Background: an optimization exercise with open tools, aiming at small area, a short achievable clock period and few clock cycles. Do not read the settings as production practice. RTL that was checked went through simulation tests only; none was proved equivalent to the original. The series may have gaps, and a smaller design here may also do less where the tests do not look. Only the layout flow was run in runs 2 and 4 to 6; the RTL was not checked for function there.

==> flow/design.v <==
module BCDUnitAdder (input  [3:0] A,
                     input  [3:0] B,
                     input        Cin,
                     output [3:0] Sum,
                     output       Carry);
    wire [4:0] bin = A + B + Cin;
    assign Carry = (bin > 5'd9);
    assign Sum   = Carry ? (bin[3:0] + 4'd6) : bin[3:0];
endmodule
module BCDAdder #(parameter SIZE = 8)
                 (input [SIZE*4-1:0] A,
                  input [SIZE*4-1:0] B,
                  output [SIZE*4-1:0] Answer);
    wire [SIZE-1:0] carry;
    genvar i;
    BCDUnitAdder A0(
        .A(A[3:0]),
        .B(B[3:0]),
        .Cin(0),
        .Sum(Answer[3:0]),
        .Carry(carry[0])
    );
    for (i=1;i<SIZE;i=i+1)begin
        BCDUnitAdder unit(
        .A(A[4*i+:4]),
        .B(B[4*i+:4]),
        .Cin(carry[i-1]),
        .Sum(Answer[4*i+:4]),
        .Carry(carry[i])
    );
    end
endmodule
`timescale 1ns / 1ps
module md5 (input clk,
            input reset_n,
            input [63:0] pwd,
            output [127:0] hash,
            output done);
    function [31:0] LeftRotate;
        input [31:0]x;
        input [4:0]c;
        LeftRotate = (((x) << (c)) | ((x) >> (32'd32 - (c))));
    endfunction
    function [31:0] R;
        input [5:0] i;
        case (i)
            6'd0: R = 32'd7;
            6'd1: R = 32'd12;
            6'd2: R = 32'd17;
            6'd3: R = 32'd22;
            6'd4: R = 32'd7;
            6'd5: R = 32'd12;
            6'd6: R = 32'd17;
            6'd7: R = 32'd22;
            6'd8: R = 32'd7;
            6'd9: R = 32'd12;
            6'd10: R = 32'd17;
            6'd11: R = 32'd22;
            6'd12: R = 32'd7;
            6'd13: R = 32'd12;
            6'd14: R = 32'd17;
            6'd15: R = 32'd22;
            6'd16: R = 32'd5;
            6'd17: R = 32'd9;
            6'd18: R = 32'd14;
            6'd19: R = 32'd20;
            6'd20: R = 32'd5;
            6'd21: R = 32'd9;
            6'd22: R = 32'd14;
            6'd23: R = 32'd20;
            6'd24: R = 32'd5;
            6'd25: R = 32'd9;
            6'd26: R = 32'd14;
            6'd27: R = 32'd20;
            6'd28: R = 32'd5;
            6'd29: R = 32'd9;
            6'd30: R = 32'd14;
            6'd31: R = 32'd20;
            6'd32: R = 32'd4;
            6'd33: R = 32'd11;
            6'd34: R = 32'd16;
            6'd35: R = 32'd23;
            6'd36: R = 32'd4;
            6'd37: R = 32'd11;
            6'd38: R = 32'd16;
            6'd39: R = 32'd23;
            6'd40: R = 32'd4;
            6'd41: R = 32'd11;
            6'd42: R = 32'd16;
            6'd43: R = 32'd23;
            6'd44: R = 32'd4;
            6'd45: R = 32'd11;
            6'd46: R = 32'd16;
            6'd47: R = 32'd23;
            6'd48: R = 32'd6;
            6'd49: R = 32'd10;
            6'd50: R = 32'd15;
            6'd51: R = 32'd21;
            6'd52: R = 32'd6;
            6'd53: R = 32'd10;
            6'd54: R = 32'd15;
            6'd55: R = 32'd21;
            6'd56: R = 32'd6;
            6'd57: R = 32'd10;
            6'd58: R = 32'd15;
            6'd59: R = 32'd21;
            6'd60: R = 32'd6;
            6'd61: R = 32'd10;
            6'd62: R = 32'd15;
            6'd63: R = 32'd21;
            default: R = 32'd0;
        endcase
    endfunction
    function [31:0] K;
        input [5:0] i;
        case (i)
            6'd0: K = 32'hd76aa478;
            6'd1: K = 32'he8c7b756;
            6'd2: K = 32'h242070db;
            6'd3: K = 32'hc1bdceee;
            6'd4: K = 32'hf57c0faf;
            6'd5: K = 32'h4787c62a;
            6'd6: K = 32'ha8304613;
            6'd7: K = 32'hfd469501;
            6'd8: K = 32'h698098d8;
            6'd9: K = 32'h8b44f7af;
            6'd10: K = 32'hffff5bb1;
            6'd11: K = 32'h895cd7be;
            6'd12: K = 32'h6b901122;
            6'd13: K = 32'hfd987193;
            6'd14: K = 32'ha679438e;
            6'd15: K = 32'h49b40821;
            6'd16: K = 32'hf61e2562;
            6'd17: K = 32'hc040b340;
            6'd18: K = 32'h265e5a51;
            6'd19: K = 32'he9b6c7aa;
            6'd20: K = 32'hd62f105d;
            6'd21: K = 32'h02441453;
            6'd22: K = 32'hd8a1e681;
            6'd23: K = 32'he7d3fbc8;
            6'd24: K = 32'h21e1cde6;
            6'd25: K = 32'hc33707d6;
            6'd26: K = 32'hf4d50d87;
            6'd27: K = 32'h455a14ed;
            6'd28: K = 32'ha9e3e905;
            6'd29: K = 32'hfcefa3f8;
            6'd30: K = 32'h676f02d9;
            6'd31: K = 32'h8d2a4c8a;
            6'd32: K = 32'hfffa3942;
            6'd33: K = 32'h8771f681;
            6'd34: K = 32'h6d9d6122;
            6'd35: K = 32'hfde5380c;
            6'd36: K = 32'ha4beea44;
            6'd37: K = 32'h4bdecfa9;
            6'd38: K = 32'hf6bb4b60;
            6'd39: K = 32'hbebfbc70;
            6'd40: K = 32'h289b7ec6;
            6'd41: K = 32'heaa127fa;
            6'd42: K = 32'hd4ef3085;
            6'd43: K = 32'h04881d05;
            6'd44: K = 32'hd9d4d039;
            6'd45: K = 32'he6db99e5;
            6'd46: K = 32'h1fa27cf8;
            6'd47: K = 32'hc4ac5665;
            6'd48: K = 32'hf4292244;
            6'd49: K = 32'h432aff97;
            6'd50: K = 32'hab9423a7;
            6'd51: K = 32'hfc93a039;
            6'd52: K = 32'h655b59c3;
            6'd53: K = 32'h8f0ccc92;
            6'd54: K = 32'hffeff47d;
            6'd55: K = 32'h85845dd1;
            6'd56: K = 32'h6fa87e4f;
            6'd57: K = 32'hfe2ce6e0;
            6'd58: K = 32'ha3014314;
            6'd59: K = 32'h4e0811a1;
            6'd60: K = 32'hf7537e82;
            6'd61: K = 32'hbd3af235;
            6'd62: K = 32'h2ad7d2bb;
            6'd63: K = 32'heb86d391;
            default: K = 32'd0;
        endcase
    endfunction
    wire [31:0] w [15:0];
    localparam [31:0] h0 = 32'h67452301;
    localparam [31:0] h1 = 32'hefcdab89;
    localparam [31:0] h2 = 32'h98badcfe;
    localparam [31:0] h3 = 32'h10325476;
    reg [31:0] a;
    reg [31:0] b;
    reg [31:0] c;
    reg [31:0] d;
    wire [31:0] h0_a;
    wire [31:0] h1_b;
    wire [31:0] h2_c;
    wire [31:0] h3_d;
    reg [31:0] f;
    reg [8:0] g;
    wire[31:0] k_show;
    wire [31:0] w_show;
    wire [31:0] r_show;
    reg [7:0] msg [7:0];
    parameter PAD_LEN = 56;
    localparam S_IDLE = 0;
    localparam S_LOOP = 1;
    localparam S_DONE = 2;
    reg [1:0]current_state, next_state;
    reg[6:0]loop_idx;
    assign w[0]  = {msg[3],msg[2],msg[1],msg[0]};
    assign w[1]  = {msg[7],msg[6],msg[5],msg[4]};
    assign w[2]  = 32'h00000080;
    assign w[3]  = 32'd0;
    assign w[4]  = 32'd0;
    assign w[5]  = 32'd0;
    assign w[6]  = 32'd0;
    assign w[7]  = 32'd0;
    assign w[8]  = 32'd0;
    assign w[9]  = 32'd0;
    assign w[10] = 32'd0;
    assign w[11] = 32'd0;
    assign w[12] = 32'd0;
    assign w[13] = 32'd0;
    assign w[14] = {24'd0, 8'd64};
    assign w[15] = 32'd0;
    always @(posedge clk) begin
        if (current_state == S_IDLE)begin
            msg[7]       <= pwd[ 0+:8]+"0";
            msg[6]       <= pwd[ 8+:8]+"0";
            msg[5]       <= pwd[16+:8]+"0";
            msg[4]       <= pwd[24+:8]+"0";
            msg[3]       <= pwd[32+:8]+"0";
            msg[2]       <= pwd[40+:8]+"0";
            msg[1]       <= pwd[48+:8]+"0";
            msg[0]       <= pwd[56+:8]+"0";
        end
    end
    always @(posedge clk) begin
        if (!reset_n)current_state <= S_IDLE;
        else current_state         <= next_state;
    end
    always @(*) begin
        case(current_state)
            S_IDLE:next_state = S_LOOP;
            S_LOOP:next_state = (loop_idx == 63)?S_DONE:S_LOOP;
            S_DONE:next_state = S_DONE;
            default next_state =S_IDLE;
        endcase
    end
    always @(posedge clk) begin
        if (current_state == S_IDLE) loop_idx      <= 0;
        else if (current_state == S_LOOP) loop_idx <= loop_idx+1;
    end
    always @(*) begin
        if (current_state == S_IDLE)f = 0;
        else if (current_state == S_LOOP)begin
        if (loop_idx< 16)f         = (b & c) | ((~b) & d);
        else if (loop_idx<32)f     = (d & b) | ((~d) & c);
        else if (loop_idx<48)f = b ^ c ^ d;
        else f                 = c ^ (b | (~d));
            end
        else f = 0;
    end
    always @(*) begin
        if (current_state == S_IDLE) g = 0;
        else if (current_state == S_LOOP)begin
            if (loop_idx< 16)g = loop_idx;
            else if (loop_idx<32)g = (5*loop_idx + 1) % 16;
            else if (loop_idx<48)g = (3*loop_idx + 5) % 16;
            else g                 = (7*loop_idx) % 16;
        end
        else g = 0;
    end
    always @(posedge clk) begin
        if (current_state == S_IDLE)begin
            a <= h0;
            b <= h1;
            c <= h2;
            d <= h3;
        end
        else if (current_state == S_LOOP)begin
            a <= d;
            d <= c;
            c <= b;
            b <= b+LeftRotate(a+f+k_show+w_show, r_show[4:0]);
        end        
    end
    assign k_show = K(loop_idx[5:0]);
    assign w_show = w[g%64];
    assign r_show = R(loop_idx[5:0]);
    assign h0_a = h0+a;
    assign h1_b = h1+b;
    assign h2_c = h2+c;
    assign h3_d = h3+d;
    assign hash = {
    h0_a[7:0],h0_a[15:8],h0_a[23:16],h0_a[31:24],
    h1_b[0+:8],h1_b[8+:8],h1_b[16+:8],h1_b[24+:8],
    h2_c[0+:8],h2_c[8+:8],h2_c[16+:8],h2_c[24+:8],
    h3_d[0+:8],h3_d[8+:8],h3_d[16+:8],h3_d[24+:8]
    };
    assign done = (current_state == S_DONE);
endmodule
`timescale 1ns / 1ps
module crack_partial(
    input clk,
    input rst_n,
    input [31:0]lower_bound,
    input [31:0]upper_bound,
    input [127:0]hash_answer,
    output [31:0]answer,
    output reg answer_found,
    output done);
    reg [31:0] i;
    localparam S_IDLE = 0;
    localparam S_CHECK = 1;
    localparam S_CRACK = 2;
    localparam S_DONE = 3;
    reg [1:0] current_state, next_state;
    reg md5_rst_n;
    wire [63:0] md5_pwd;
    wire [127:0] md5_hash;
    wire md5_done;
    assign md5_pwd = {
        4'd0,i[28+:4],4'd0,i[24+:4],4'd0,i[20+:4],4'd0,i[16+:4],4'd0,i[12+:4],4'd0,i[8+:4],4'd0,i[4+:4],4'd0,i[0+:4]
        };
    md5 md5(
    .clk(clk),
    .reset_n(md5_rst_n),
    .pwd(md5_pwd),
    .hash(md5_hash),
    .done(md5_done)
    );
    wire [31:0] BCD_Answer;
    BCDAdder BCDAdder(
     .A(i),
     .B(1),
     .Answer(BCD_Answer)
    );
    always @(posedge clk ) begin
        if(!rst_n)current_state<=S_IDLE;
        else current_state<=next_state;
    end
    always @(*) begin
        case(current_state)
        S_IDLE:next_state=S_CHECK;
        S_CHECK:next_state=(i>upper_bound)?S_DONE:S_CRACK;
        S_CRACK:begin
            if(md5_done && md5_hash != hash_answer) next_state = S_CHECK;
            else if(md5_done && md5_hash == hash_answer) next_state = S_DONE;
            else next_state = S_CRACK;
        end
        S_DONE:next_state= S_DONE;
        endcase
    end
    always @(posedge clk ) begin
        if(current_state == S_IDLE) i<=lower_bound;
        else if(current_state == S_CRACK && next_state ==S_CHECK) i<=BCD_Answer;
    end
    always @(posedge clk ) begin
        if(current_state == S_CRACK && next_state == S_CHECK)  md5_rst_n <=0;
        else if(current_state == S_IDLE && next_state == S_CHECK) md5_rst_n <= 0;
        else md5_rst_n<=1;
    end
    assign done =(current_state == S_DONE);
    assign answer = i;
    always @(posedge clk ) begin
        if(current_state == S_IDLE) answer_found <= 0;
        else if(current_state == S_CRACK && next_state == S_DONE) answer_found <= 1;
    end
endmodule
==> flow/run.sh <==
#!/bin/bash
# synth_recipe.tcl (not shown) runs the flow's synth.tcl, then flattens the netlist and writes it again
# the make line also repeats each setting of config.mk as NAME=value (left out here)
make -C /OpenROAD-flow-scripts/flow DESIGN_CONFIG=/design/flow/config.mk WORK_HOME=/design/flow/orfs CLKGATE_MAP_FILE= SYNTH_SCRIPT=/design/flow/synth_recipe.tcl finish
==> flow/config.mk <==
export PLATFORM = sky130hd
export DESIGN_NAME = crack_partial
export DESIGN_NICKNAME = crack_partial
export VERILOG_FILES = /design/flow/design.v
export SDC_FILE = /design/flow/constraint.sdc
export NUM_CORES = 4
export LEC_CHECK = 0
export CAP_MARGIN = 20
export CORE_MARGIN = 2
export CORE_UTILIZATION = 40
export SLEW_MARGIN = 20
==> flow/constraint.sdc <==
create_clock -name core_clock -period 12.0 [get_ports {clk}]
set_input_delay 2.4000 -clock core_clock [delete_from_list [all_inputs] [get_ports {clk}]]
set_output_delay 2.4000 -clock core_clock [all_outputs]
set_load 0.01 [all_outputs]
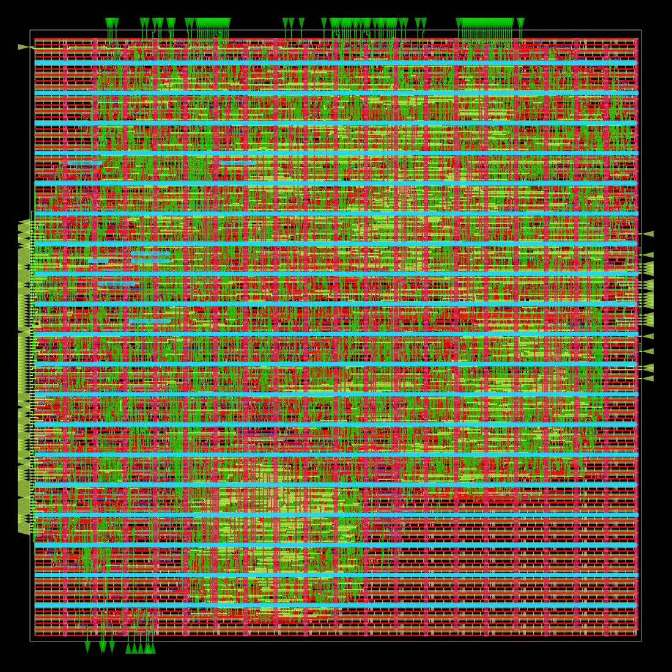
Fig. 1. Full-chip view from the flow's report step (run 1).
Final Util: 46.51%
post-route cell area: 0.03399 mm²

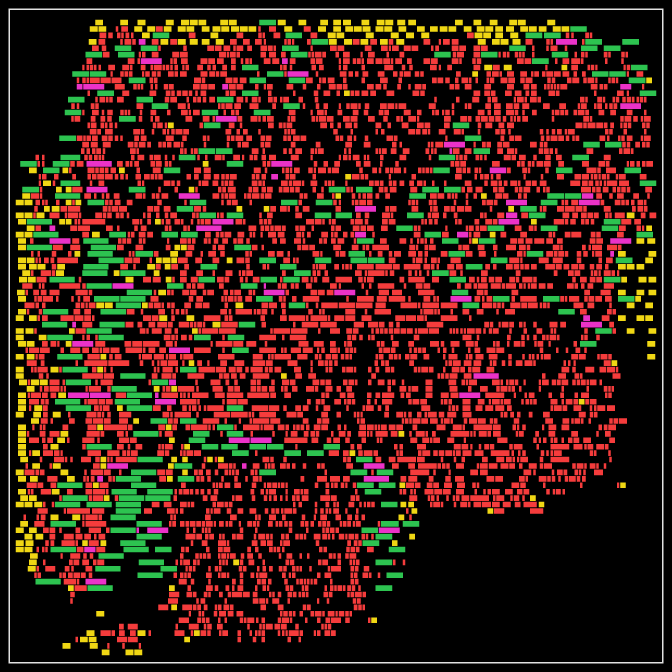
Fig. 2. Placement by cell class (run 1).
all other logic: shown in red, cells 3476, share of their area 71%. flip-flops: shown in green, cells 242, share of their area 17%. clock drivers and dummy loads: shown in magenta, cells 62, share of their area 3.7%. other buffers and delay cells: shown in yellow, cells 317, share of their area 9.0%.
row count: 99
core area: 0.07308 mm²
sequential cell area share: 16.17%

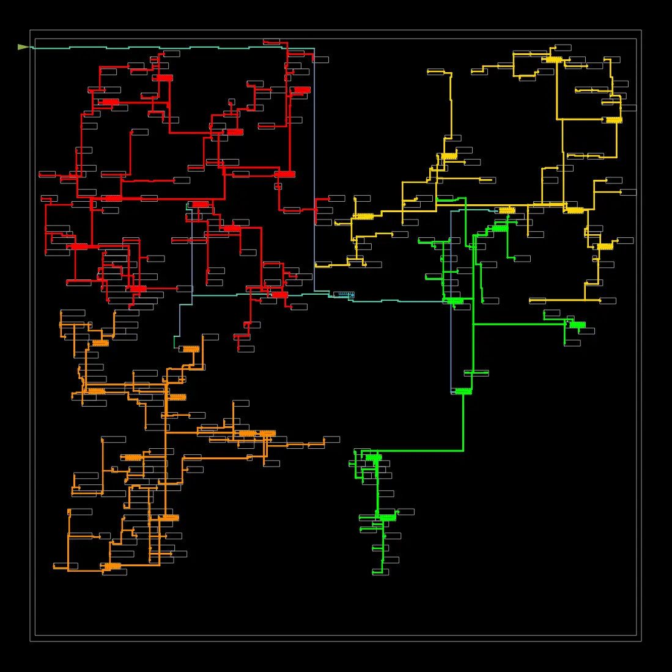
Fig. 3. Clock tree branches (run 1).
num sequential: 242
CTS Buf Count: 34
CTS sink count: 242
H-Tree Depth: 2
CTS root buf: clkbuf_16

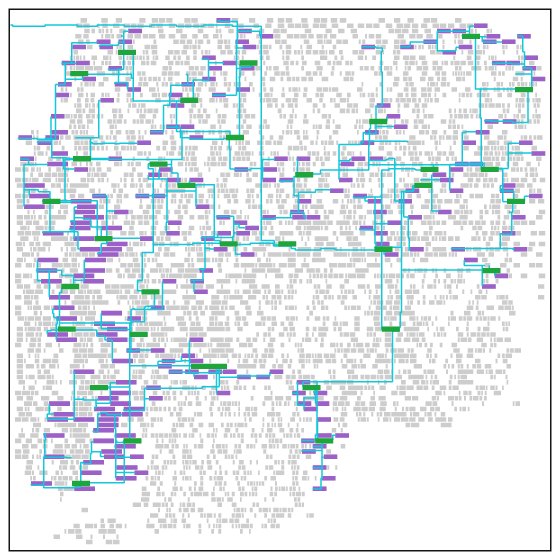
Fig. 4. Routed clock nets over the placement (run 1).
flip-flops: shown in purple, count 242. cells driving clock nets: shown in green, count 34. clock wires: shown in cyan, length 4420 µm.
Position of the flops: all over the die. There are 35 routed clock nets.
clk_skew: 0.04683 ns
Worst-Skew Late Latency: 0.60 ns

==> flow_metrics.tcl, run 1 <==
set metrics [dict create \
    routed_wl_um 124100 \
    final-seq-area_mm2 0.005497 \
    synth-xor-area-share_pct 10.13 \
    dr.first_iter.drc_count 4360 \
    ff2ff_path_depth 68 \
    syn_nets 4464 \
    dieHeight_um 275.9 \
    endpoint_kind "flop" \
    layout.nets 4484 \
    drc 0 \
    place_inst 4981 \
    criticalPathCategory "flop to flop" \
    r2r-start "i[0]" \
    diodes 2 \
    max-cap-violations 0 \
    dominant_cells "multi-input gates" \
    ys_async_sr_fraction_pct 0 \
    final_cell_mix "nand2_1 (456), nor2_1 (339), a21oi_1 (335)" \
    area_share_nonclk_buffers_pct 8.672 \
    relSlewSlack_pct 25.29 \
    syn-cell-area_mm2 0.02958 \
    setup_viol 0 \
    multi_input_area_mm2 0.02245 \
    grt_max_degree 86 \
    ys_warn_count 4 \
    io_buffers 227 \
    worstSetupStartpoint "i[0]" \
    crit_top_cell "ha_2" \
    synth_top_family_by_area "compound AO/OA/AOI/OAI gates" \
    hp-start "md5_rst_n" \
    hold_buffers 0 \
    vias 31920 \
    whs_endpoint "md5.current_state[0]" \
    slowest_delay_ns 0.46 \
    fin_crit_sh_pct 96.19 \
    postCtsSetupRepairBufs 6 \
    hpwl_um 93790 \
    hold_viol 0 \
    hold_depth 2 \
    final_common_cell "nand2_1" \
    worst_hold_path_type "flop to flop" \
    ys.flop_type "dfxtp_1" \
    antenna_found_initial 9 \
    wl_per_cell_um 24.54 \
    cts_tree "done" \
    gp_congestion 1.011 \
    fmax_mhz 86.63 \
    start_util_pct 40.48 \
    n_tap_cell 959 \
    num-clock-buffers 44 \
    track_usage_pct 31.53 \
    worst_slack_ns 0.4570 \
    drive_gt1_share_pct 7.200 \
    viasPerCell 6.311 \
    drt_pre_antenna_iters 19 \
    worst_pin_slew_ns 1.121 \
    syn_area_per_cell_um2 7.302 \
    ys_ff_latch 242 \
    area_growth_pct 14.91 \
    instances_no_fill 5058 \
    regToRegSetupSlack_ns 0.46 \
    clk_pin_slew_worst_paths_ns 0.07 \
    die_w_um 275.9 \
    nFillCells 7387 \
    timing.rr.end "i[31]" \
    finalCriticalPeriod_ns 11.54 \
    outcome "complete, no violations" \
    ant_nets 0 \
    synth_adder_area_share_pct 10.79 \
    multi_input_area_share_pct 66.04 \
    grt_pass1_wl_um 183300 \
    cp.arrival_ns 11.84 \
    synth-edff-count 64 \
    cp_data_required_time_ns 12.30 \
    synthMuxAreaShare_pct 5.008 \
    postCtsResizedCells 15 \
    nNonClkBuffers 317 \
    final_max_slew_viol_count 0 \
    crit_slowest_cell "edfxtp_1" \
    grt.overflow.total 0 \
    syn_inst 4051 \
    ctsLongestPathBuffers 3 \
    ys_types 98 \
    finalHoldWorstSlack_ns 0.4291 \
]
Testbench counts for the RTL of run 1, summed over its fixed seeds: cycles 85,709.
run 1: registers in the layout (all words and copies together), names as in the netlist, 5 cells and up:
name	flops
md5.msg	32
md5.d	32
md5.loop_idx	7
md5.b	32
md5.r_show	5
md5.a	32
md5.k_show	32
i	32
md5.c	32
run 1: worst max path at each step:
stage	end	depth (start not counted)	slack, ns
floorplan	i[31]	65	0.05
global placement	i[31]	65	0.11
detailed placement	i[31]	65	-0.37
CTS	i[31]	67	0.03
global route	i[31]	69	-0.14
finish	i[31]	68	0.46
run 1: worst max-delay path: cells and delay by family, from the launching register on:
family                     cells  cell delay [ns]
AOI/OAI and AO/OA             20             2.94
muxes                          3             0.84
xor gates and xnor gates       6             0.91
adders and majority gates     23             4.80
DFF                            1             0.46
buffers and inverters         11             0.90
and+or+nand+nor                5             0.40
run 1: cell usage after synthesis, types with 14 or more instances:
library cell  instances  area share, %
inv_1               174            2.2
and3_1               23           0.49
a21oi_1             338            5.7
buf_1                33           0.42
o221ai_1             51            1.5
o21a_1               50            1.3
dfxtp_1             178             12
nand2_1             456            5.8
a21o_1               61            1.5
fa_1                 60            4.1
mux2i_1              94            3.2
a31oi_1              52            1.1
a311oi_1             14           0.41
or2_2                27           0.57
o22ai_1              62            1.3
a221oi_1             27           0.80
nand3_1             108            1.8
xor2_1              138            4.1
xnor2_1             204            6.0
o211ai_1             48            1.2
a22oi_1              38           0.96
mux2_2               27            1.0
or3_1                21           0.44
nor3b_1              17           0.43
a221o_1              23           0.78
a2bb2oi_1            52            1.5
nand2b_1             46           0.97
nor4_1               21           0.44
nor3_1               94            1.6
o21ai_0             320            5.4
clkbuf_1            288            3.7
a211oi_1             47            1.2
ha_1                159            6.7
a21boi_0             19           0.48
o2111ai_1            18           0.53
nand4_1              33           0.70
edfxtp_1             64            6.5
nor2b_1              22           0.47
nor2_1              340            4.3
run 1: metal layers:
metal	up-vias	share of wire, %	GRT usage (%)
met5	-	0.078	0
met3	336	11	6.546
met4	14	4.6	12.89
met1	15030	41	43.61
met2	1808	43	47.63
li1	14730	-	-
Fig. 5: run 1, power grid
The bar under the picture is 100 µm long. Pins as bars on the die edge. Tap cells in grey.
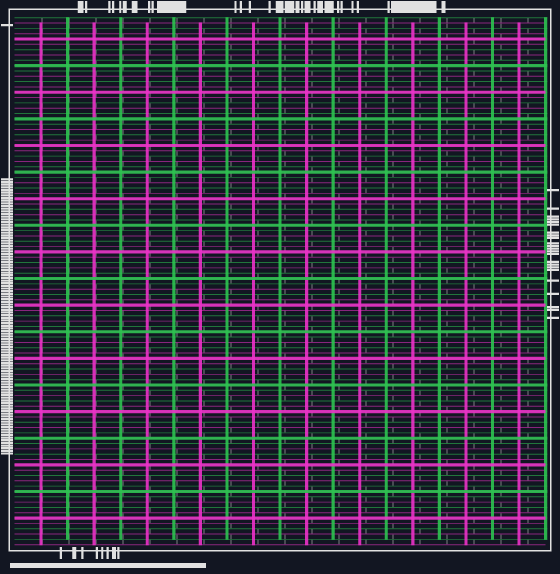

==> run 2: a larger rewrite; changed files in full <==
==> flow/design.v <==
module BCDUnitAdder (input  [3:0] A,
                     input  [3:0] B,
                     input        Cin,
                     output [3:0] Sum,
                     output       Carry);
    wire [4:0] bin = A + B + Cin;
    assign Carry = (bin > 5'd9);
    assign Sum   = Carry ? (bin[3:0] + 4'd6) : bin[3:0];
endmodule
module BCDAdder #(parameter SIZE = 8)
                 (input [SIZE*4-1:0] A,
                  input [SIZE*4-1:0] B,
                  output [SIZE*4-1:0] Answer);
    wire [SIZE-1:0] carry;
    genvar i;
    BCDUnitAdder A0(
        .A(A[3:0]),
        .B(B[3:0]),
        .Cin(0),
        .Sum(Answer[3:0]),
        .Carry(carry[0])
    );
    for (i=1;i<SIZE;i=i+1)begin
        BCDUnitAdder unit(
        .A(A[4*i+:4]),
        .B(B[4*i+:4]),
        .Cin(carry[i-1]),
        .Sum(Answer[4*i+:4]),
        .Carry(carry[i])
    );
    end
endmodule
module md5_round (
    input  [5:0]  r,
    input  [31:0] P,
    input  [31:0] B,
    input  [31:0] C,
    input  [31:0] D,
    output [31:0] Q
);
function [1:0] FR; input [5:0] r; case (r)
    6'd0: FR = 2'd3;
    6'd1: FR = 2'd3;
    6'd2: FR = 2'd3;
    6'd3: FR = 2'd2;
    6'd4: FR = 2'd3;
    6'd5: FR = 2'd3;
    6'd6: FR = 2'd3;
    6'd7: FR = 2'd2;
    6'd8: FR = 2'd3;
    6'd9: FR = 2'd3;
    6'd10: FR = 2'd3;
    6'd11: FR = 2'd2;
    6'd12: FR = 2'd3;
    6'd13: FR = 2'd3;
    6'd14: FR = 2'd3;
    6'd15: FR = 2'd2;
    6'd16: FR = 2'd1;
    6'd17: FR = 2'd0;
    6'd18: FR = 2'd0;
    6'd19: FR = 2'd0;
    6'd20: FR = 2'd1;
    6'd21: FR = 2'd0;
    6'd22: FR = 2'd0;
    6'd23: FR = 2'd0;
    6'd24: FR = 2'd1;
    6'd25: FR = 2'd0;
    6'd26: FR = 2'd0;
    6'd27: FR = 2'd0;
    6'd28: FR = 2'd1;
    6'd29: FR = 2'd0;
    6'd30: FR = 2'd0;
    6'd31: FR = 2'd0;
    6'd32: FR = 2'd0;
    6'd33: FR = 2'd2;
    6'd34: FR = 2'd2;
    6'd35: FR = 2'd3;
    6'd36: FR = 2'd0;
    6'd37: FR = 2'd2;
    6'd38: FR = 2'd2;
    6'd39: FR = 2'd3;
    6'd40: FR = 2'd0;
    6'd41: FR = 2'd2;
    6'd42: FR = 2'd2;
    6'd43: FR = 2'd3;
    6'd44: FR = 2'd0;
    6'd45: FR = 2'd2;
    6'd46: FR = 2'd2;
    6'd47: FR = 2'd3;
    6'd48: FR = 2'd2;
    6'd49: FR = 2'd1;
    6'd50: FR = 2'd1;
    6'd51: FR = 2'd1;
    6'd52: FR = 2'd2;
    6'd53: FR = 2'd1;
    6'd54: FR = 2'd1;
    6'd55: FR = 2'd1;
    6'd56: FR = 2'd2;
    6'd57: FR = 2'd1;
    6'd58: FR = 2'd1;
    6'd59: FR = 2'd1;
    6'd60: FR = 2'd2;
    6'd61: FR = 2'd1;
    6'd62: FR = 2'd1;
    6'd63: FR = 2'd1;
endcase endfunction
    reg [31:0] F;
    always @(*) begin
        case (r[5:4])
            2'd0: F = (B & C) | (~B & D);
            2'd1: F = (D & B) | (~D & C);
            2'd2: F = B ^ C ^ D;
            default: F = C ^ (B | ~D);
        endcase
    end
    wire [31:0] S = P + F;
    wire [1:0] fr = FR(r);
    reg [31:0] t1, t2;
    always @(*) begin
        case (fr)
            2'd0: t1 = {S[27:0], S[31:28]};
            2'd1: t1 = {S[26:0], S[31:27]};
            2'd2: t1 = {S[25:0], S[31:26]};
            default: t1 = {S[24:0], S[31:25]};
        endcase
        case (r[1:0])
            2'd0: t2 = t1;
            2'd1: t2 = {t1[26:0], t1[31:27]};
            2'd2: t2 = {t1[21:0], t1[31:22]};
            default: t2 = {t1[15:0], t1[31:16]};
        endcase
    end
    assign Q = B + t2;
endmodule
module md5_kwn (
    input  [5:0]  r,
    output [31:0] kw
);
function [31:0] KWN; input [5:0] r; case (r)
    6'd0: KWN = 32'h18f7e786;
    6'd1: KWN = 32'h2420715b;
    6'd2: KWN = 32'hc1bdceee;
    6'd3: KWN = 32'hf57c0faf;
    6'd4: KWN = 32'h4787c62a;
    6'd5: KWN = 32'ha8304613;
    6'd6: KWN = 32'hfd469501;
    6'd7: KWN = 32'h698098d8;
    6'd8: KWN = 32'h8b44f7af;
    6'd9: KWN = 32'hffff5bb1;
    6'd10: KWN = 32'h895cd7be;
    6'd11: KWN = 32'h6b901122;
    6'd12: KWN = 32'hfd987193;
    6'd13: KWN = 32'ha67943ce;
    6'd14: KWN = 32'h49b40821;
    6'd15: KWN = 32'h264e5592;
    6'd16: KWN = 32'hc040b340;
    6'd17: KWN = 32'h265e5a51;
    6'd18: KWN = 32'h19e6f7da;
    6'd19: KWN = 32'hd62f105d;
    6'd20: KWN = 32'h02441453;
    6'd21: KWN = 32'hd8a1e681;
    6'd22: KWN = 32'he7d3fbc8;
    6'd23: KWN = 32'h21e1cde6;
    6'd24: KWN = 32'hc3370816;
    6'd25: KWN = 32'hf4d50d87;
    6'd26: KWN = 32'h455a14ed;
    6'd27: KWN = 32'ha9e3e905;
    6'd28: KWN = 32'hfcefa478;
    6'd29: KWN = 32'h676f02d9;
    6'd30: KWN = 32'h8d2a4c8a;
    6'd31: KWN = 32'hfffa3942;
    6'd32: KWN = 32'h8771f681;
    6'd33: KWN = 32'h6d9d6122;
    6'd34: KWN = 32'hfde5384c;
    6'd35: KWN = 32'hd4ef1a74;
    6'd36: KWN = 32'h4bdecfa9;
    6'd37: KWN = 32'hf6bb4b60;
    6'd38: KWN = 32'hbebfbc70;
    6'd39: KWN = 32'h289b7ec6;
    6'd40: KWN = 32'h1ad1582a;
    6'd41: KWN = 32'hd4ef3085;
    6'd42: KWN = 32'h04881d05;
    6'd43: KWN = 32'hd9d4d039;
    6'd44: KWN = 32'he6db99e5;
    6'd45: KWN = 32'h1fa27cf8;
    6'd46: KWN = 32'hc4ac56e5;
    6'd47: KWN = 32'h24595274;
    6'd48: KWN = 32'h432aff97;
    6'd49: KWN = 32'hab9423e7;
    6'd50: KWN = 32'hfc93a039;
    6'd51: KWN = 32'h655b59c3;
    6'd52: KWN = 32'h8f0ccc92;
    6'd53: KWN = 32'hffeff47d;
    6'd54: KWN = 32'hb5b48e01;
    6'd55: KWN = 32'h6fa87e4f;
    6'd56: KWN = 32'hfe2ce6e0;
    6'd57: KWN = 32'ha3014314;
    6'd58: KWN = 32'h4e0811a1;
    6'd59: KWN = 32'hf7537e82;
    6'd60: KWN = 32'hbd3af235;
    6'd61: KWN = 32'h2ad7d33b;
    6'd62: KWN = 32'heb86d391;
    6'd63: KWN = 32'h079ad4a8;
endcase endfunction
    assign kw = KWN(r);
endmodule
module crack_partial(
    input clk,
    input rst_n,
    input [31:0]lower_bound,
    input [31:0]upper_bound,
    input [127:0]hash_answer,
    output [31:0]answer,
    output reg answer_found,
    output reg done);
    localparam [31:0] H0 = 32'h67452301;
    localparam [31:0] H1 = 32'hefcdab89;
    localparam [31:0] H2 = 32'h98badcfe;
    localparam [31:0] H3 = 32'h10325476;
    localparam [31:0] KW0 = 32'h6edff7a9;
    function sum_eq;
        input [31:0] x, y, z;
        reg [32:0] c;
        integer k;
        begin
            c[0] = 1'b0;
            for (k = 0; k < 32; k = k + 1)
                c[k+1] = (x[k] & y[k]) | ((x[k] ^ y[k]) & ~z[k]);
            sum_eq = &(~(x ^ y ^ z ^ c[31:0]));
        end
    endfunction
    function [31:0] bswap;
        input [31:0] x;
        bswap = {x[7:0], x[15:8], x[23:16], x[31:24]};
    endfunction
    function [31:0] bcd_inc;
        input [31:0] x;
        reg cy;
        integer k;
        begin
            cy = 1'b1;
            for (k = 0; k < 8; k = k + 1) begin
                if (cy) bcd_inc[4*k +: 4] = (x[4*k +: 4] == 4'd9) ? 4'd0 : x[4*k +: 4] + 4'd1;
                else    bcd_inc[4*k +: 4] = x[4*k +: 4];
                cy = cy & (x[4*k +: 4] == 4'd9);
            end
        end
    endfunction
    function [31:0] w0d;
        input [31:0] x;
        w0d = {4'd0, x[19:16], 4'd0, x[23:20], 4'd0, x[27:24], 4'd0, x[31:28]};
    endfunction
    function [31:0] w1d;
        input [31:0] x;
        w1d = {4'd0, x[3:0], 4'd0, x[7:4], 4'd0, x[11:8], 4'd0, x[15:12]};
    endfunction
    reg [31:0] i;             
    reg [31:0] P, B, C, D;    
    reg [5:0]  r;             
    reg        prep;          
    reg        run;           
    reg        vfy;           
    reg        vm;            
    reg        last;          
    wire [31:0] Q;
    md5_round round (.r(r), .P(P), .B(B), .C(C), .D(D), .Q(Q));
    wire [31:0] kwn;
    md5_kwn kwtab (.r(r), .kw(kwn));
    wire [31:0] inc = bcd_inc(i);
    wire gt = i > upper_bound;
    wire ge = i >= upper_bound;
    wire [1:0] vsel = !vfy ? 2'd0 : (r == 6'd62) ? 2'd1 : (r == 6'd63) ? 2'd2 : 2'd3;
    reg [31:0] hsel, zsel;
    always @(*) begin
        case (vsel)
            2'd0: begin hsel = H0; zsel = bswap(hash_answer[127:96]); end
            2'd1: begin hsel = H3; zsel = bswap(hash_answer[31:0]);   end
            2'd2: begin hsel = H2; zsel = bswap(hash_answer[63:32]);  end
            default: begin hsel = H1; zsel = bswap(hash_answer[95:64]); end
        endcase
    end
    wire m = sum_eq(B, hsel, zsel);
    wire at61  = run & ~vfy & (r == 6'd61);
    wire atfin = run & vfy & (r == 6'd0);
    wire fail  = (at61 & ~m) | (atfin & ~(vm & m));
    wire hit   = atfin & vm & m;
    wire restart = (prep & ~gt) | (fail & ~last);
    wire stop    = (prep & gt) | (fail & last);
    wire [31:0] wd = (r == 6'd18 || r == 6'd40 || r == 6'd47) ? w0d(i) :
                     (r == 6'd0 || r == 6'd15 || r == 6'd35 || r == 6'd54) ? w1d(i) : 32'd0;
    wire [31:0] pinit = KW0 + w0d(prep ? i : inc);
    always @(posedge clk) begin
        if (!rst_n) begin
            i <= lower_bound;
            prep <= 1'b1;
            run <= 1'b0;
            vfy <= 1'b0;
            done <= 1'b0;
            answer_found <= 1'b0;
        end else begin
            prep <= 1'b0;
            if (restart) begin
                run <= 1'b1;
                vfy <= 1'b0;
                if (!prep) i <= inc;
            end else if (stop) begin
                run <= 1'b0;
                done <= 1'b1;
            end else if (hit) begin
                run <= 1'b0;
                done <= 1'b1;
                answer_found <= 1'b1;
            end else if (at61) begin
                vfy <= 1'b1;
            end
        end
    end
    always @(posedge clk) begin
        last <= ge;
        vm <= (r == 6'd62) ? m : (vm & m);
        if (restart) begin
            r <= 6'd0;
            P <= pinit;
            B <= H1;
            C <= H2;
            D <= H3;
        end else begin
            r <= r + 6'd1;
            P <= D + kwn + wd;
            B <= Q;
            C <= B;
            D <= C;
        end
    end
    assign answer = i;
endmodule
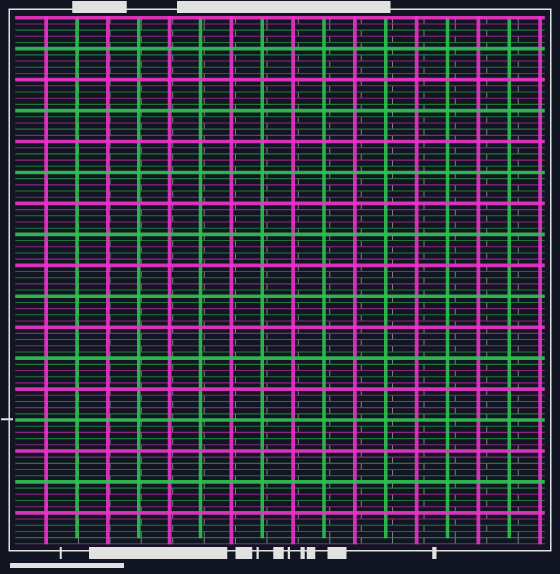
Fig. 6. Power grid (run 2).
The bar under the picture is 50 µm long. Pins as bars on the die edge. Tap cells in grey.
VSS: shown in magenta. VDD: shown in green.
86 met1 rails follow the rows. 228 signal pins sit on the boundary. 696 tap cells. 17 straps on met4. The core has 85 rows.
die width: 237.3 µm
core area: 0.05381 mm²
Die Height: 237.3 µm

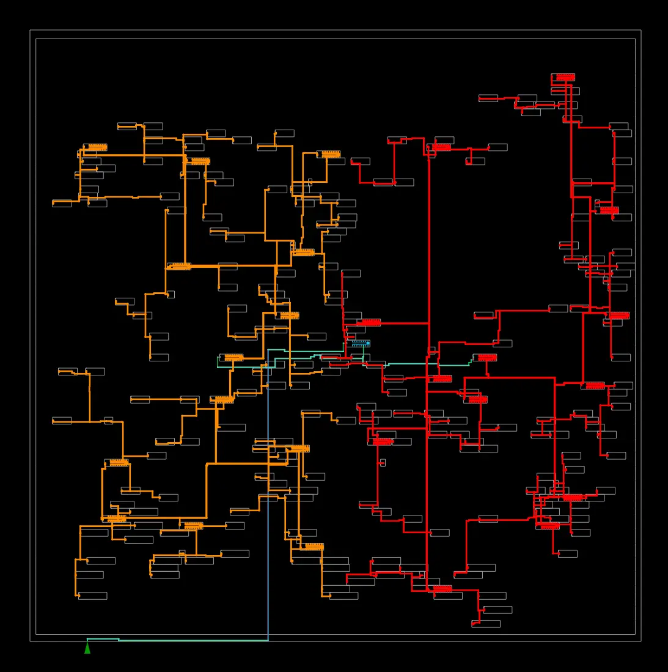
Fig. 7. Clock tree branches (run 2).
CTS sink count: 207
num sequential: 207

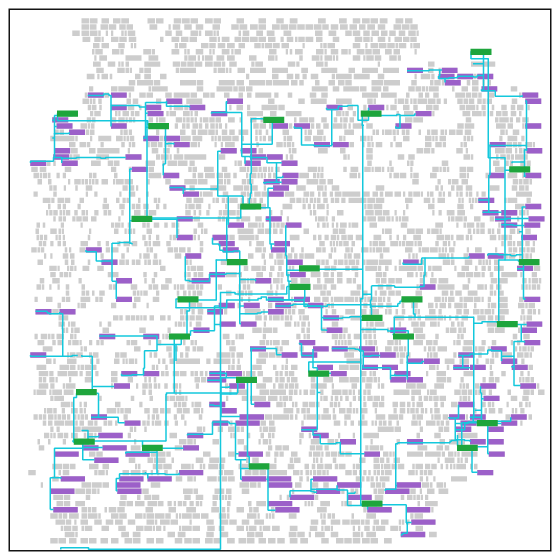
Fig. 8. Routed clock nets over the placement (run 2).
flip-flops: shown in purple, count 207. cells driving clock nets: shown in green, count 27. clock wires: shown in cyan, length 3710 µm.
Position of the flops: all over the die.
clk_skew: 0.02250 ns
Worst-Skew Late Latency: 0.58 ns

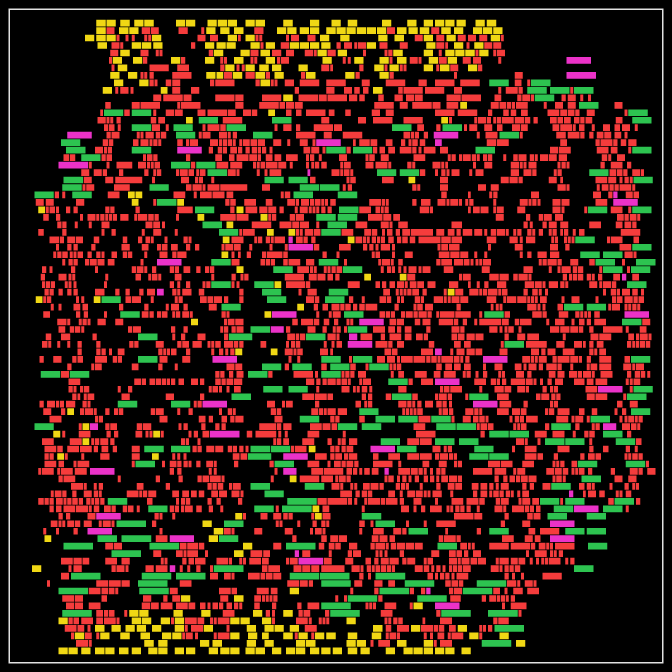
Fig. 9. Placement by cell class (run 2).
clock drivers and dummy loads: shown in magenta, cells 49, share of their area 3.8%. all other logic: shown in red, cells 2478, share of their area 67%. flip-flops: shown in green, cells 207, share of their area 18%. other buffers and delay cells: shown in yellow, cells 274, share of their area 11%.

==> run 2 against run 1 <==
Still clean. Sequential cell count is 35 lower. Sequential share of layout area is 1.3 points higher. Register-to-register slack better by 2.6 ns. Highest routed layer unchanged. Critical path type unchanged.
==> flow_metrics.tcl, run 2 <==
set metrics [dict create \
    outcome "complete, no violations" \
    worst_hold_path_type "flop to flop" \
    ys_types 97 \
    ys_ff_latch 207 \
    yosysTopAreaCell "dfxtp_1" \
    rsz0062_at_grt "false" \
    hold_viol 0 \
    postCtsSetupRepairBufs 0 \
    synth_adder_area_share_pct 15.16 \
    regToRegSetupSlack_ns 3.07 \
    final_max_slew_viol_count 0 \
    crit_fanout 38 \
    synth_top_area_share_pct 16.09 \
    ys_async_sr_fraction_pct 0 \
    htree_levels 1 \
    yosysSeqAreaShare_pct 20.50 \
    synth_top_family_by_area "compound AO/OA/AOI/OAI gates" \
    syn-cell-area_mm2 0.02178 \
    start_util_pct 40.47 \
    cp.arrival_ns 9.34 \
    instances_no_fill 3705 \
    viasPerCell 6.237 \
    setup_viol 0 \
    synthTopCellsByCount "nand2_1 (321), a21oi_1 (303), nor2_1 (276)" \
    ctsLongestPathBuffers 3 \
    post-synth-top-count-cell "nand2_1" \
    final_common_cell "nand2_1" \
    hpwl_um 67860 \
    endpoint_kind "flop" \
    area_growth_pct 17.36 \
    grt.overflow.total 0 \
    drt_pre_antenna_iters 6 \
    cts_root_buf "clkbuf_16" \
    synthMuxAreaShare_pct 2.367 \
    cp_data_required_time_ns 12.41 \
    ys_warn_count 3 \
    antenna_found_initial 2 \
    syn_nets 3300 \
    place_inst 3655 \
    nFillCells 5349 \
    vias 23110 \
    num_io_pins 228 \
    synth-xor-area-share_pct 8.239 \
    finalSetupTns_ns 0 \
    syn_area_per_cell_um2 7.579 \
    grt_max_degree 75 \
    dr.first_iter.drc_count 2315 \
    drive_gt1_share_pct 4.920 \
    synth_compound_area_share_pct 30.25 \
    postCtsResizedCells 0 \
    place_area_mm2 0.02461 \
    final-seq-area_mm2 0.004472 \
    routed_wl_um 89630 \
    syn_inst 2873 \
    fin_area_mm2 0.02556 \
    wl_per_cell_um 24.19 \
    io_buffers 227 \
    row_count 85 \
    worst_pin_slew_ns 1.131 \
    grt_pass1_vias 21940 \
    layout.nets 3415 \
    finalCriticalPeriod_ns 8.934 \
    numCtsBuffers 27 \
    relSlewSlack_pct 24.60 \
    fin_crit_sh_pct 74.45 \
    synth-edff-count 32 \
    final_cell_mix "nand2_1 (321), a21oi_1 (303), nor2_1 (276)" \
    ys.flop_type "dfxtp_1" \
    max-cap-violations 0 \
    hold_buffers 0 \
    fin_util_pct 47.49 \
    gp_congestion 1.006 \
    start_kind "flop" \
    criticalPathCategory "flop to flop" \
    track_usage_pct 30.62 \
    ys_top_cells_by_area "dfxtp_1 (16%), ha_1 (11%), a21oi_1 (7.0%)" \
    multi_input_area_mm2 0.01614 \
    cts_tree "done" \
    die_area_mm2 0.05632 \
    ant_nets 0 \
    grt_pass1_wl_um 134600 \
    drc 0 \
    fmax_mhz 111.9 \
    synthSimpleGateAreaFrac_pct 17.73 \
    clk_pin_slew_worst_paths_ns 0.07 \
]
run 2: cell types whose count changed after synthesis, sizes merged, moves of 43 or more:
cell	delta
clkbuf	-149
o21ai	-150
xor2	-60
nand2	-135
nor2	-65
nor3	-61
o221ai	-43
inv	-45
xnor2	-78
mux2i	-56
nand3	-53
run 2: worst max-delay path, cell delays in order, from the launching register on:
cell and delay (ns):
dfxtp_1 0.31, inv_1 0.44, ha_1 0.25, buf_4 0.38, inv_1 0.13, a31o_2 0.27
inv_1 0.06, ha_1 0.13, buf_4 0.31, clkinv_1 0.33, buf_4 0.32, o21ai_0 0.35
fa_1 0.49, xor2_1 0.27, nand4_1 0.14, nor4_1 0.34, nand4_1 0.36, o211ai_1 0.32
a21oi_2 0.13, a31o_4 0.39, nor2_1 0.48, inv_1 0.25, ha_1 0.87, nor2_1 0.22
a2111oi_0 0.79, a31oi_1 0.15, nand2_1 0.13, o31ai_1 0.09
run 2: cell type report:
class                   count  area share [%]
flip-flops and latches    207           17.50
repair buffers            274           10.27
diodes                      1        0.009792
clock buffers              33           3.016
clock inverters            16          0.6707
inverters                 133           1.953
well taps                 696           3.408
multi-input cells        2345           63.17
run 2: kinds of logic after synthesis:
logic type | Yosys count
AO/OA/AOI/OAI | 1004
buffers and inverters | 321
multiplexers | 47
AND/OR/NAND/NOR | 856
adder cells (fa/ha/maj) | 234
XOR/XNOR | 204
flip-flops | 207
run 2: per-layer routing:
layer / routed length [µm] / global-route usage [%] / up-vias
met2: 40270 / 48.36 / 1010
met3: 6311 / 4.030 / 219
met1: 38540 / 41.56 / 11190
li1: - / - / 10690
met5: 13 / 0 / -
met4: 4490 / 14.01 / 2
run 2: path summary, 6_finish.rpt:
check                  to  startpoint  depth (start not counted)
setup / recovery  kwn[22]        r[0]                         27
hold / removal      D[19]       C[19]                          2
setup reg to reg  kwn[22]        r[0]                         27
hold reg to reg     D[19]       C[19]                          2
run 2: metrics by stage:
stage          hold WS (ns)  worst slack, ns
2_1_floorplan        0.4401            4.909
3_3_place_gp         0.4458            3.345
3_5_place_dp         0.4592            3.241
4_1_cts              0.4577            3.445
5_1_grt              0.4924            2.826
6_report             0.4597            3.066
Fig. 10: run 2, routed metal, one colour a layer
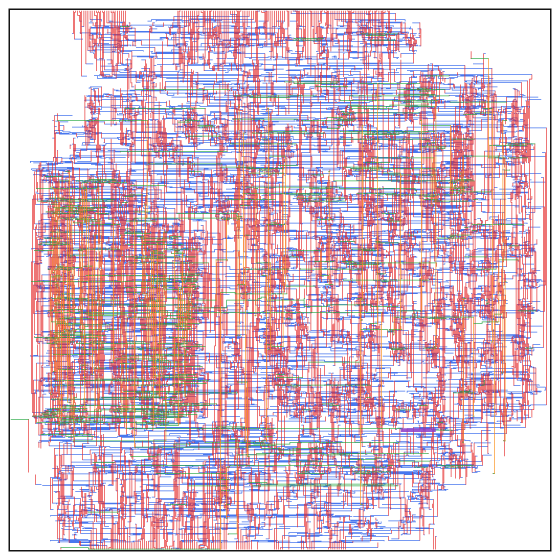

## Run 3: what changed since run 2
--- a/flow/design.v
+++ b/flow/design.v
@@ -32,6 +32,7 @@
 endmodule
 module md5_round (
     input  [5:0]  r,
+    input  [3:0]  fs,
     input  [31:0] P,
     input  [31:0] B,
     input  [31:0] C,
@@ -104,15 +105,10 @@
     6'd62: FR = 2'd1;
     6'd63: FR = 2'd1;
 endcase endfunction
-    reg [31:0] F;
-    always @(*) begin
-        case (r[5:4])
-            2'd0: F = (B & C) | (~B & D);
-            2'd1: F = (D & B) | (~D & C);
-            2'd2: F = B ^ C ^ D;
-            default: F = C ^ (B | ~D);
-        endcase
-    end
+    wire [31:0] F = ({32{fs[0]}} & ((B & C) | (~B & D)))
+                  | ({32{fs[1]}} & ((D & B) | (~D & C)))
+                  | ({32{fs[2]}} & (B ^ C ^ D))
+                  | ({32{fs[3]}} & (C ^ (B | ~D)));
     wire [31:0] S = P + F;
     wire [1:0] fr = FR(r);
     reg [31:0] t1, t2;
@@ -136,73 +132,8 @@
     input  [5:0]  r,
     output [31:0] kw
 );
-function [31:0] KWN; input [5:0] r; case (r)
-    6'd0: KWN = 32'h18f7e786;
-    6'd1: KWN = 32'h2420715b;
-    6'd2: KWN = 32'hc1bdceee;
-    6'd3: KWN = 32'hf57c0faf;
-    6'd4: KWN = 32'h4787c62a;
-    6'd5: KWN = 32'ha8304613;
-    6'd6: KWN = 32'hfd469501;
-    6'd7: KWN = 32'h698098d8;
-    6'd8: KWN = 32'h8b44f7af;
-    6'd9: KWN = 32'hffff5bb1;
-    6'd10: KWN = 32'h895cd7be;
-    6'd11: KWN = 32'h6b901122;
-    6'd12: KWN = 32'hfd987193;
-    6'd13: KWN = 32'ha67943ce;
-    6'd14: KWN = 32'h49b40821;
-    6'd15: KWN = 32'h264e5592;
-    6'd16: KWN = 32'hc040b340;
-    6'd17: KWN = 32'h265e5a51;
-    6'd18: KWN = 32'h19e6f7da;
-    6'd19: KWN = 32'hd62f105d;
-    6'd20: KWN = 32'h02441453;
-    6'd21: KWN = 32'hd8a1e681;
-    6'd22: KWN = 32'he7d3fbc8;
-    6'd23: KWN = 32'h21e1cde6;
-    6'd24: KWN = 32'hc3370816;
-    6'd25: KWN = 32'hf4d50d87;
-    6'd26: KWN = 32'h455a14ed;
-    6'd27: KWN = 32'ha9e3e905;
-    6'd28: KWN = 32'hfcefa478;
-    6'd29: KWN = 32'h676f02d9;
-    6'd30: KWN = 32'h8d2a4c8a;
-    6'd31: KWN = 32'hfffa3942;
-    6'd32: KWN = 32'h8771f681;
-    6'd33: KWN = 32'h6d9d6122;
-    6'd34: KWN = 32'hfde5384c;
-    6'd35: KWN = 32'hd4ef1a74;
-    6'd36: KWN = 32'h4bdecfa9;
-    6'd37: KWN = 32'hf6bb4b60;
-    6'd38: KWN = 32'hbebfbc70;
-    6'd39: KWN = 32'h289b7ec6;
-    6'd40: KWN = 32'h1ad1582a;
-    6'd41: KWN = 32'hd4ef3085;
-    6'd42: KWN = 32'h04881d05;
-    6'd43: KWN = 32'hd9d4d039;
-    6'd44: KWN = 32'he6db99e5;
-    6'd45: KWN = 32'h1fa27cf8;
-    6'd46: KWN = 32'hc4ac56e5;
-    6'd47: KWN = 32'h24595274;
-    6'd48: KWN = 32'h432aff97;
-    6'd49: KWN = 32'hab9423e7;
-    6'd50: KWN = 32'hfc93a039;
-    6'd51: KWN = 32'h655b59c3;
-    6'd52: KWN = 32'h8f0ccc92;
-    6'd53: KWN = 32'hffeff47d;
-    6'd54: KWN = 32'hb5b48e01;
-    6'd55: KWN = 32'h6fa87e4f;
-    6'd56: KWN = 32'hfe2ce6e0;
-    6'd57: KWN = 32'ha3014314;
-    6'd58: KWN = 32'h4e0811a1;
-    6'd59: KWN = 32'hf7537e82;
-    6'd60: KWN = 32'hbd3af235;
-    6'd61: KWN = 32'h2ad7d33b;
-    6'd62: KWN = 32'heb86d391;
-    6'd63: KWN = 32'h079ad4a8;
-endcase endfunction
-    assign kw = KWN(r);
+    localparam [2047:0] KWN = 2048'h079ad4a8eb86d3912ad7d33bbd3af235f7537e824e0811a1a3014314fe2ce6e06fa87e4fb5b48e01ffeff47d8f0ccc92655b59c3fc93a039ab9423e7432aff9724595274c4ac56e51fa27cf8e6db99e5d9d4d03904881d05d4ef30851ad1582a289b7ec6bebfbc70f6bb4b604bdecfa9d4ef1a74fde5384c6d9d61228771f681fffa39428d2a4c8a676f02d9fcefa478a9e3e905455a14edf4d50d87c337081621e1cde6e7d3fbc8d8a1e68102441453d62f105d19e6f7da265e5a51c040b340264e559249b40821a67943cefd9871936b901122895cd7beffff5bb18b44f7af698098d8fd469501a83046134787c62af57c0fafc1bdceee2420715b18f7e786;
+    assign kw = KWN[32*r +: 32];
 endmodule
 module crack_partial(
     input clk,
@@ -257,13 +188,14 @@
     reg [31:0] i;             
     reg [31:0] P, B, C, D;    
     reg [5:0]  r;             
+    reg [3:0]  fs;            
     reg        prep;          
     reg        run;           
     reg        vfy;           
     reg        vm;            
     reg        last;          
     wire [31:0] Q;
-    md5_round round (.r(r), .P(P), .B(B), .C(C), .D(D), .Q(Q));
+    md5_round round (.r(r), .fs(fs), .P(P), .B(B), .C(C), .D(D), .Q(Q));
     wire [31:0] kwn;
     md5_kwn kwtab (.r(r), .kw(kwn));
     wire [31:0] inc = bcd_inc(i);
@@ -320,12 +252,14 @@
         vm <= (r == 6'd62) ? m : (vm & m);
         if (restart) begin
             r <= 6'd0;
+            fs <= 4'b0001;
             P <= pinit;
             B <= H1;
             C <= H2;
             D <= H3;
         end else begin
             r <= r + 6'd1;
+            if (r[3:0] == 4'd15) fs <= {fs[2:0], fs[3]};
             P <= D + kwn + wd;
             B <= Q;
             C <= B;
--- a/flow/config.mk
+++ b/flow/config.mk
@@ -5,6 +5,7 @@
 export SDC_FILE = /design/flow/constraint.sdc
 export NUM_CORES = 4
 export LEC_CHECK = 0
+export ABC_AREA = 1
 export CAP_MARGIN = 20
 export CORE_MARGIN = 2
 export CORE_UTILIZATION = 40
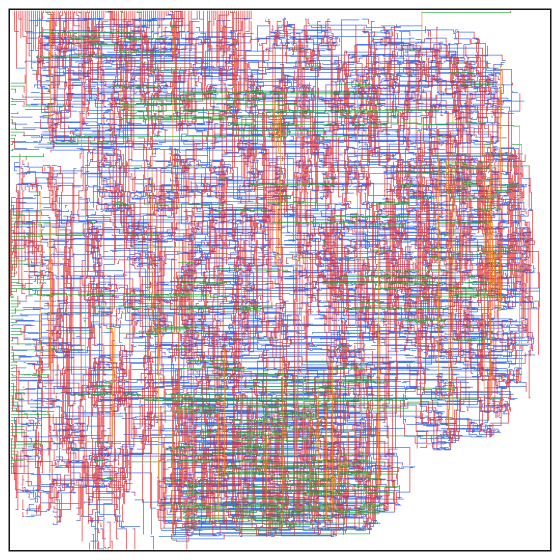
Fig. 11. Routed metal, one colour a layer (run 3).
met3: shown in green, wire length 9630 µm. met1: shown in blue, wire length 42.5 mm. met4: shown in orange, wire length 4200 µm. met2: shown in red, wire length 40.1 mm.

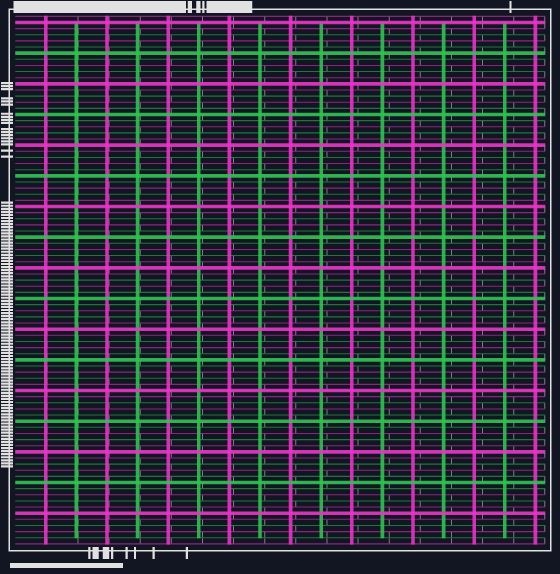
Fig. 12. Power grid (run 3).
The bar under the picture is 50 µm long. Pins as bars on the die edge. Tap cells in grey.
VSS: shown in magenta. VDD: shown in green.
228 signal pins sit on the boundary. 17 straps on met5. 748 tap cells.

==> run 3 against run 2 <==
Global-route usage is 2.8 points higher. Non-clock buffer count fell by 10. Cell count up 24%. Final area increased by 0.85%. Via count grew 11%. Area after synthesis is 1.8% higher. Maximum frequency grew 6.6%. Synthesized cell count is 28% higher. Worst hold slack got worse by 0.0020 ns.
==> flow_metrics.tcl, run 3 <==
set metrics [dict create \
    outcome "complete, no violations" \
    fmax_mhz 119.3 \
    multi_input_area_mm2 0.01579 \
    hold_viol 0 \
    postCtsResizedCells 0 \
    drt_pre_antenna_iters 6 \
    hpwl_um 78010 \
    synth-xor-area-share_pct 3.160 \
    worst_hold_path_type "flop to flop" \
    coreArea_mm2 0.05499 \
    layout.nets 4266 \
    r2r-start "r[1]" \
    num_io_pins 228 \
    ys_top_cells_by_area "nand2_1 (16%), dfxtp_1 (13%), ha_1 (10%)" \
    syn_nets 4091 \
    final-seq-area_mm2 0.003910 \
    fin_crit_sh_pct 69.85 \
    start_util_pct 40.33 \
    clk_pin_slew_worst_paths_ns 0.07 \
    met1_usage_pct 46.56 \
    cts_root_buf "clkbuf_16" \
    finalCriticalPeriod_ns 8.382 \
    yosysSeqAreaShare_pct 17.60 \
    wl_met2_um 40110 \
    synthMuxAreaShare_pct 0 \
    grt_max_degree 66 \
    final_common_cell "nand2_1" \
    dr.first_iter.drc_count 2842 \
    route.met3.wl_um 9630 \
    die_w_um 239.5 \
    fin_area_mm2 0.02577 \
    hold_buffers 0 \
    grt.overflow.total 0 \
    ff2ff_path_depth 24 \
    row_count 86 \
    yosysTopAreaCell "nand2_1" \
    ys_types 57 \
    synth_compound_area_share_pct 20.22 \
    synthTopCellsByCount "nand2_1 (937), inv_1 (524), nor2_1 (403)" \
    grt_pass1_vias 23640 \
    relSlewSlack_pct 16.99 \
    rsz0062_at_grt "false" \
    final_cell_mix "nand2_1 (937), inv_1 (524), nor2_1 (402)" \
    synth_top_family_by_area "simple AND/OR/NAND/NOR gates" \
    clock_latency_ns 0.49 \
    antenna_found_initial 3 \
    cp.arrival_ns 8.41 \
    io_buffers 227 \
    synthSimpleGateAreaFrac_pct 33.01 \
    routed_wl_um 96460 \
    crit_fanout 65 \
    synth-edff-count 32 \
    worst_pin_slew_ns 1.214 \
    use_met3_pct 7.664 \
    finalSetupTns_ns 0 \
    top_usage_layer "met2" \
    synth_top_area_share_pct 15.86 \
    endpoint_kind "flop" \
    setup_viol 0 \
    setup.worst_path.end "i[31]" \
    ys_ff_latch 179 \
]
Testbench counts for the RTL of run 3, summed over its fixed seeds: cycles 79,517.
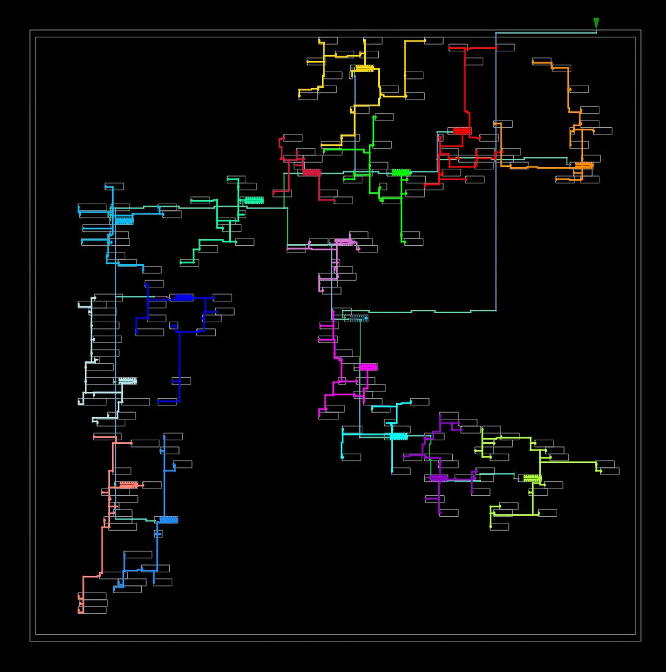
Fig. 13. Clock tree branches (run 3).
num sequential: 179
H-Tree Depth: 4
CTS Buf Count: 17
CTS sink count: 179

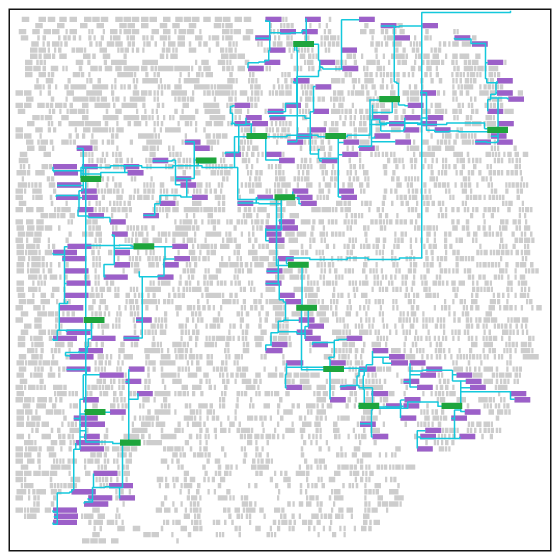
Fig. 14. Routed clock nets over the placement (run 3).
clock wires: shown in cyan, length 2720 µm. cells driving clock nets: shown in green, count 17. flip-flops: shown in purple, count 179.
There are 18 routed clock nets. Position of the flops: all over the die.
clk_skew: 0.02111 ns

-- run 3: changes by cell type in the layout (fill, tap and decap cells not counted), sizes merged, moves of 37 or more --
cell | previous run | this run
inv | 134 | 536
nor2 | 276 | 406
o21ai | 183 | 288
a221oi | 66 | 9
nand2 | 321 | 942
mux2i | 38 | 0
a21o | 66 | 8
nor3 | 34 | 71
xnor2 | 126 | 26
nand3 | 56 | 245
a21oi | 304 | 231
-- run 3: critical path, cell delays in order, from the launching register on --
cell     delay [ns]
dfxtp_1        0.77
ha_1           0.52
buf_4          0.40
inv_1          0.30
a31oi_1        0.57
ha_1           0.25
buf_4          0.34
inv_1          0.55
o21ai_0        0.44
fa_1           0.49
nand2_1        0.09
nand2_1        0.07
nor3_1         0.14
nand2_1        0.07
nor2_1         0.10
nand2_1        0.05
nor2_1         0.37
nand3_2        0.15
nand2_1        0.11
nand2_1        0.07
nand3_2        0.16
nand2_4        0.29
inv_2          0.11
buf_4          0.65
nand2_1        0.74
-- run 3: cell families (layout without fill, tap and decap cells) --
kind of cell               after synthesis  in the layout
and+or+nand+nor                       1763           1763
other                                    0              1
xor gates and xnor gates                80             80
buffers and inverters                  647            835
DFF                                    179            179
AOI/OAI and AO/OA                      764            764
adders and majority gates              232            232
-- run 3: worst min path at each step --
stage                   end  slack [ns]  depth (start not counted)
6_report       answer_found        0.46                          2
5_1_grt        answer_found        0.48                          2
4_1_cts        answer_found        0.47                          2
3_5_place_dp   answer_found        0.46                          2
3_3_place_gp   answer_found        0.45                          2
2_1_floorplan            vm        0.44                          2
-- run 3: stage by stage --
stage / cells / worst slack, ns / util [%] / hold slack, ns
after global placement: 4569 / 4.009 / 45.84 / 0.4546
after CTS: 4601 / 3.792 / 46.86 / 0.4685
final: 4602 / 3.618 / 46.87 / 0.4577
after floorplan: 3665 / 7.013 / - / 0.4428
after global routing: 4602 / 3.300 / 46.87 / 0.4819
after detailed placement: 4569 / 3.828 / 45.84 / 0.4591
-- run 3: area by class of cell --
cell class              count  share of cell area [%]
diodes                      1                0.009710
clock buffers              18                   1.665
clock inverters            14                  0.4952
inverters                 539                   7.850
multi-input cells        2839                   61.28
flip-flops and latches    179                   15.17
well taps                 748                   3.631
repair buffers            264                   9.894
Fig. 15: run 3, placement by cell class
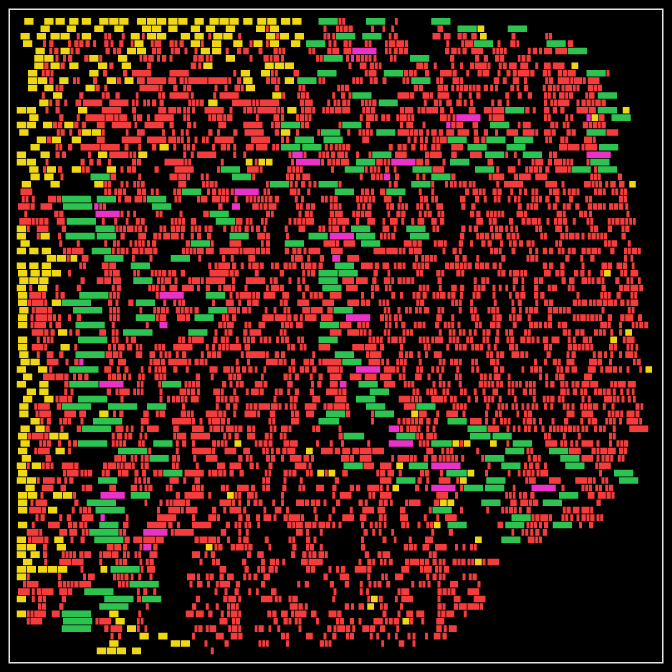

## Run 4: what changed since run 3
--- a/flow/design.v
+++ b/flow/design.v
@@ -189,7 +189,9 @@
     reg [31:0] P, B, C, D;    
     reg [5:0]  r;             
     reg [3:0]  fs;            
+    reg        prep1;         
     reg        prep;          
+    reg        gtr;           
     reg        run;           
     reg        vfy;           
     reg        vm;            
@@ -199,38 +201,39 @@
     wire [31:0] kwn;
     md5_kwn kwtab (.r(r), .kw(kwn));
     wire [31:0] inc = bcd_inc(i);
-    wire gt = i > upper_bound;
     wire ge = i >= upper_bound;
-    wire [1:0] vsel = !vfy ? 2'd0 : (r == 6'd62) ? 2'd1 : (r == 6'd63) ? 2'd2 : 2'd3;
-    reg [31:0] hsel, zsel;
+    reg [31:0] hsel;
+    reg [31:0] hc;
     always @(*) begin
-        case (vsel)
-            2'd0: begin hsel = H0; zsel = bswap(hash_answer[127:96]); end
-            2'd1: begin hsel = H3; zsel = bswap(hash_answer[31:0]);   end
-            2'd2: begin hsel = H2; zsel = bswap(hash_answer[63:32]);  end
-            default: begin hsel = H1; zsel = bswap(hash_answer[95:64]); end
-        endcase
-    end
-    wire m = sum_eq(B, hsel, zsel);
+        case (r[1:0])
+            2'd1: hc = H0;
+            2'd2: hc = H3;
+            2'd3: hc = H2;
+            default: hc = H1;
+        endcase
+    end
+    wire m = sum_eq(B, hc, hsel);
     wire at61  = run & ~vfy & (r == 6'd61);
     wire atfin = run & vfy & (r == 6'd0);
     wire fail  = (at61 & ~m) | (atfin & ~(vm & m));
     wire hit   = atfin & vm & m;
-    wire restart = (prep & ~gt) | (fail & ~last);
-    wire stop    = (prep & gt) | (fail & last);
+    wire restart = (prep & ~gtr) | (fail & ~last);
+    wire stop    = (prep & gtr) | (fail & last);
     wire [31:0] wd = (r == 6'd18 || r == 6'd40 || r == 6'd47) ? w0d(i) :
                      (r == 6'd0 || r == 6'd15 || r == 6'd35 || r == 6'd54) ? w1d(i) : 32'd0;
     wire [31:0] pinit = KW0 + w0d(prep ? i : inc);
     always @(posedge clk) begin
         if (!rst_n) begin
             i <= lower_bound;
-            prep <= 1'b1;
+            prep1 <= 1'b1;
+            prep <= 1'b0;
             run <= 1'b0;
             vfy <= 1'b0;
             done <= 1'b0;
             answer_found <= 1'b0;
         end else begin
-            prep <= 1'b0;
+            prep1 <= 1'b0;
+            prep <= prep1;
             if (restart) begin
                 run <= 1'b1;
                 vfy <= 1'b0;
@@ -249,6 +252,13 @@
     end
     always @(posedge clk) begin
         last <= ge;
+        gtr <= i > upper_bound;
+        case (r[1:0])
+            2'd0: hsel <= bswap(hash_answer[127:96]);
+            2'd1: hsel <= bswap(hash_answer[31:0]);
+            2'd2: hsel <= bswap(hash_answer[63:32]);
+            default: hsel <= bswap(hash_answer[95:64]);
+        endcase
         vm <= (r == 6'd62) ? m : (vm & m);
         if (restart) begin
             r <= 6'd0;
==> flow/flow/run.sh (new file) <==
#!/bin/bash
set -euo pipefail
MARGIN=$(cat flow/margin.txt)
bash standard.sh synth > synth.log 2>&1
sed "s/\"\\\${@:-finish}\"/SETUP_SLACK_MARGIN=${MARGIN} \"\${@:-finish}\"/" standard.sh > standard_margin.sh
grep -q "SETUP_SLACK_MARGIN=${MARGIN}" standard_margin.sh
bash standard_margin.sh finish > layout.log 2>&1
==> flow/flow/margin.txt (new file) <==
7.5
==> flow/standard.sh (new file) <==
#!/bin/bash
# synth_recipe.tcl (not shown) runs the flow's synth.tcl, then flattens the netlist and writes it again
# the make line also repeats each setting of config.mk as NAME=value (left out here)
make -C /OpenROAD-flow-scripts/flow DESIGN_CONFIG=/design/flow/config.mk WORK_HOME=/design/flow/orfs CLKGATE_MAP_FILE= SYNTH_SCRIPT=/design/flow/synth_recipe.tcl "${@:-finish}"
removed: flow/run.sh
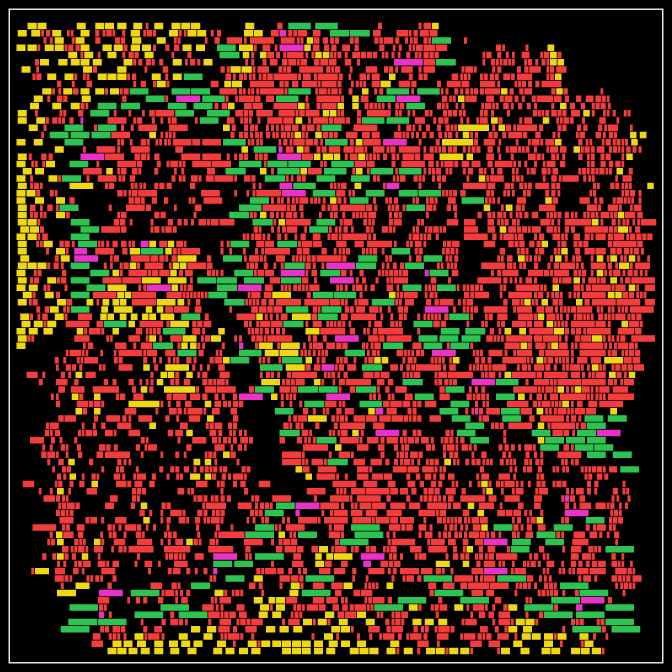
Fig. 16. Placement by cell class (run 4).
all other logic: shown in red, cells 3365, share of their area 68%. flip-flops: shown in green, cells 213, share of their area 15%. other buffers and delay cells: shown in yellow, cells 466, share of their area 14%. clock drivers and dummy loads: shown in magenta, cells 48, share of their area 2.8%.
Final Util: 57.54%
post-route cell area: 0.03263 mm²
row count: 87
sequential cell area share: 14.59%

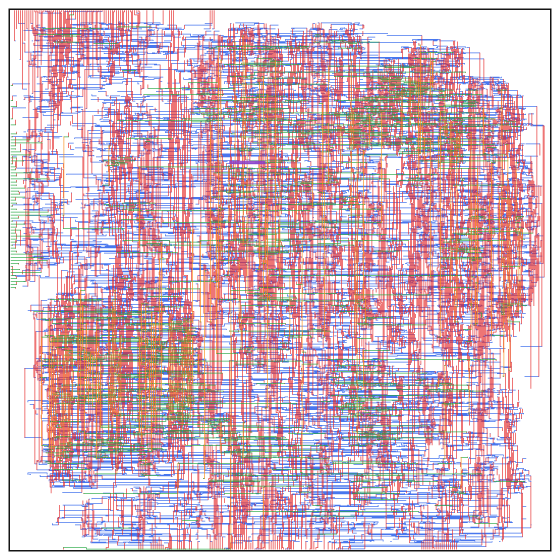
Fig. 17. Routed metal, one colour a layer (run 4).
met2: shown in red, wire length 47.8 mm. met1: shown in blue, wire length 45.8 mm. met4: shown in orange, wire length 5650 µm. met5: shown in purple, wire length 14.7 µm. met3: shown in green, wire length 10000 µm.
via count: 27990
routed len/inst: 22.55 µm
total track usage: 34.26%

==> run 4 against run 3 <==
Worst setup slack better by 3.3 ns. Non-clock buffer count up 202. Via count up 8.7%. Worst hold slack worse by 0.042 ns.
==> flow_metrics.tcl, run 4 <==
set metrics [dict create \
    outcome "complete, no violations" \
    ys_types 75 \
    htree_levels 1 \
    ys_top_cells_by_area "dfxtp_1 (16%), nand2_1 (15%), ha_1 (9.9%)" \
    drc 0 \
    yosysTopAreaCell "dfxtp_1" \
    final_cell_mix "nand2_1 (804), inv_1 (471), nor2_1 (285)" \
    post-synth-top-count-cell "nand2_1" \
    drive_gt1_share_pct 25.05 \
    endpoint_kind "flop" \
    ys.flop_type "dfxtp_1" \
    highest_layer "met5" \
    nFillCells 5302 \
    hp-start "prep1" \
    grt_pass1_vias 25890 \
    rsz0062_at_grt "true" \
    fmax_mhz 197.6 \
    routed_wl_um 109300 \
    cts_tree "done" \
    clk_pin_slew_worst_paths_ns 0.06 \
    ctsLongestPathBuffers 3 \
    worst_pin_slew_ns 1.047 \
    start_util_pct 40.62 \
    max-cap-violations 0 \
    crit_fanout 4 \
    grt_max_degree 84 \
    gp_congestion 0.9989 \
    start_kind "flop" \
    use_met3_pct 5.070 \
    coreArea_mm2 0.05671 \
    ys_async_sr_fraction_pct 0 \
    final-seq-area_mm2 0.004761 \
    final_max_slew_viol_count 0 \
    r2r-start "B[0]" \
    place_area_mm2 0.02602 \
    criticalPathCategory "flop to flop" \
    wl_met2_um 47820 \
    syn_area_per_cell_um2 6.239 \
    cts_sinks 213 \
    cts_root_buf "clkbuf_16" \
    io_buffers 227 \
    clock_latency_ns 0.56 \
    hpwl_um 79110 \
    syn_inst 3692 \
    antenna_found_initial 2 \
    fin_crit_sh_pct 42.17 \
    yosysSeqAreaShare_pct 19.90 \
    clock_skew_ns 0.01016 \
    grt.overflow.total 0 \
    relSlewSlack_pct 30.12 \
    ant_nets 0 \
    syn_nets 4119 \
    syn-cell-area_mm2 0.02303 \
    grtUsageMet2_pct 53.51 \
    crit_buf_inv 1 \
    multi_input_area_mm2 0.01931 \
    layout.nets 4500 \
    worst_hold_path_type "flop to flop" \
    synth-edff-count 32 \
    drt_pre_antenna_iters 7 \
    ys_ff_latch 213 \
    numCtsBuffers 27 \
    cp.arrival_ns 5.55 \
    crit_top_cell "nand2_1" \
    final_common_cell "nand2_1" \
    synthTopCellsByCount "nand2_1 (919), inv_1 (541), nor2_1 (364)" \
    dr.first_iter.drc_count 3170 \
    cp_data_required_time_ns 12.49 \
    path_delay_family "compound AO/OA/AOI/OAI gates" \
    met1_usage_pct 46.95 \
    wl_met1_um 45850 \
    ys_warn_count 2 \
    grt_pass1_wl_um 157100 \
    worstSetupStartpoint "B[0]" \
    area_growth_pct 41.67 \
    top_usage_layer "met2" \
    synth_top_area_share_pct 15.73 \
    hold_viol 0 \
    route.met3.wl_um 10000 \
    slowest_delay_ns 0.41 \
    viasPerCell 5.773 \
    setup_viol 0 \
    finalSetupTns_ns 0 \
    crit_slowest_cell "fa_2" \
    finalCriticalPeriod_ns 5.061 \
]
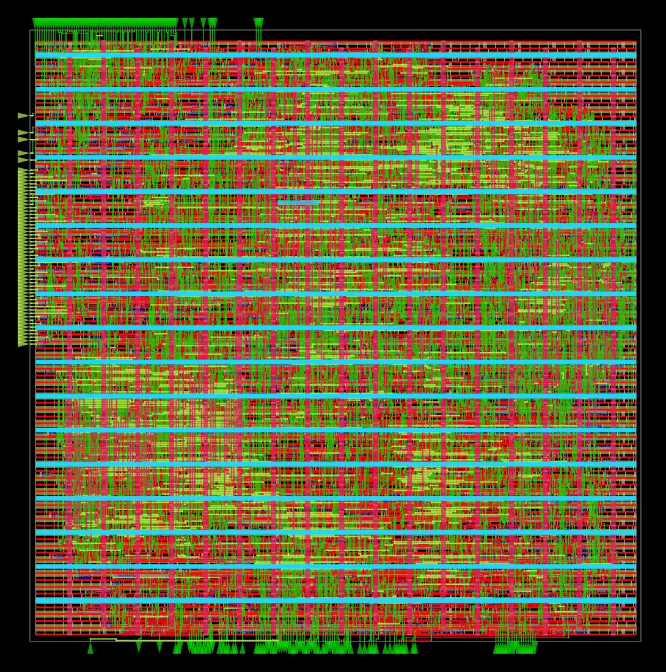
Fig. 18. Full-chip view from the flow's report step (run 4).
# IOs: 228
DIE AREA: 0.05952 mm²
die width: 244.0 µm

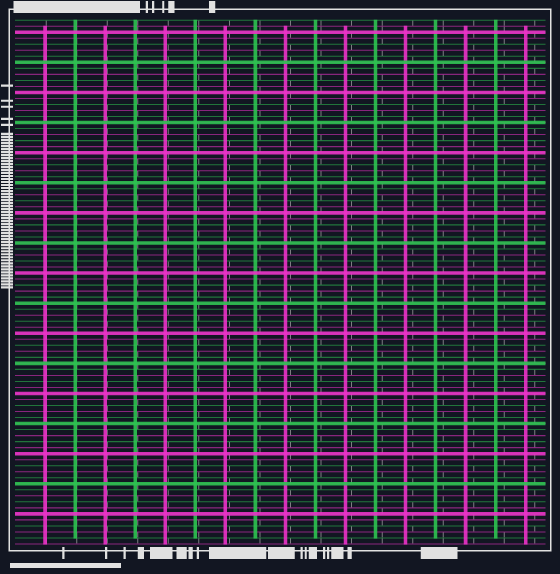
Fig. 19. Power grid (run 4).
The bar under the picture is 50 µm long. Pins as bars on the die edge. Tap cells in grey.
VSS: shown in magenta. VDD: shown in green.
88 met1 rails follow the rows. 17 straps on met5. 756 tap cells. 17 straps on met4. The core has 87 rows.

-- run 4: changes by cell type after synthesis, moves of 12 or more --
cell     before  now
xor2_1       54   42
or2_2        19   43
nand2_1     937  919
inv_1       524  541
nor2_1      403  364
nand3_1     243  218
dfxtp_1     147  181
o21ai_0     271  256
a31oi_1      30   60
a21oi_1     231  250
nand4_1      39   51
-- run 4: stage by stage --
stage / hold WS, ns / setup slack (ns) / instances
floorplan: 0.3905 / 7.494 / 3692
global placement: 0.3985 / 5.875 / 4586
detailed placement: 0.4000 / 5.829 / 4586
CTS: 0.4162 / 7.099 / 4759
global route: 0.4497 / 6.740 / 4848
finish: 0.4161 / 6.939 / 4849
-- run 4: cells by family (layout without fill, tap and decap cells) --
kind of cell | Yosys count | in the layout | share of synthesized area (%)
AO/OA/AOI/OAI | 806 | 807 | 20.87
XOR/XNOR | 59 | 59 | 2.276
adder cells (fa/ha/maj) | 233 | 233 | 14.29
buffers and inverters | 666 | 1065 | 11.05
flip-flops | 213 | 213 | 19.90
other | 0 | 1 | 0
AND/OR/NAND/NOR | 1715 | 1715 | 31.61
-- run 4: timing repair --
item	4_1_cts	5_1_grt
pin swaps	123	205
gates cloned	4	5
setup buffers	121	84
hold buffers	0	0
setup endpoints to repair	176	111
resized for setup	565	405
-- run 4: final cells by class --
type | instances | area share [%]
multi-input combinational | 2814 | 59.18
sequential | 213 | 14.59
clock inverter | 13 | 0.3987
timing repair inverter | 1 | 0.01534
antenna | 1 | 0.007668
clock buffer | 35 | 2.362
timing repair buffer | 466 | 13.93
inverter | 550 | 6.625
tap | 756 | 2.899
-- run 4: path summary, 6_finish.rpt --
path / to / slack [ns] / cells after the start
hold reg to reg: prep / 0.42 / 2
setup reg to reg: B[29] / 6.94 / 26
setup / recovery: B[29] / 6.94 / 26
hold / removal: prep / 0.42 / 2
-- run 4: tightest hold or removal path, stage by stage (launching register included) --
cell,delay [ns]
dfxtp_1,0.30
nand2_1,0.05
inv_1,0.04
Fig. 20: run 4, routed clock nets over the placement
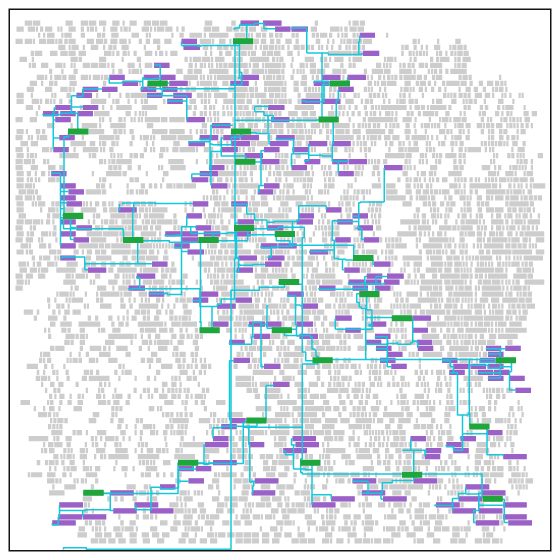

## Run 5: what changed since run 4
==> flow/flow/margin.txt (replaced) <==
6.5
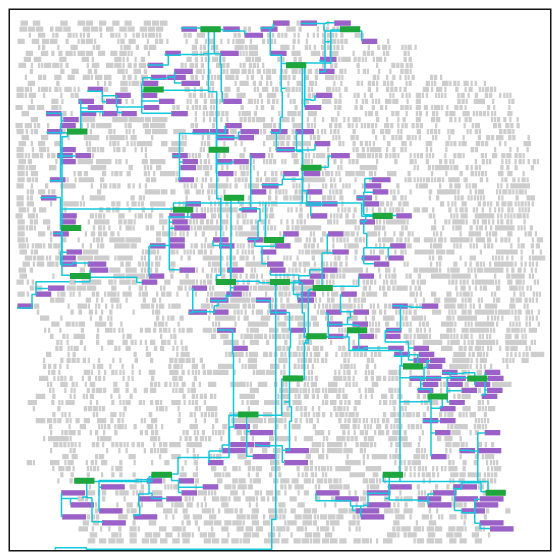
Fig. 21. Routed clock nets over the placement (run 5).
flip-flops: shown in purple, count 213. clock wires: shown in cyan, length 3390 µm. cells driving clock nets: shown in green, count 27.
Position of the flops: all over the die.

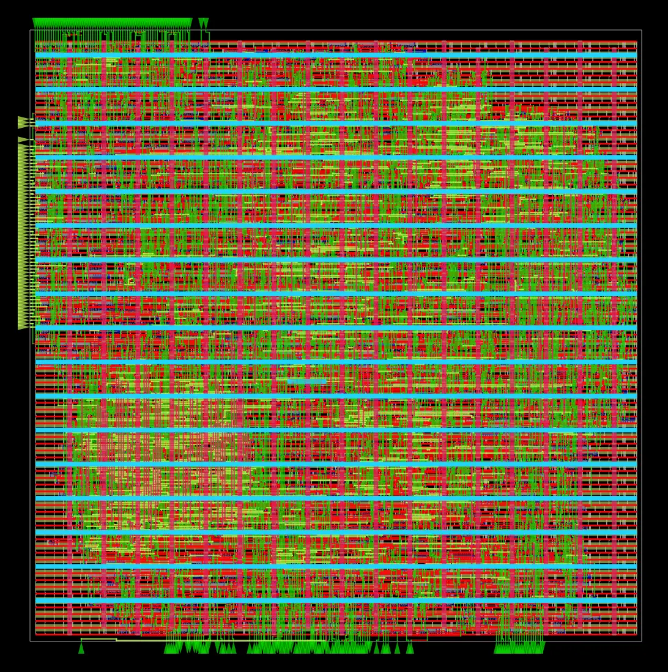
Fig. 22. Full-chip view from the flow's report step (run 5).
Die Height: 244.0 µm
Final Non-Filler Cells: 4679
post-route cell area: 0.02858 mm²
final WL: 99880 µm

==> run 5 against run 4 <==
Clock skew increased by 0.021 ns. Worst setup slack got worse by 0.28 ns. Clock-buffer cell count fell by 1. First-iteration DRC count up 2.4%. Maximum frequency decreased by 5.2%. Area after synthesis stayed put. Global-route usage is 2.3 points lower. Die area is the same. Critical path depth is 6 lower. Synthesized cell count unchanged. Critical endpoint is now P[16].
==> flow_metrics.tcl, run 5 <==
set metrics [dict create \
    endpoint_kind "flop" \
    coreArea_mm2 0.05671 \
    ant_nets 0 \
    worst_hold_path_type "flop to flop" \
    synth-edff-count 32 \
    final_max_slew_viol_count 0 \
    layout.nets 4331 \
    clock_skew_ns 0.03074 \
    syn_area_per_cell_um2 6.239 \
    rsz0062_at_grt "true" \
    setup_viol 0 \
    criticalPathCategory "flop to flop" \
    ys_async_sr_fraction_pct 0 \
    start_kind "flop" \
    synth_top_area_share_pct 15.73 \
    ys.flop_type "dfxtp_1" \
    num_io_pins 228 \
    crit_fanout 14 \
    syn_nets 4119 \
    viasPerCell 5.700 \
    ys_top_cells_by_area "dfxtp_1 (16%), nand2_1 (15%), ha_1 (9.9%)" \
    vias 26670 \
    gp_congestion 1.043 \
    hold_buffers 0 \
    outcome "complete, no violations" \
    finalCriticalPeriod_ns 5.336 \
    cts_tree "done" \
    drc 0 \
    ys_types 75 \
    regToRegSetupSlack_ns 6.66 \
    die_w_um 244.0 \
    ys_ff_latch 213 \
    ys_warn_count 2 \
    fmax_mhz 187.4 \
    ctsLongestPathBuffers 3 \
    cts_sinks 213 \
    htree_levels 1 \
    dr.first_iter.drc_count 3247 \
    syn_inst 3692 \
    diodes 0 \
    final_common_cell "nand2_1" \
    cts_root_buf "clkbuf_16" \
    drive_gt1_share_pct 10.99 \
    start_util_pct 40.62 \
    clk_pin_slew_worst_paths_ns 0.06 \
    grt_pass1_wl_um 147000 \
    drt_pre_antenna_iters 10 \
    worst_pin_slew_ns 1.072 \
    wl_per_cell_um 21.35 \
    cp_data_required_time_ns 12.41 \
    numCtsBuffers 27 \
    area_growth_pct 24.07 \
    final_cell_mix "nand2_1 (899), inv_1 (528), nor2_1 (329)" \
    post-synth-top-count-cell "nand2_1" \
    yosysSeqAreaShare_pct 19.90 \
    io_buffers 227 \
    hold_viol 0 \
    hpwl_um 77990 \
]
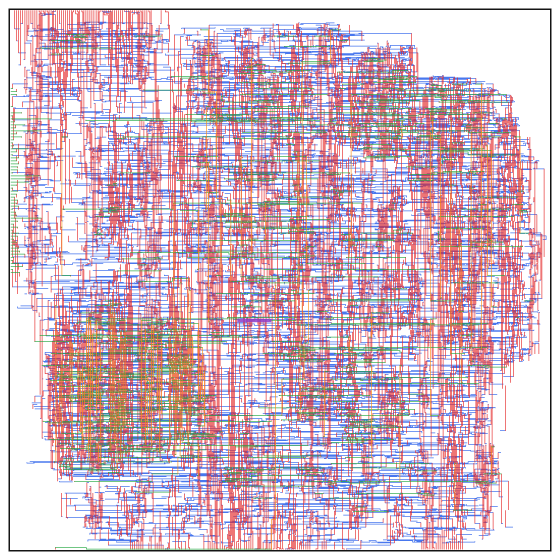
Fig. 23. Routed metal, one colour a layer (run 5).
met3: shown in green, wire length 8740 µm. met2: shown in red, wire length 43.7 mm. met1: shown in blue, wire length 43.4 mm. met5: shown in purple, wire length 13.8 µm. met4: shown in orange, wire length 3970 µm.

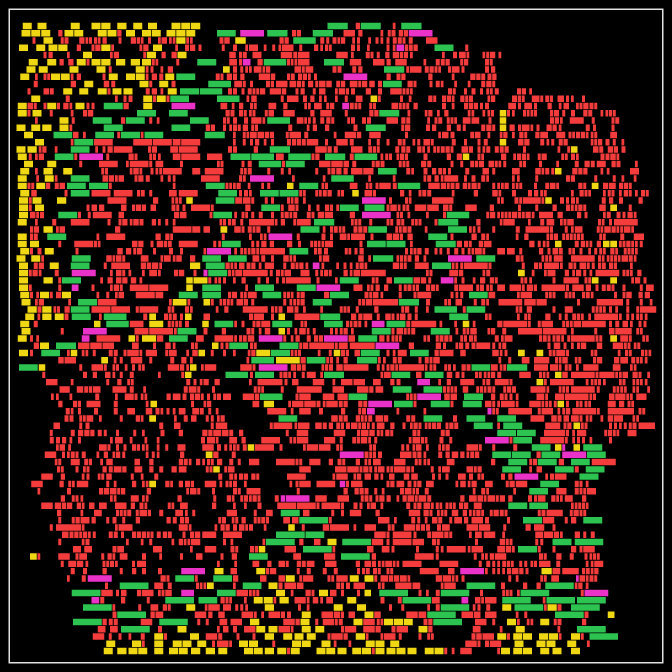
Fig. 24. Placement by cell class (run 5).
other buffers and delay cells: shown in yellow, cells 299, share of their area 10%. flip-flops: shown in green, cells 213, share of their area 17%. all other logic: shown in red, cells 3363, share of their area 69%. clock drivers and dummy loads: shown in magenta, cells 48, share of their area 3.2%.

-- run 5: worst max-delay path, stage by stage, from the launching register on --
cell	delay [ns]
dfxtp_4	0.40
inv_1	0.21
ha_2	0.29
clkinvlp_4	0.37
nor2_2	0.31
inv_1	0.24
nand2_1	0.16
o21ai_0	0.10
a32oi_1	0.19
nand3_1	0.23
fa_1	0.57
inv_1	0.04
ha_1	0.38
a21oi_1	0.27
inv_1	0.06
a31oi_1	0.21
o21ai_0	0.13
a21oi_1	0.34
nor2_1	0.09
nor3_1	0.46
a31oi_1	0.10
-- run 5: layer usage --
| layer | GRT usage, % | part of all wire (%) | vias to the layer above |
|---|---|---|---|
| met1 | 45.20 | 43 | 12380 |
| met5 | 0 | 0.013 | - |
| met3 | 4.072 | 8.8 | 235 |
| li1 | - | - | 12710 |
| met4 | 12.36 | 4.0 | 2 |
| met2 | 49.40 | 44 | 1345 |
-- run 5: path summary, 6_finish.rpt --
kind            to  startpoint  cells past startpoint
min           prep       prep1                      2
max          P[16]        r[1]                     20
max reg2reg  P[16]        r[1]                     20
min reg2reg   prep       prep1                      2
-- run 5: layout make-up --
cell class              instances  area, µm²
fillers                      5853      28130
multi-input cells            2813      17090
flip-flops and latches        213       4687
repair buffers                299       2883
inverters                     550       2085
well taps                     756      945.9
clock buffers                  34      745.7
clock inverters                14      147.6
-- run 5: cell families after synthesis --
group / count (synthesis) / synth area share, %
DFF: 213 / 19.90
adders and majority gates: 233 / 14.29
AOI/OAI and AO/OA: 806 / 20.87
and+or+nand+nor: 1715 / 31.61
xor gates and xnor gates: 59 / 2.276
buffers and inverters: 666 / 11.05
-- run 5: through the flow --
step           cells  utilization (%)  hold WS, ns  worst slack (ns)
2_1_floorplan   3692                -       0.3905             7.163
3_3_place_gp    4588            45.87       0.3982             5.779
3_5_place_dp    4588            45.87       0.4031             5.695
4_1_cts         4642            48.15       0.4171             6.504
5_1_grt         4679            50.39       0.4510             6.341
6_report        4679            50.39       0.4186             6.664
-- run 5: timing repair --
action | CTS | global route
pin swaps | 5 | 55
endpoints found under the setup margin | 146 | 73
cloned | 0 | 0
setup buffers | 6 | 37
gates resized for setup | 88 | 235
Fig. 25: run 5, power grid
The bar under the picture is 50 µm long. Pins as bars on the die edge. Tap cells in grey.
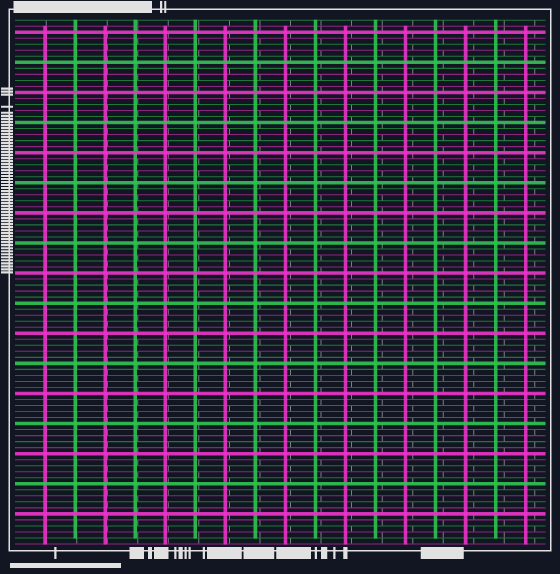

--- run 6 (changed files replaced; the others as in run 5) ---
==> flow/design.v <==
module BCDUnitAdder (input  [3:0] A,
                     input  [3:0] B,
                     input        Cin,
                     output [3:0] Sum,
                     output       Carry);
    wire [4:0] bin = A + B + Cin;
    assign Carry = (bin > 5'd9);
    assign Sum   = Carry ? (bin[3:0] + 4'd6) : bin[3:0];
endmodule
module BCDAdder #(parameter SIZE = 8)
                 (input [SIZE*4-1:0] A,
                  input [SIZE*4-1:0] B,
                  output [SIZE*4-1:0] Answer);
    wire [SIZE-1:0] carry;
    genvar i;
    BCDUnitAdder A0(
        .A(A[3:0]),
        .B(B[3:0]),
        .Cin(0),
        .Sum(Answer[3:0]),
        .Carry(carry[0])
    );
    for (i=1;i<SIZE;i=i+1)begin
        BCDUnitAdder unit(
        .A(A[4*i+:4]),
        .B(B[4*i+:4]),
        .Cin(carry[i-1]),
        .Sum(Answer[4*i+:4]),
        .Carry(carry[i])
    );
    end
endmodule
module md5_s1 (
    input  [3:0]  fs,
    input  [31:0] P,
    input  [31:0] B,
    input  [31:0] C,
    input  [31:0] D,
    output [31:0] S
);
    wire [31:0] F = ({32{fs[0]}} & ((B & C) | (~B & D)))
                  | ({32{fs[1]}} & ((D & B) | (~D & C)))
                  | ({32{fs[2]}} & (B ^ C ^ D))
                  | ({32{fs[3]}} & (C ^ (B | ~D)));
    assign S = P + F;
endmodule
module md5_s2 (
    input  [1:0]  fine,
    input  [1:0]  coarse,
    input  [31:0] S,
    input  [31:0] B,
    output [31:0] Q
);
    reg [31:0] t1, t2;
    always @(*) begin
        case (fine)
            2'd0: t1 = {S[27:0], S[31:28]};
            2'd1: t1 = {S[26:0], S[31:27]};
            2'd2: t1 = {S[25:0], S[31:26]};
            default: t1 = {S[24:0], S[31:25]};
        endcase
        case (coarse)
            2'd0: t2 = t1;
            2'd1: t2 = {t1[26:0], t1[31:27]};
            2'd2: t2 = {t1[21:0], t1[31:22]};
            default: t2 = {t1[15:0], t1[31:16]};
        endcase
    end
    assign Q = B + t2;
endmodule
module md5_tab (
    input  [5:0]  r,
    output [31:0] kw2,
    output [1:0]  fine
);
    localparam [2047:0] KW2 = 2048'h18f7e786079ad4a8eb86d3912ad7d33bbd3af235f7537e824e0811a1a3014314fe2ce6e06fa87e4fb5b48e01ffeff47d8f0ccc92655b59c3fc93a039ab9423e7432aff9724595274c4ac56e51fa27cf8e6db99e5d9d4d03904881d05d4ef30851ad1582a289b7ec6bebfbc70f6bb4b604bdecfa9d4ef1a74fde5384c6d9d61228771f681fffa39428d2a4c8a676f02d9fcefa478a9e3e905455a14edf4d50d87c337081621e1cde6e7d3fbc8d8a1e68102441453d62f105d19e6f7da265e5a51c040b340264e559249b40821a67943cefd9871936b901122895cd7beffff5bb18b44f7af698098d8fd469501a83046134787c62af57c0fafc1bdceee2420715b;
    localparam [127:0] FR = 128'b01010110010101100101011001010110111010001110100011101000111010000000000100000001000000010000000110111111101111111011111110111111;
    assign kw2 = KW2[32*r +: 32];
    assign fine = FR[2*r +: 2];
endmodule
module crack_partial(
    input clk,
    input rst_n,
    input [31:0]lower_bound,
    input [31:0]upper_bound,
    input [127:0]hash_answer,
    output [31:0]answer,
    output reg answer_found,
    output reg done);
    localparam [31:0] H0 = 32'h67452301;
    localparam [31:0] H1 = 32'hefcdab89;
    localparam [31:0] H2 = 32'h98badcfe;
    localparam [31:0] H3 = 32'h10325476;
    localparam [31:0] KW0 = 32'h6edff7a9;
    localparam [31:0] KW1 = 32'h18f7e786;
    function sum_eq;
        input [31:0] x, y, z;
        reg [32:0] c;
        integer k;
        begin
            c[0] = 1'b0;
            for (k = 0; k < 32; k = k + 1)
                c[k+1] = (x[k] & y[k]) | ((x[k] ^ y[k]) & ~z[k]);
            sum_eq = &(~(x ^ y ^ z ^ c[31:0]));
        end
    endfunction
    function [31:0] bswap;
        input [31:0] x;
        bswap = {x[7:0], x[15:8], x[23:16], x[31:24]};
    endfunction
    function [31:0] bcd_inc;
        input [31:0] x;
        reg cy;
        integer k;
        begin
            cy = 1'b1;
            for (k = 0; k < 8; k = k + 1) begin
                if (cy) bcd_inc[4*k +: 4] = (x[4*k +: 4] == 4'd9) ? 4'd0 : x[4*k +: 4] + 4'd1;
                else    bcd_inc[4*k +: 4] = x[4*k +: 4];
                cy = cy & (x[4*k +: 4] == 4'd9);
            end
        end
    endfunction
    function [31:0] w0d;
        input [31:0] x;
        w0d = {4'd0, x[19:16], 4'd0, x[23:20], 4'd0, x[27:24], 4'd0, x[31:28]};
    endfunction
    function [31:0] w1d;
        input [31:0] x;
        w1d = {4'd0, x[3:0], 4'd0, x[7:4], 4'd0, x[11:8], 4'd0, x[15:12]};
    endfunction
    reg [31:0] aP, aB, aC, aD;   
    reg [31:0] akw;              
    reg [1:0]  awsel;            
    reg [5:0]  ar;               
    reg [3:0]  afs;              
    reg [31:0] acand;            
    reg        arun, apend, avfy, avm;
    reg [31:0] kP, kB, kC;       
    reg [31:0] S;                
    reg [5:0]  kr;
    reg [1:0]  kfine;            
    reg [31:0] kcand;
    reg        krun, kpend, kvfy, kvm;
    reg        km;               
    reg [31:0] nx;               
    reg [31:0] ub;               
    reg [31:0] hsel;             
    wire [31:0] S_n;
    md5_s1 s1 (.fs(afs), .P(aP), .B(aB), .C(aC), .D(aD), .S(S_n));
    wire [31:0] wd = awsel[0] ? w0d(acand) : awsel[1] ? w1d(acand) : 32'd0;
    wire [31:0] P_n = aD + akw + wd;
    wire [31:0] kw2_unused;
    wire [1:0]  fine_n;
    md5_tab tab1 (.r(ar), .kw2(kw2_unused), .fine(fine_n));
    reg [31:0] hc;
    always @(*) begin
        case (ar[1:0])
            2'd1: hc = H0;
            2'd2: hc = H3;
            2'd3: hc = H2;
            default: hc = H1;
        endcase
    end
    wire m_n = sum_eq(aB, hc, hsel);
    wire [31:0] Q;
    md5_s2 s2 (.fine(kfine), .coarse(kr[1:0]), .S(S), .B(kB), .Q(Q));
    wire [31:0] kw2_n;
    wire [1:0]  fine_unused;
    md5_tab tab2 (.r(kr), .kw2(kw2_n), .fine(fine_unused));
    wire chk61   = krun & ~kvfy & (kr == 6'd61);
    wire fin     = krun & kvfy & (kr == 6'd0);
    wire fail    = (chk61 & ~km) | (fin & ~(kvm & km));
    wire hit     = fin & kvm & km;
    wire need    = fail | kpend;
    wire exh     = nx > ub;
    wire restart = need & ~exh & ~done;
    wire a_alive = restart | (krun & ~need);
    wire k_alive = arun | apend;
    wire [5:0] r1 = kr + 6'd1;
    reg  [3:0] fs_n;
    always @(*) begin
        case (r1[5:4])
            2'd0: fs_n = 4'b0001;
            2'd1: fs_n = 4'b0010;
            2'd2: fs_n = 4'b0100;
            default: fs_n = 4'b1000;
        endcase
    end
    wire [1:0] wsel_n = {kr == 6'd14 || kr == 6'd34 || kr == 6'd53,
                         kr == 6'd17 || kr == 6'd39 || kr == 6'd46};
    always @(posedge clk) begin
        S <= S_n;
        kP <= P_n;
        kB <= aB;
        kC <= aC;
        kr <= ar;
        kfine <= fine_n;
        kvfy <= avfy;
        kvm <= avm;
        km <= m_n;
        case (kr[1:0])
            2'd0: hsel <= bswap(hash_answer[127:96]);
            2'd1: hsel <= bswap(hash_answer[31:0]);
            2'd2: hsel <= bswap(hash_answer[63:32]);
            default: hsel <= bswap(hash_answer[95:64]);
        endcase
        if (restart) begin
            aP <= KW0 + w0d(nx);
            aB <= H1;
            aC <= H2;
            aD <= H3;
            ar <= 6'd0;
            afs <= 4'b0001;
            akw <= KW1;
            awsel <= 2'b10;
            avfy <= 1'b0;
        end else begin
            aP <= kP;
            aB <= Q;
            aC <= kB;
            aD <= kC;
            ar <= r1;
            afs <= fs_n;
            akw <= kw2_n;
            awsel <= wsel_n;
            avfy <= kvfy | chk61;
        end
        avm <= (kr == 6'd62) ? km : (kvm & km);
        if (!done) begin
            acand <= restart ? nx : kcand;
            kcand <= acand;
        end
    end
    always @(posedge clk) begin
        if (!rst_n) begin
            nx <= lower_bound;
            ub <= upper_bound;
            arun <= 1'b0;
            krun <= 1'b0;
            apend <= 1'b1;
            kpend <= 1'b1;
            done <= 1'b0;
            answer_found <= 1'b0;
        end else begin
            if (restart) nx <= bcd_inc(nx);
            arun <= a_alive;
            apend <= 1'b0;
            krun <= arun;
            kpend <= apend;
            if (!done) begin
                done <= hit | (~a_alive & ~k_alive);
                answer_found <= hit;
            end
        end
    end
    assign answer = acand;
endmodule
==> flow/flow/margin.txt <==
8.3
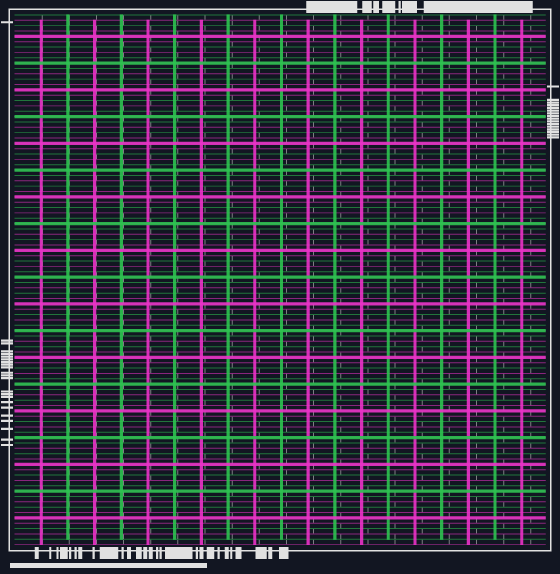
Fig. 26. Power grid (run 6).
The bar under the picture is 100 µm long. Pins as bars on the die edge. Tap cells in grey.
VDD: shown in green. VSS: shown in magenta.
19 straps on met4. 19 straps on met5. The core has 99 rows. 959 tap cells.
Die Height: 274.5 µm

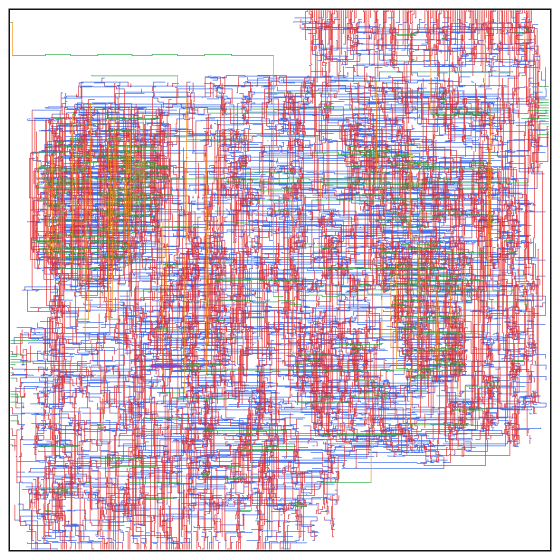
Fig. 27. Routed metal, one colour a layer (run 6).
met1: shown in blue, wire length 46.1 mm. met3: shown in green, wire length 7260 µm. met4: shown in orange, wire length 3750 µm. met2: shown in red, wire length 47.7 mm. met5: shown in purple, wire length 13.8 µm.
total track usage: 26.94%
final WL: 104900 µm
routed len/inst: 20.42 µm

==> run 6 against run 5 <==
Clock skew down 0.013 ns. Non-clock buffer count up 5. Final area up 21%. Wire length up 5.0%. Critical path depth down 19. Critical path type is now flop to output pin.
==> flow_metrics.tcl, run 6 <==
set metrics [dict create \
    synthTopCellsByCount "nand2_1 (804), inv_1 (490), nor2_1 (415)" \
    finalHoldWorstSlack_ns 0.3238 \
    multi_input_area_mm2 0.01605 \
    ys_top_cells_by_area "dfxtp_1 (24%), edfxtp_1 (13%), nand2_1 (10%)" \
    hold_viol 0 \
    relSlewSlack_pct 37.76 \
    yosysSeqAreaShare_pct 37.14 \
    ant_nets 0 \
    place_area_mm2 0.03239 \
    crit_chain "buf_2" \
    cts_root_buf "clkbuf_16" \
    antenna_found_initial 2 \
    whs_endpoint "kr[3]" \
    hp-start "ar[3]" \
    hpwl_um 80630 \
    start_util_pct 40.25 \
    final_cell_mix "nand2_1 (801), inv_1 (482), nor2_1 (414)" \
    ys_types 62 \
    row_count 99 \
    drc 0 \
    die_w_um 274.5 \
    clock_latency_ns 0.63 \
    vias 28200 \
    clk_pin_slew_worst_paths_ns 0.06 \
    fmax_mhz 271.3 \
    ys.flop_type "dfxtp_1" \
    crit_fanout 2 \
    gp_congestion 1.031 \
    criticalPathCategory "flop to output pin" \
    die_area_mm2 0.07535 \
    rsz0062_at_grt "true" \
    finalSetupTns_ns 0 \
    drive_gt1_share_pct 7.304 \
    ff2ff_path_depth 17 \
    synth_top_area_share_pct 24.01 \
    path_delay_family "flip-flops" \
    clock_skew_ns 0.01796 \
    cp_data_required_time_ns 9.60 \
    endpoint_kind "output pin" \
    cp_num_cells 1 \
    grt_pass1_vias 26010 \
    hold_depth 0 \
    crit_slowest_cell "edfxtp_1" \
    grt_max_degree 83 \
    fin_util_pct 47.70 \
    cts_tree "done" \
    coreArea_mm2 0.07271 \
    r2r-start "kfine[1]" \
    outcome "complete, no violations" \
    hold_buffers 0 \
    syn-cell-area_mm2 0.02927 \
    area_growth_pct 18.51 \
    viasPerCell 5.489 \
    final_max_slew_viol_count 0 \
    regToRegSetupSlack_ns 8.41 \
    cp.arrival_ns 1.29 \
    syn_nets 4318 \
    fin_area_mm2 0.03468 \
    drt_pre_antenna_iters 6 \
    syn_inst 3896 \
    worst_hold_path_type "flop to flop" \
    syn_area_per_cell_um2 7.512 \
    fin_crit_sh_pct 30.72 \
    finalCriticalPeriod_ns 3.686 \
    ys_async_sr_fraction_pct 0 \
    io_buffers 227 \
    start_kind "flop" \
    synth-edff-count 128 \
    nFillCells 7256 \
    slowest_delay_ns 0.47 \
    post-synth-top-count-cell "nand2_1" \
    timing.rr.end "aB[23]" \
    max-cap-violations 0 \
    worst_pin_slew_ns 0.9302 \
    crit_buf_inv 1 \
    dr.first_iter.drc_count 2857 \
    layout.nets 4557 \
    ctsLongestPathBuffers 3 \
    yosysTopAreaCell "dfxtp_1" \
    grt_pass1_wl_um 155500 \
    ys_ff_latch 479 \
    ys_warn_count 2 \
    final_common_cell "nand2_1" \
    grt.overflow.total 0 \
    final-seq-area_mm2 0.01089 \
    setup_viol 0 \
    num_io_pins 228 \
]
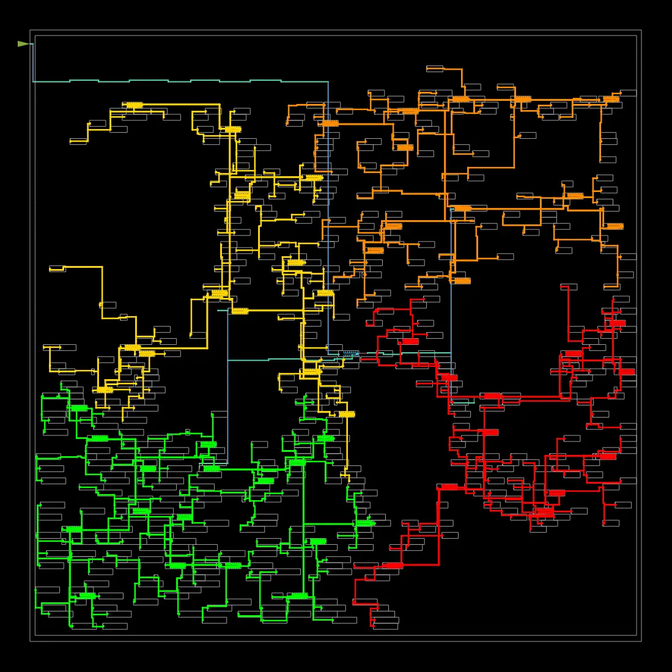
Fig. 28. Clock tree branches (run 6).
H-Tree Depth: 2
CTS sink count: 479
CTS Buf Count: 55
num sequential: 479

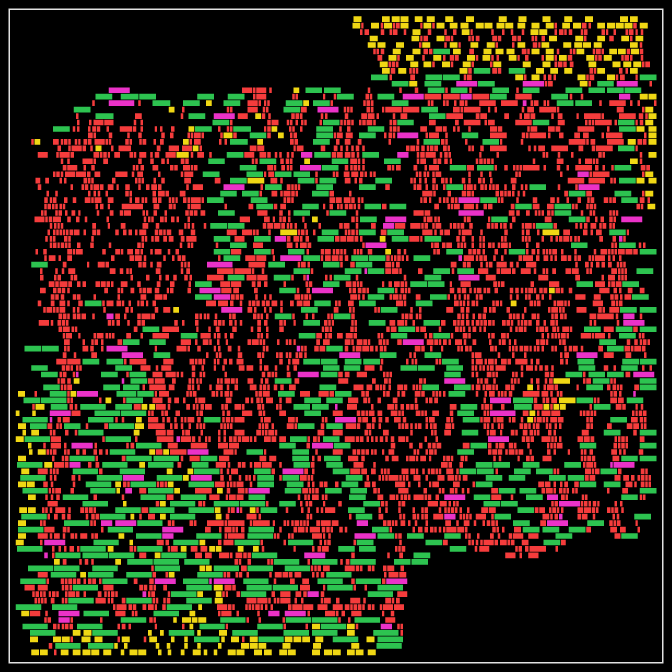
Fig. 29. Placement by cell class (run 6).
clock drivers and dummy loads: shown in magenta, cells 98, share of their area 5.6%. other buffers and delay cells: shown in yellow, cells 304, share of their area 8.3%. all other logic: shown in red, cells 3295, share of their area 54%. flip-flops: shown in green, cells 479, share of their area 33%.

run 6: metal layers:
layer	vias to the layer above	part of all wire, %	global-route usage, %
met5	-	0.012	0
met1	13260	44	36.76
li1	13570	-	-
met3	224	6.9	3.652
met2	1144	46	43.51
met4	2	3.6	9.554
run 6: area by class of cell:
cell class              instances  area share (%)
repair inverters                1         0.01443
flip-flops and latches        479           31.38
multi-input cells            2794           46.26
well taps                     959           3.459
clock inverters                14          0.5555
diodes                          3         0.02164
inverters                     500           5.480
repair buffers                304           8.019
clock buffers                  84           4.805
run 6: cells by family (layout without fill, tap and decap cells):
kind of cell / count (synthesis) / count (layout) / share of synthesized area (%)
XOR/XNOR: 86 / 86 / 2.574
flip-flops: 479 / 479 / 37.14
buffers and inverters: 623 / 903 / 8.358
other: 0 / 3 / 0
AO/OA/AOI/OAI: 939 / 939 / 19.13
AND/OR/NAND/NOR: 1541 / 1541 / 21.76
adder cells (fa/ha/maj): 228 / 228 / 11.03
run 6: per-stage QoR:
step	worst slack, ns	instances
finish	8.314	5138
global route	8.247	5135
CTS	8.232	5116
detailed placement	7.497	4987
global placement	7.534	4987
floorplan	8.443	3896
run 6: how the worst max path moves through the flow:
| stage | from | to | slack [ns] |
|---|---|---|---|
| 5_1_grt | awsel[0] | kP[21] | 8.25 |
| 6_report | acand[21] | answer[21] | 8.31 |
| 2_1_floorplan | rst_n | nx[20] | 8.44 |
| 4_1_cts | kr[0] | aB[30] | 8.23 |
| 3_3_place_gp | rst_n | nx[27] | 7.53 |
| 3_5_place_dp | rst_n | nx[27] | 7.50 |
run 6: timing repair:
item | 4_1_cts | 5_1_grt
gates resized for setup | 157 | 33
endpoints found under the setup margin | 154 | 137
setup buffers | 31 | 18
gates cloned | 0 | 1
pin swaps | 0 | 3
run 6: worst reg2reg max path: stages (launching register included):
cell,delay (ns)
dfxtp_2,0.48
inv_1,0.19
nand2_4,0.23
o21ai_0,0.11
nor3_1,0.36
nor2_1,0.18
a21oi_1,0.16
a31oi_1,0.12
ha_1,0.41
nand2_1,0.13
nor2_1,0.15
inv_1,0.11
nor3_1,0.14
nand2_1,0.08
nand2_1,0.21
a21oi_1,0.12
or2_2,0.28
nand3_1,0.06
Fig. 30: run 6, routed clock nets over the placement
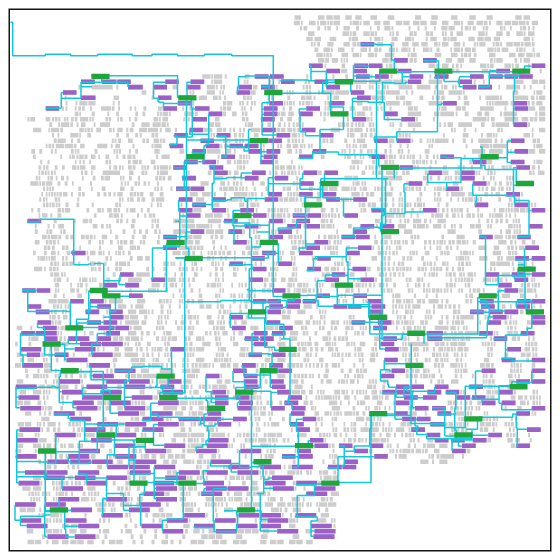

## Run 7: what changed since run 6
--- a/flow/design.v
+++ b/flow/design.v
@@ -32,6 +32,7 @@
 endmodule
 module md5_s1 (
     input  [3:0]  fs,
+    input  [1:0]  fine,
     input  [31:0] P,
     input  [31:0] B,
     input  [31:0] C,
@@ -42,31 +43,30 @@
                   | ({32{fs[1]}} & ((D & B) | (~D & C)))
                   | ({32{fs[2]}} & (B ^ C ^ D))
                   | ({32{fs[3]}} & (C ^ (B | ~D)));
-    assign S = P + F;
+    wire [31:0] T;
+    add32 add (.x(P), .y(F), .s(T));
+    reg [31:0] t1;
+    always @(*) begin
+        case (fine)
+            2'd0: t1 = {T[27:0], T[31:28]};
+            2'd1: t1 = {T[26:0], T[31:27]};
+            2'd2: t1 = {T[25:0], T[31:26]};
+            default: t1 = {T[24:0], T[31:25]};
+        endcase
+    end
+    assign S = t1;
 endmodule
 module md5_s2 (
-    input  [1:0]  fine,
-    input  [1:0]  coarse,
+    input  [3:0]  coarse,    
     input  [31:0] S,
     input  [31:0] B,
     output [31:0] Q
 );
-    reg [31:0] t1, t2;
-    always @(*) begin
-        case (fine)
-            2'd0: t1 = {S[27:0], S[31:28]};
-            2'd1: t1 = {S[26:0], S[31:27]};
-            2'd2: t1 = {S[25:0], S[31:26]};
-            default: t1 = {S[24:0], S[31:25]};
-        endcase
-        case (coarse)
-            2'd0: t2 = t1;
-            2'd1: t2 = {t1[26:0], t1[31:27]};
-            2'd2: t2 = {t1[21:0], t1[31:22]};
-            default: t2 = {t1[15:0], t1[31:16]};
-        endcase
-    end
-    assign Q = B + t2;
+    wire [31:0] t2 = ({32{coarse[0]}} & S)
+                   | ({32{coarse[1]}} & {S[26:0], S[31:27]})
+                   | ({32{coarse[2]}} & {S[21:0], S[31:22]})
+                   | ({32{coarse[3]}} & {S[15:0], S[31:16]});
+    add32 add (.x(B), .y(t2), .s(Q));
 endmodule
 module md5_tab (
     input  [5:0]  r,
@@ -77,6 +77,35 @@
     localparam [127:0] FR = 128'b01010110010101100101011001010110111010001110100011101000111010000000000100000001000000010000000110111111101111111011111110111111;
     assign kw2 = KW2[32*r +: 32];
     assign fine = FR[2*r +: 2];
+endmodule
+module add32 (
+    input  [31:0] x,
+    input  [31:0] y,
+    output [31:0] s
+);
+    reg [31:0] G, P;
+    integer i, l, d;
+    always @(*) begin
+        G = x & y;
+        P = x ^ y;
+        for (l = 0; l < 5; l = l + 1) begin
+            d = 1 << l;
+            for (i = 0; i < 32; i = i + 1)
+                if (((i + 1) % (2 * d)) == 0) begin
+                    G[i] = G[i] | (P[i] & G[i - d]);
+                    P[i] = P[i] & P[i - d];
+                end
+        end
+        for (l = 3; l >= 0; l = l - 1) begin
+            d = 1 << l;
+            for (i = 0; i < 32; i = i + 1)
+                if (((i + 1) % (2 * d)) == d && i >= 2 * d) begin
+                    G[i] = G[i] | (P[i] & G[i - d]);
+                    P[i] = P[i] & P[i - d];
+                end
+        end
+    end
+    assign s = (x ^ y) ^ {G[30:0], 1'b0};
 endmodule
 module crack_partial(
     input clk,
@@ -139,20 +168,23 @@
     reg [31:0] kP, kB, kC;       
     reg [31:0] S;                
     reg [5:0]  kr;
-    reg [1:0]  kfine;            
+    reg [3:0]  kco;              
     reg [31:0] kcand;
     reg        krun, kpend, kvfy, kvm;
     reg        km;               
     reg [31:0] nx;               
     reg [31:0] ub;               
     reg [31:0] hsel;             
-    wire [31:0] S_n;
-    md5_s1 s1 (.fs(afs), .P(aP), .B(aB), .C(aC), .D(aD), .S(S_n));
-    wire [31:0] wd = awsel[0] ? w0d(acand) : awsel[1] ? w1d(acand) : 32'd0;
-    wire [31:0] P_n = aD + akw + wd;
     wire [31:0] kw2_unused;
     wire [1:0]  fine_n;
     md5_tab tab1 (.r(ar), .kw2(kw2_unused), .fine(fine_n));
+    wire [31:0] S_n;
+    md5_s1 s1 (.fs(afs), .fine(fine_n), .P(aP), .B(aB), .C(aC), .D(aD), .S(S_n));
+    wire [31:0] wd = awsel[0] ? w0d(acand) : awsel[1] ? w1d(acand) : 32'd0;
+    wire [31:0] ps = aD ^ akw ^ wd;
+    wire [31:0] pc = (aD & akw) | (aD & wd) | (akw & wd);
+    wire [31:0] P_n;
+    add32 padd (.x(ps), .y({pc[30:0], 1'b0}), .s(P_n));
     reg [31:0] hc;
     always @(*) begin
         case (ar[1:0])
@@ -164,7 +196,7 @@
     end
     wire m_n = sum_eq(aB, hc, hsel);
     wire [31:0] Q;
-    md5_s2 s2 (.fine(kfine), .coarse(kr[1:0]), .S(S), .B(kB), .Q(Q));
+    md5_s2 s2 (.coarse(kco), .S(S), .B(kB), .Q(Q));
     wire [31:0] kw2_n;
     wire [1:0]  fine_unused;
     md5_tab tab2 (.r(kr), .kw2(kw2_n), .fine(fine_unused));
@@ -195,10 +227,11 @@
         kB <= aB;
         kC <= aC;
         kr <= ar;
-        kfine <= fine_n;
+        kco <= 4'b0001 << ar[1:0];
         kvfy <= avfy;
         kvm <= avm;
         km <= m_n;
+        ub <= upper_bound;
         case (kr[1:0])
             2'd0: hsel <= bswap(hash_answer[127:96]);
             2'd1: hsel <= bswap(hash_answer[31:0]);
@@ -227,15 +260,12 @@
             avfy <= kvfy | chk61;
         end
         avm <= (kr == 6'd62) ? km : (kvm & km);
-        if (!done) begin
-            acand <= restart ? nx : kcand;
-            kcand <= acand;
-        end
+        acand <= restart ? nx : kcand;
+        kcand <= acand;
     end
     always @(posedge clk) begin
         if (!rst_n) begin
             nx <= lower_bound;
-            ub <= upper_bound;
             arun <= 1'b0;
             krun <= 1'b0;
             apend <= 1'b1;
@@ -244,6 +274,7 @@
             answer_found <= 1'b0;
         end else begin
             if (restart) nx <= bcd_inc(nx);
+            else if (hit & ~done) nx <= kcand;
             arun <= a_alive;
             apend <= 1'b0;
             krun <= arun;
@@ -254,5 +285,5 @@
             end
         end
     end
-    assign answer = acand;
-endmodule
+    assign answer = nx;
+endmodule
==> flow/flow/margin.txt (replaced) <==
8.5
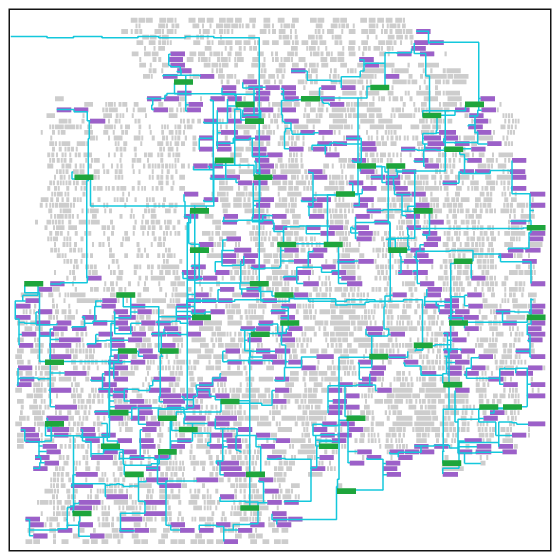
Fig. 31. Routed clock nets over the placement (run 7).
cells driving clock nets: shown in green, count 54. flip-flops: shown in purple, count 481. clock wires: shown in cyan, length 6630 µm.
Position of the flops: all over the die. There are 55 routed clock nets.

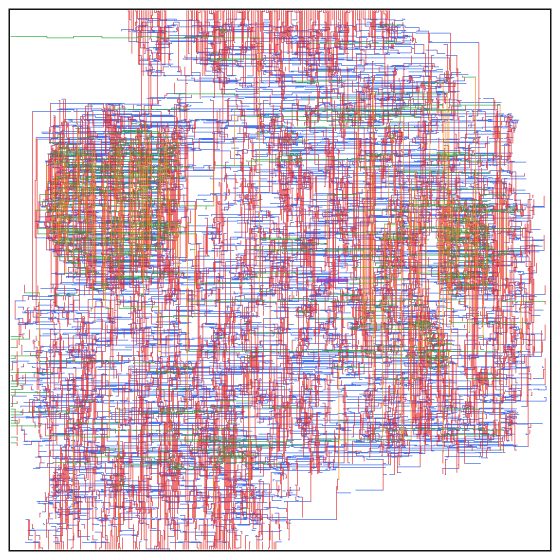
Fig. 32. Routed metal, one colour a layer (run 7).
met1: shown in blue, wire length 41.0 mm. met4: shown in orange, wire length 4920 µm. met2: shown in red, wire length 42.4 mm. met3: shown in green, wire length 6970 µm. met5: shown in purple, wire length 13.8 µm.

==> run 7 against run 6 <==
Sequential cell count rose by 2. Synthesized cell count fell by 13%. Area after synthesis fell by 9.0%. Wire length fell by 9.2%. Global-route usage barely moved. Utilization rose by 3.1 points. Largest cell class unchanged.
==> flow_metrics.tcl, run 7 <==
set metrics [dict create \
    cts_root_buf "clkbuf_16" \
    num_io_pins 228 \
    cp_data_required_time_ns 9.60 \
    drive_gt1_share_pct 14.09 \
    ant_nets 0 \
    clock_latency_ns 0.64 \
    r2r-start "kr[2]" \
    ys_async_sr_fraction_pct 0 \
    htree_levels 2 \
    worstSetupStartpoint "nx[0]" \
    vias 25080 \
    final_common_cell "nand2_1" \
    finalCriticalPeriod_ns 3.664 \
    row_count 94 \
    clk_pin_slew_worst_paths_ns 0.06 \
    cts_tree "done" \
    grt.overflow.total 0 \
    hold_viol 0 \
    yosysSeqAreaShare_pct 37.36 \
    io_buffers 227 \
    cts_sinks 481 \
    ys.flop_type "dfxtp_1" \
    crit_slowest_cell "edfxtp_1" \
    ctsLongestPathBuffers 3 \
    die_w_um 262.0 \
    antenna_found_initial 3 \
    grt_max_degree 64 \
    worst_hold_path_type "flop to flop" \
    hpwl_um 67800 \
    track_usage_pct 26.89 \
    cp.arrival_ns 1.26 \
    syn_nets 3850 \
    slowest_delay_ns 0.45 \
    path_delay_family "flip-flops" \
    relSlewSlack_pct 25.15 \
    layout.nets 4151 \
    die_area_mm2 0.06866 \
    dieHeight_um 262.0 \
    syn_inst 3393 \
    numCtsBuffers 54 \
    outcome "complete, no violations" \
    ys_warn_count 3 \
    grt_pass1_vias 23610 \
    endpoint_kind "output pin" \
    synthTopCellsByCount "nand2_1 (618), inv_1 (464), dfxtp_1 (449)" \
    worst_pin_slew_ns 1.122 \
    crit_buf_inv 1 \
    finalSetupTns_ns 0 \
    drc 0 \
    crit_fanout 2 \
    clock_skew_ns 0.03007 \
    fin_crit_sh_pct 30.53 \
    crit_chain "buf_2" \
    post-synth-top-count-cell "nand2_1" \
    fmax_mhz 273.0 \
    wl_per_cell_um 20.71 \
    start_util_pct 40.43 \
    criticalPathCategory "flop to output pin" \
    gp_congestion 1.058 \
    syn_area_per_cell_um2 7.849 \
    grt_pass1_wl_um 140800 \
    area_growth_pct 25.58 \
    final_max_slew_viol_count 0 \
    finalHoldWorstSlack_ns 0.3341 \
    ys_types 53 \
    hp-start "avm" \
    viasPerCell 5.453 \
    coreArea_mm2 0.06586 \
    ys_top_cells_by_area "dfxtp_1 (34%), nand2_1 (8.7%), ha_1 (7.9%)" \
    drt_pre_antenna_iters 6 \
    synth-edff-count 32 \
    regToRegSetupSlack_ns 8.44 \
    start_kind "flop" \
    max-cap-violations 0 \
    syn-cell-area_mm2 0.02663 \
    synth_top_area_share_pct 33.75 \
    dr.first_iter.drc_count 2373 \
    final_cell_mix "nand2_1 (589), inv_1 (446), dfxtp_1 (403)" \
    ys_ff_latch 481 \
    rsz0062_at_grt "true" \
    yosysTopAreaCell "dfxtp_1" \
    setup_viol 0 \
]
Testbench counts for the RTL of run 7, summed over its fixed seeds: cycles 82,876.
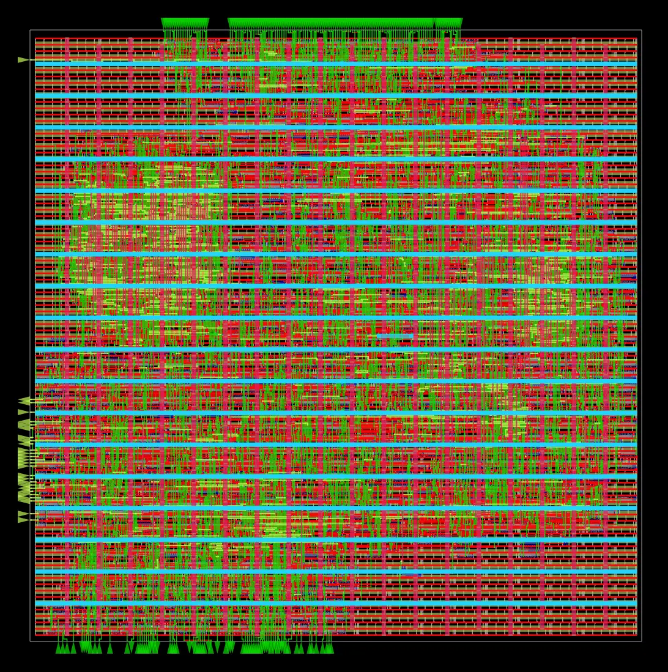
Fig. 33. Full-chip view from the flow's report step (run 7).
final WL: 95230 µm
Final Util: 50.78%
post-route cell area: 0.03344 mm²
Final Non-Filler Cells: 4599

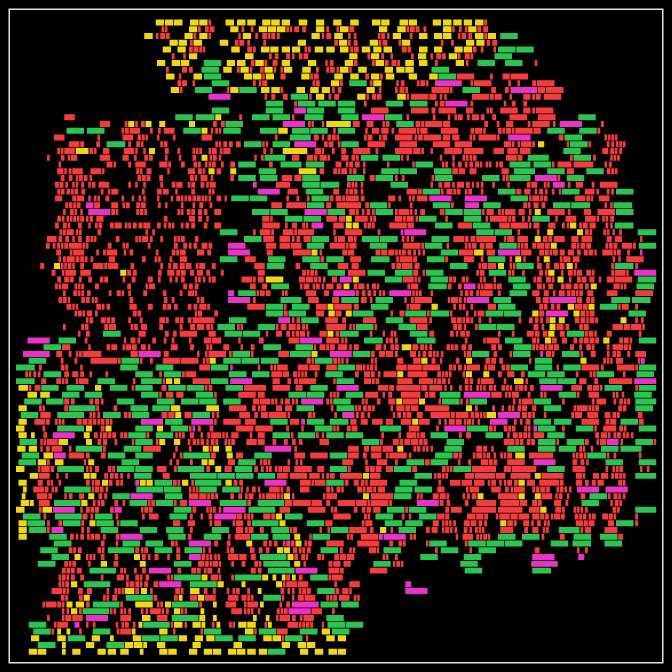
Fig. 34. Placement by cell class (run 7).
clock drivers and dummy loads: shown in magenta, cells 96, share of their area 6.0%. other buffers and delay cells: shown in yellow, cells 369, share of their area 10%. flip-flops: shown in green, cells 481, share of their area 31%. all other logic: shown in red, cells 2788, share of their area 53%.

## run 7: layout make-up
cell class | count | area (µm²)
diodes | 1 | 2.502
clock buffers | 72 | 1572
clock inverters | 24 | 377.9
fillers | 6318 | 32420
inverters | 472 | 1834
multi-input cells | 2312 | 15160
flip-flops and latches | 481 | 10060
well taps | 864 | 1081
repair buffers | 369 | 3329
repair inverters | 4 | 25.02
## run 7: metal layers
metal	wire length [µm]	track usage, %
met5	13	0
met4	4917	11.61
met3	6971	4.061
met2	42370	42.15
met1	40960	36.84
## run 7: path summary, 6_finish.rpt
kind,endpoint,cells after the start
hold / removal,kvm,0
setup / recovery,answer[0],1
hold reg to reg,kvm,0
setup reg to reg,akw[11],8
## run 7: metrics by stage
stage	cell area (µm²)	utilization, %	worst slack, ns	std cells
CTS	32390	49.18	8.306	4548
detailed placement	29580	44.92	7.232	4374
global route	33440	50.77	8.280	4598
floorplan	26640	-	8.482	3393
finish	33440	50.78	8.336	4599
global placement	29580	44.92	7.319	4374
## run 7: logic make-up after synthesis
logic type                 count (synthesis)  synth area share [%]
AOI/OAI and AO/OA                        779                 17.60
xor gates and xnor gates                  75                 2.467
adders and majority gates                263                 15.01
buffers and inverters                    603                 8.861
DFF                                      481                 37.36
and+or+nand+nor                         1192                 18.70
## run 7: repair_timing
item                       in CTS  in global routing
setup endpoints to repair     321                181
setup buffers                  72                 49
hold buffers                    0                  0
cloned                          6                  1
pin swaps                      26                 74
resized for setup             270                174

==> static timing again, ports no longer ideal <==
No port has a modelled driver above. Below, the same layouts with a new extraction and two added sets of constraints. Step 1, drivers: a clkbuf_16 drives clk and a buf_2 each remaining input, both assumed. Step 2 also shifts input and output timing later by t, the mid clock arrival at the registers, as if the neighbouring blocks saw the same clock. Slacks: ideal / step 1 / step 2; pairs: ideal / step 1.
run | t (ns) | slack for setup (ns) | hold slack, ns | slew at the worst register clock pin (ns) | worst data-port slew with drivers (ns)
run 1 | 0.636 | 0.457 / 0.457 / 0.457 | 0.429 / 0.429 / 0.429 | 0.07 / 0.07 | 0.12
run 2 | 0.623 | 3.066 / 3.066 / 2.955 | 0.460 / 0.460 / 0.460 | 0.07 / 0.07 | 0.07
run 3 | 0.540 | 3.618 / 3.618 / 3.618 | 0.458 / 0.458 / 0.458 | 0.08 / 0.08 | 0.08
run 4 | 0.617 | 6.939 / 6.939 / 6.939 | 0.416 / 0.416 / 0.416 | 0.07 / 0.07 | 0.08
run 5 | 0.615 | 6.664 / 6.664 / 6.664 | 0.419 / 0.419 / 0.419 | 0.07 / 0.07 | 0.06
run 6 | 0.683 | 8.314 / 8.252 / 7.754 | 0.324 / 0.324 / 0.324 | 0.07 / 0.07 | 0.05
run 7 | 0.686 | 8.336 / 8.272 / 7.984 | 0.334 / 0.334 / 0.334 | 0.07 / 0.07 | 0.05
After both steps setup and hold are still met in every run listed. For run 6, which loses most, drivers alone change the setup slack by -0.062 ns; drivers and shift together by -0.560 ns.
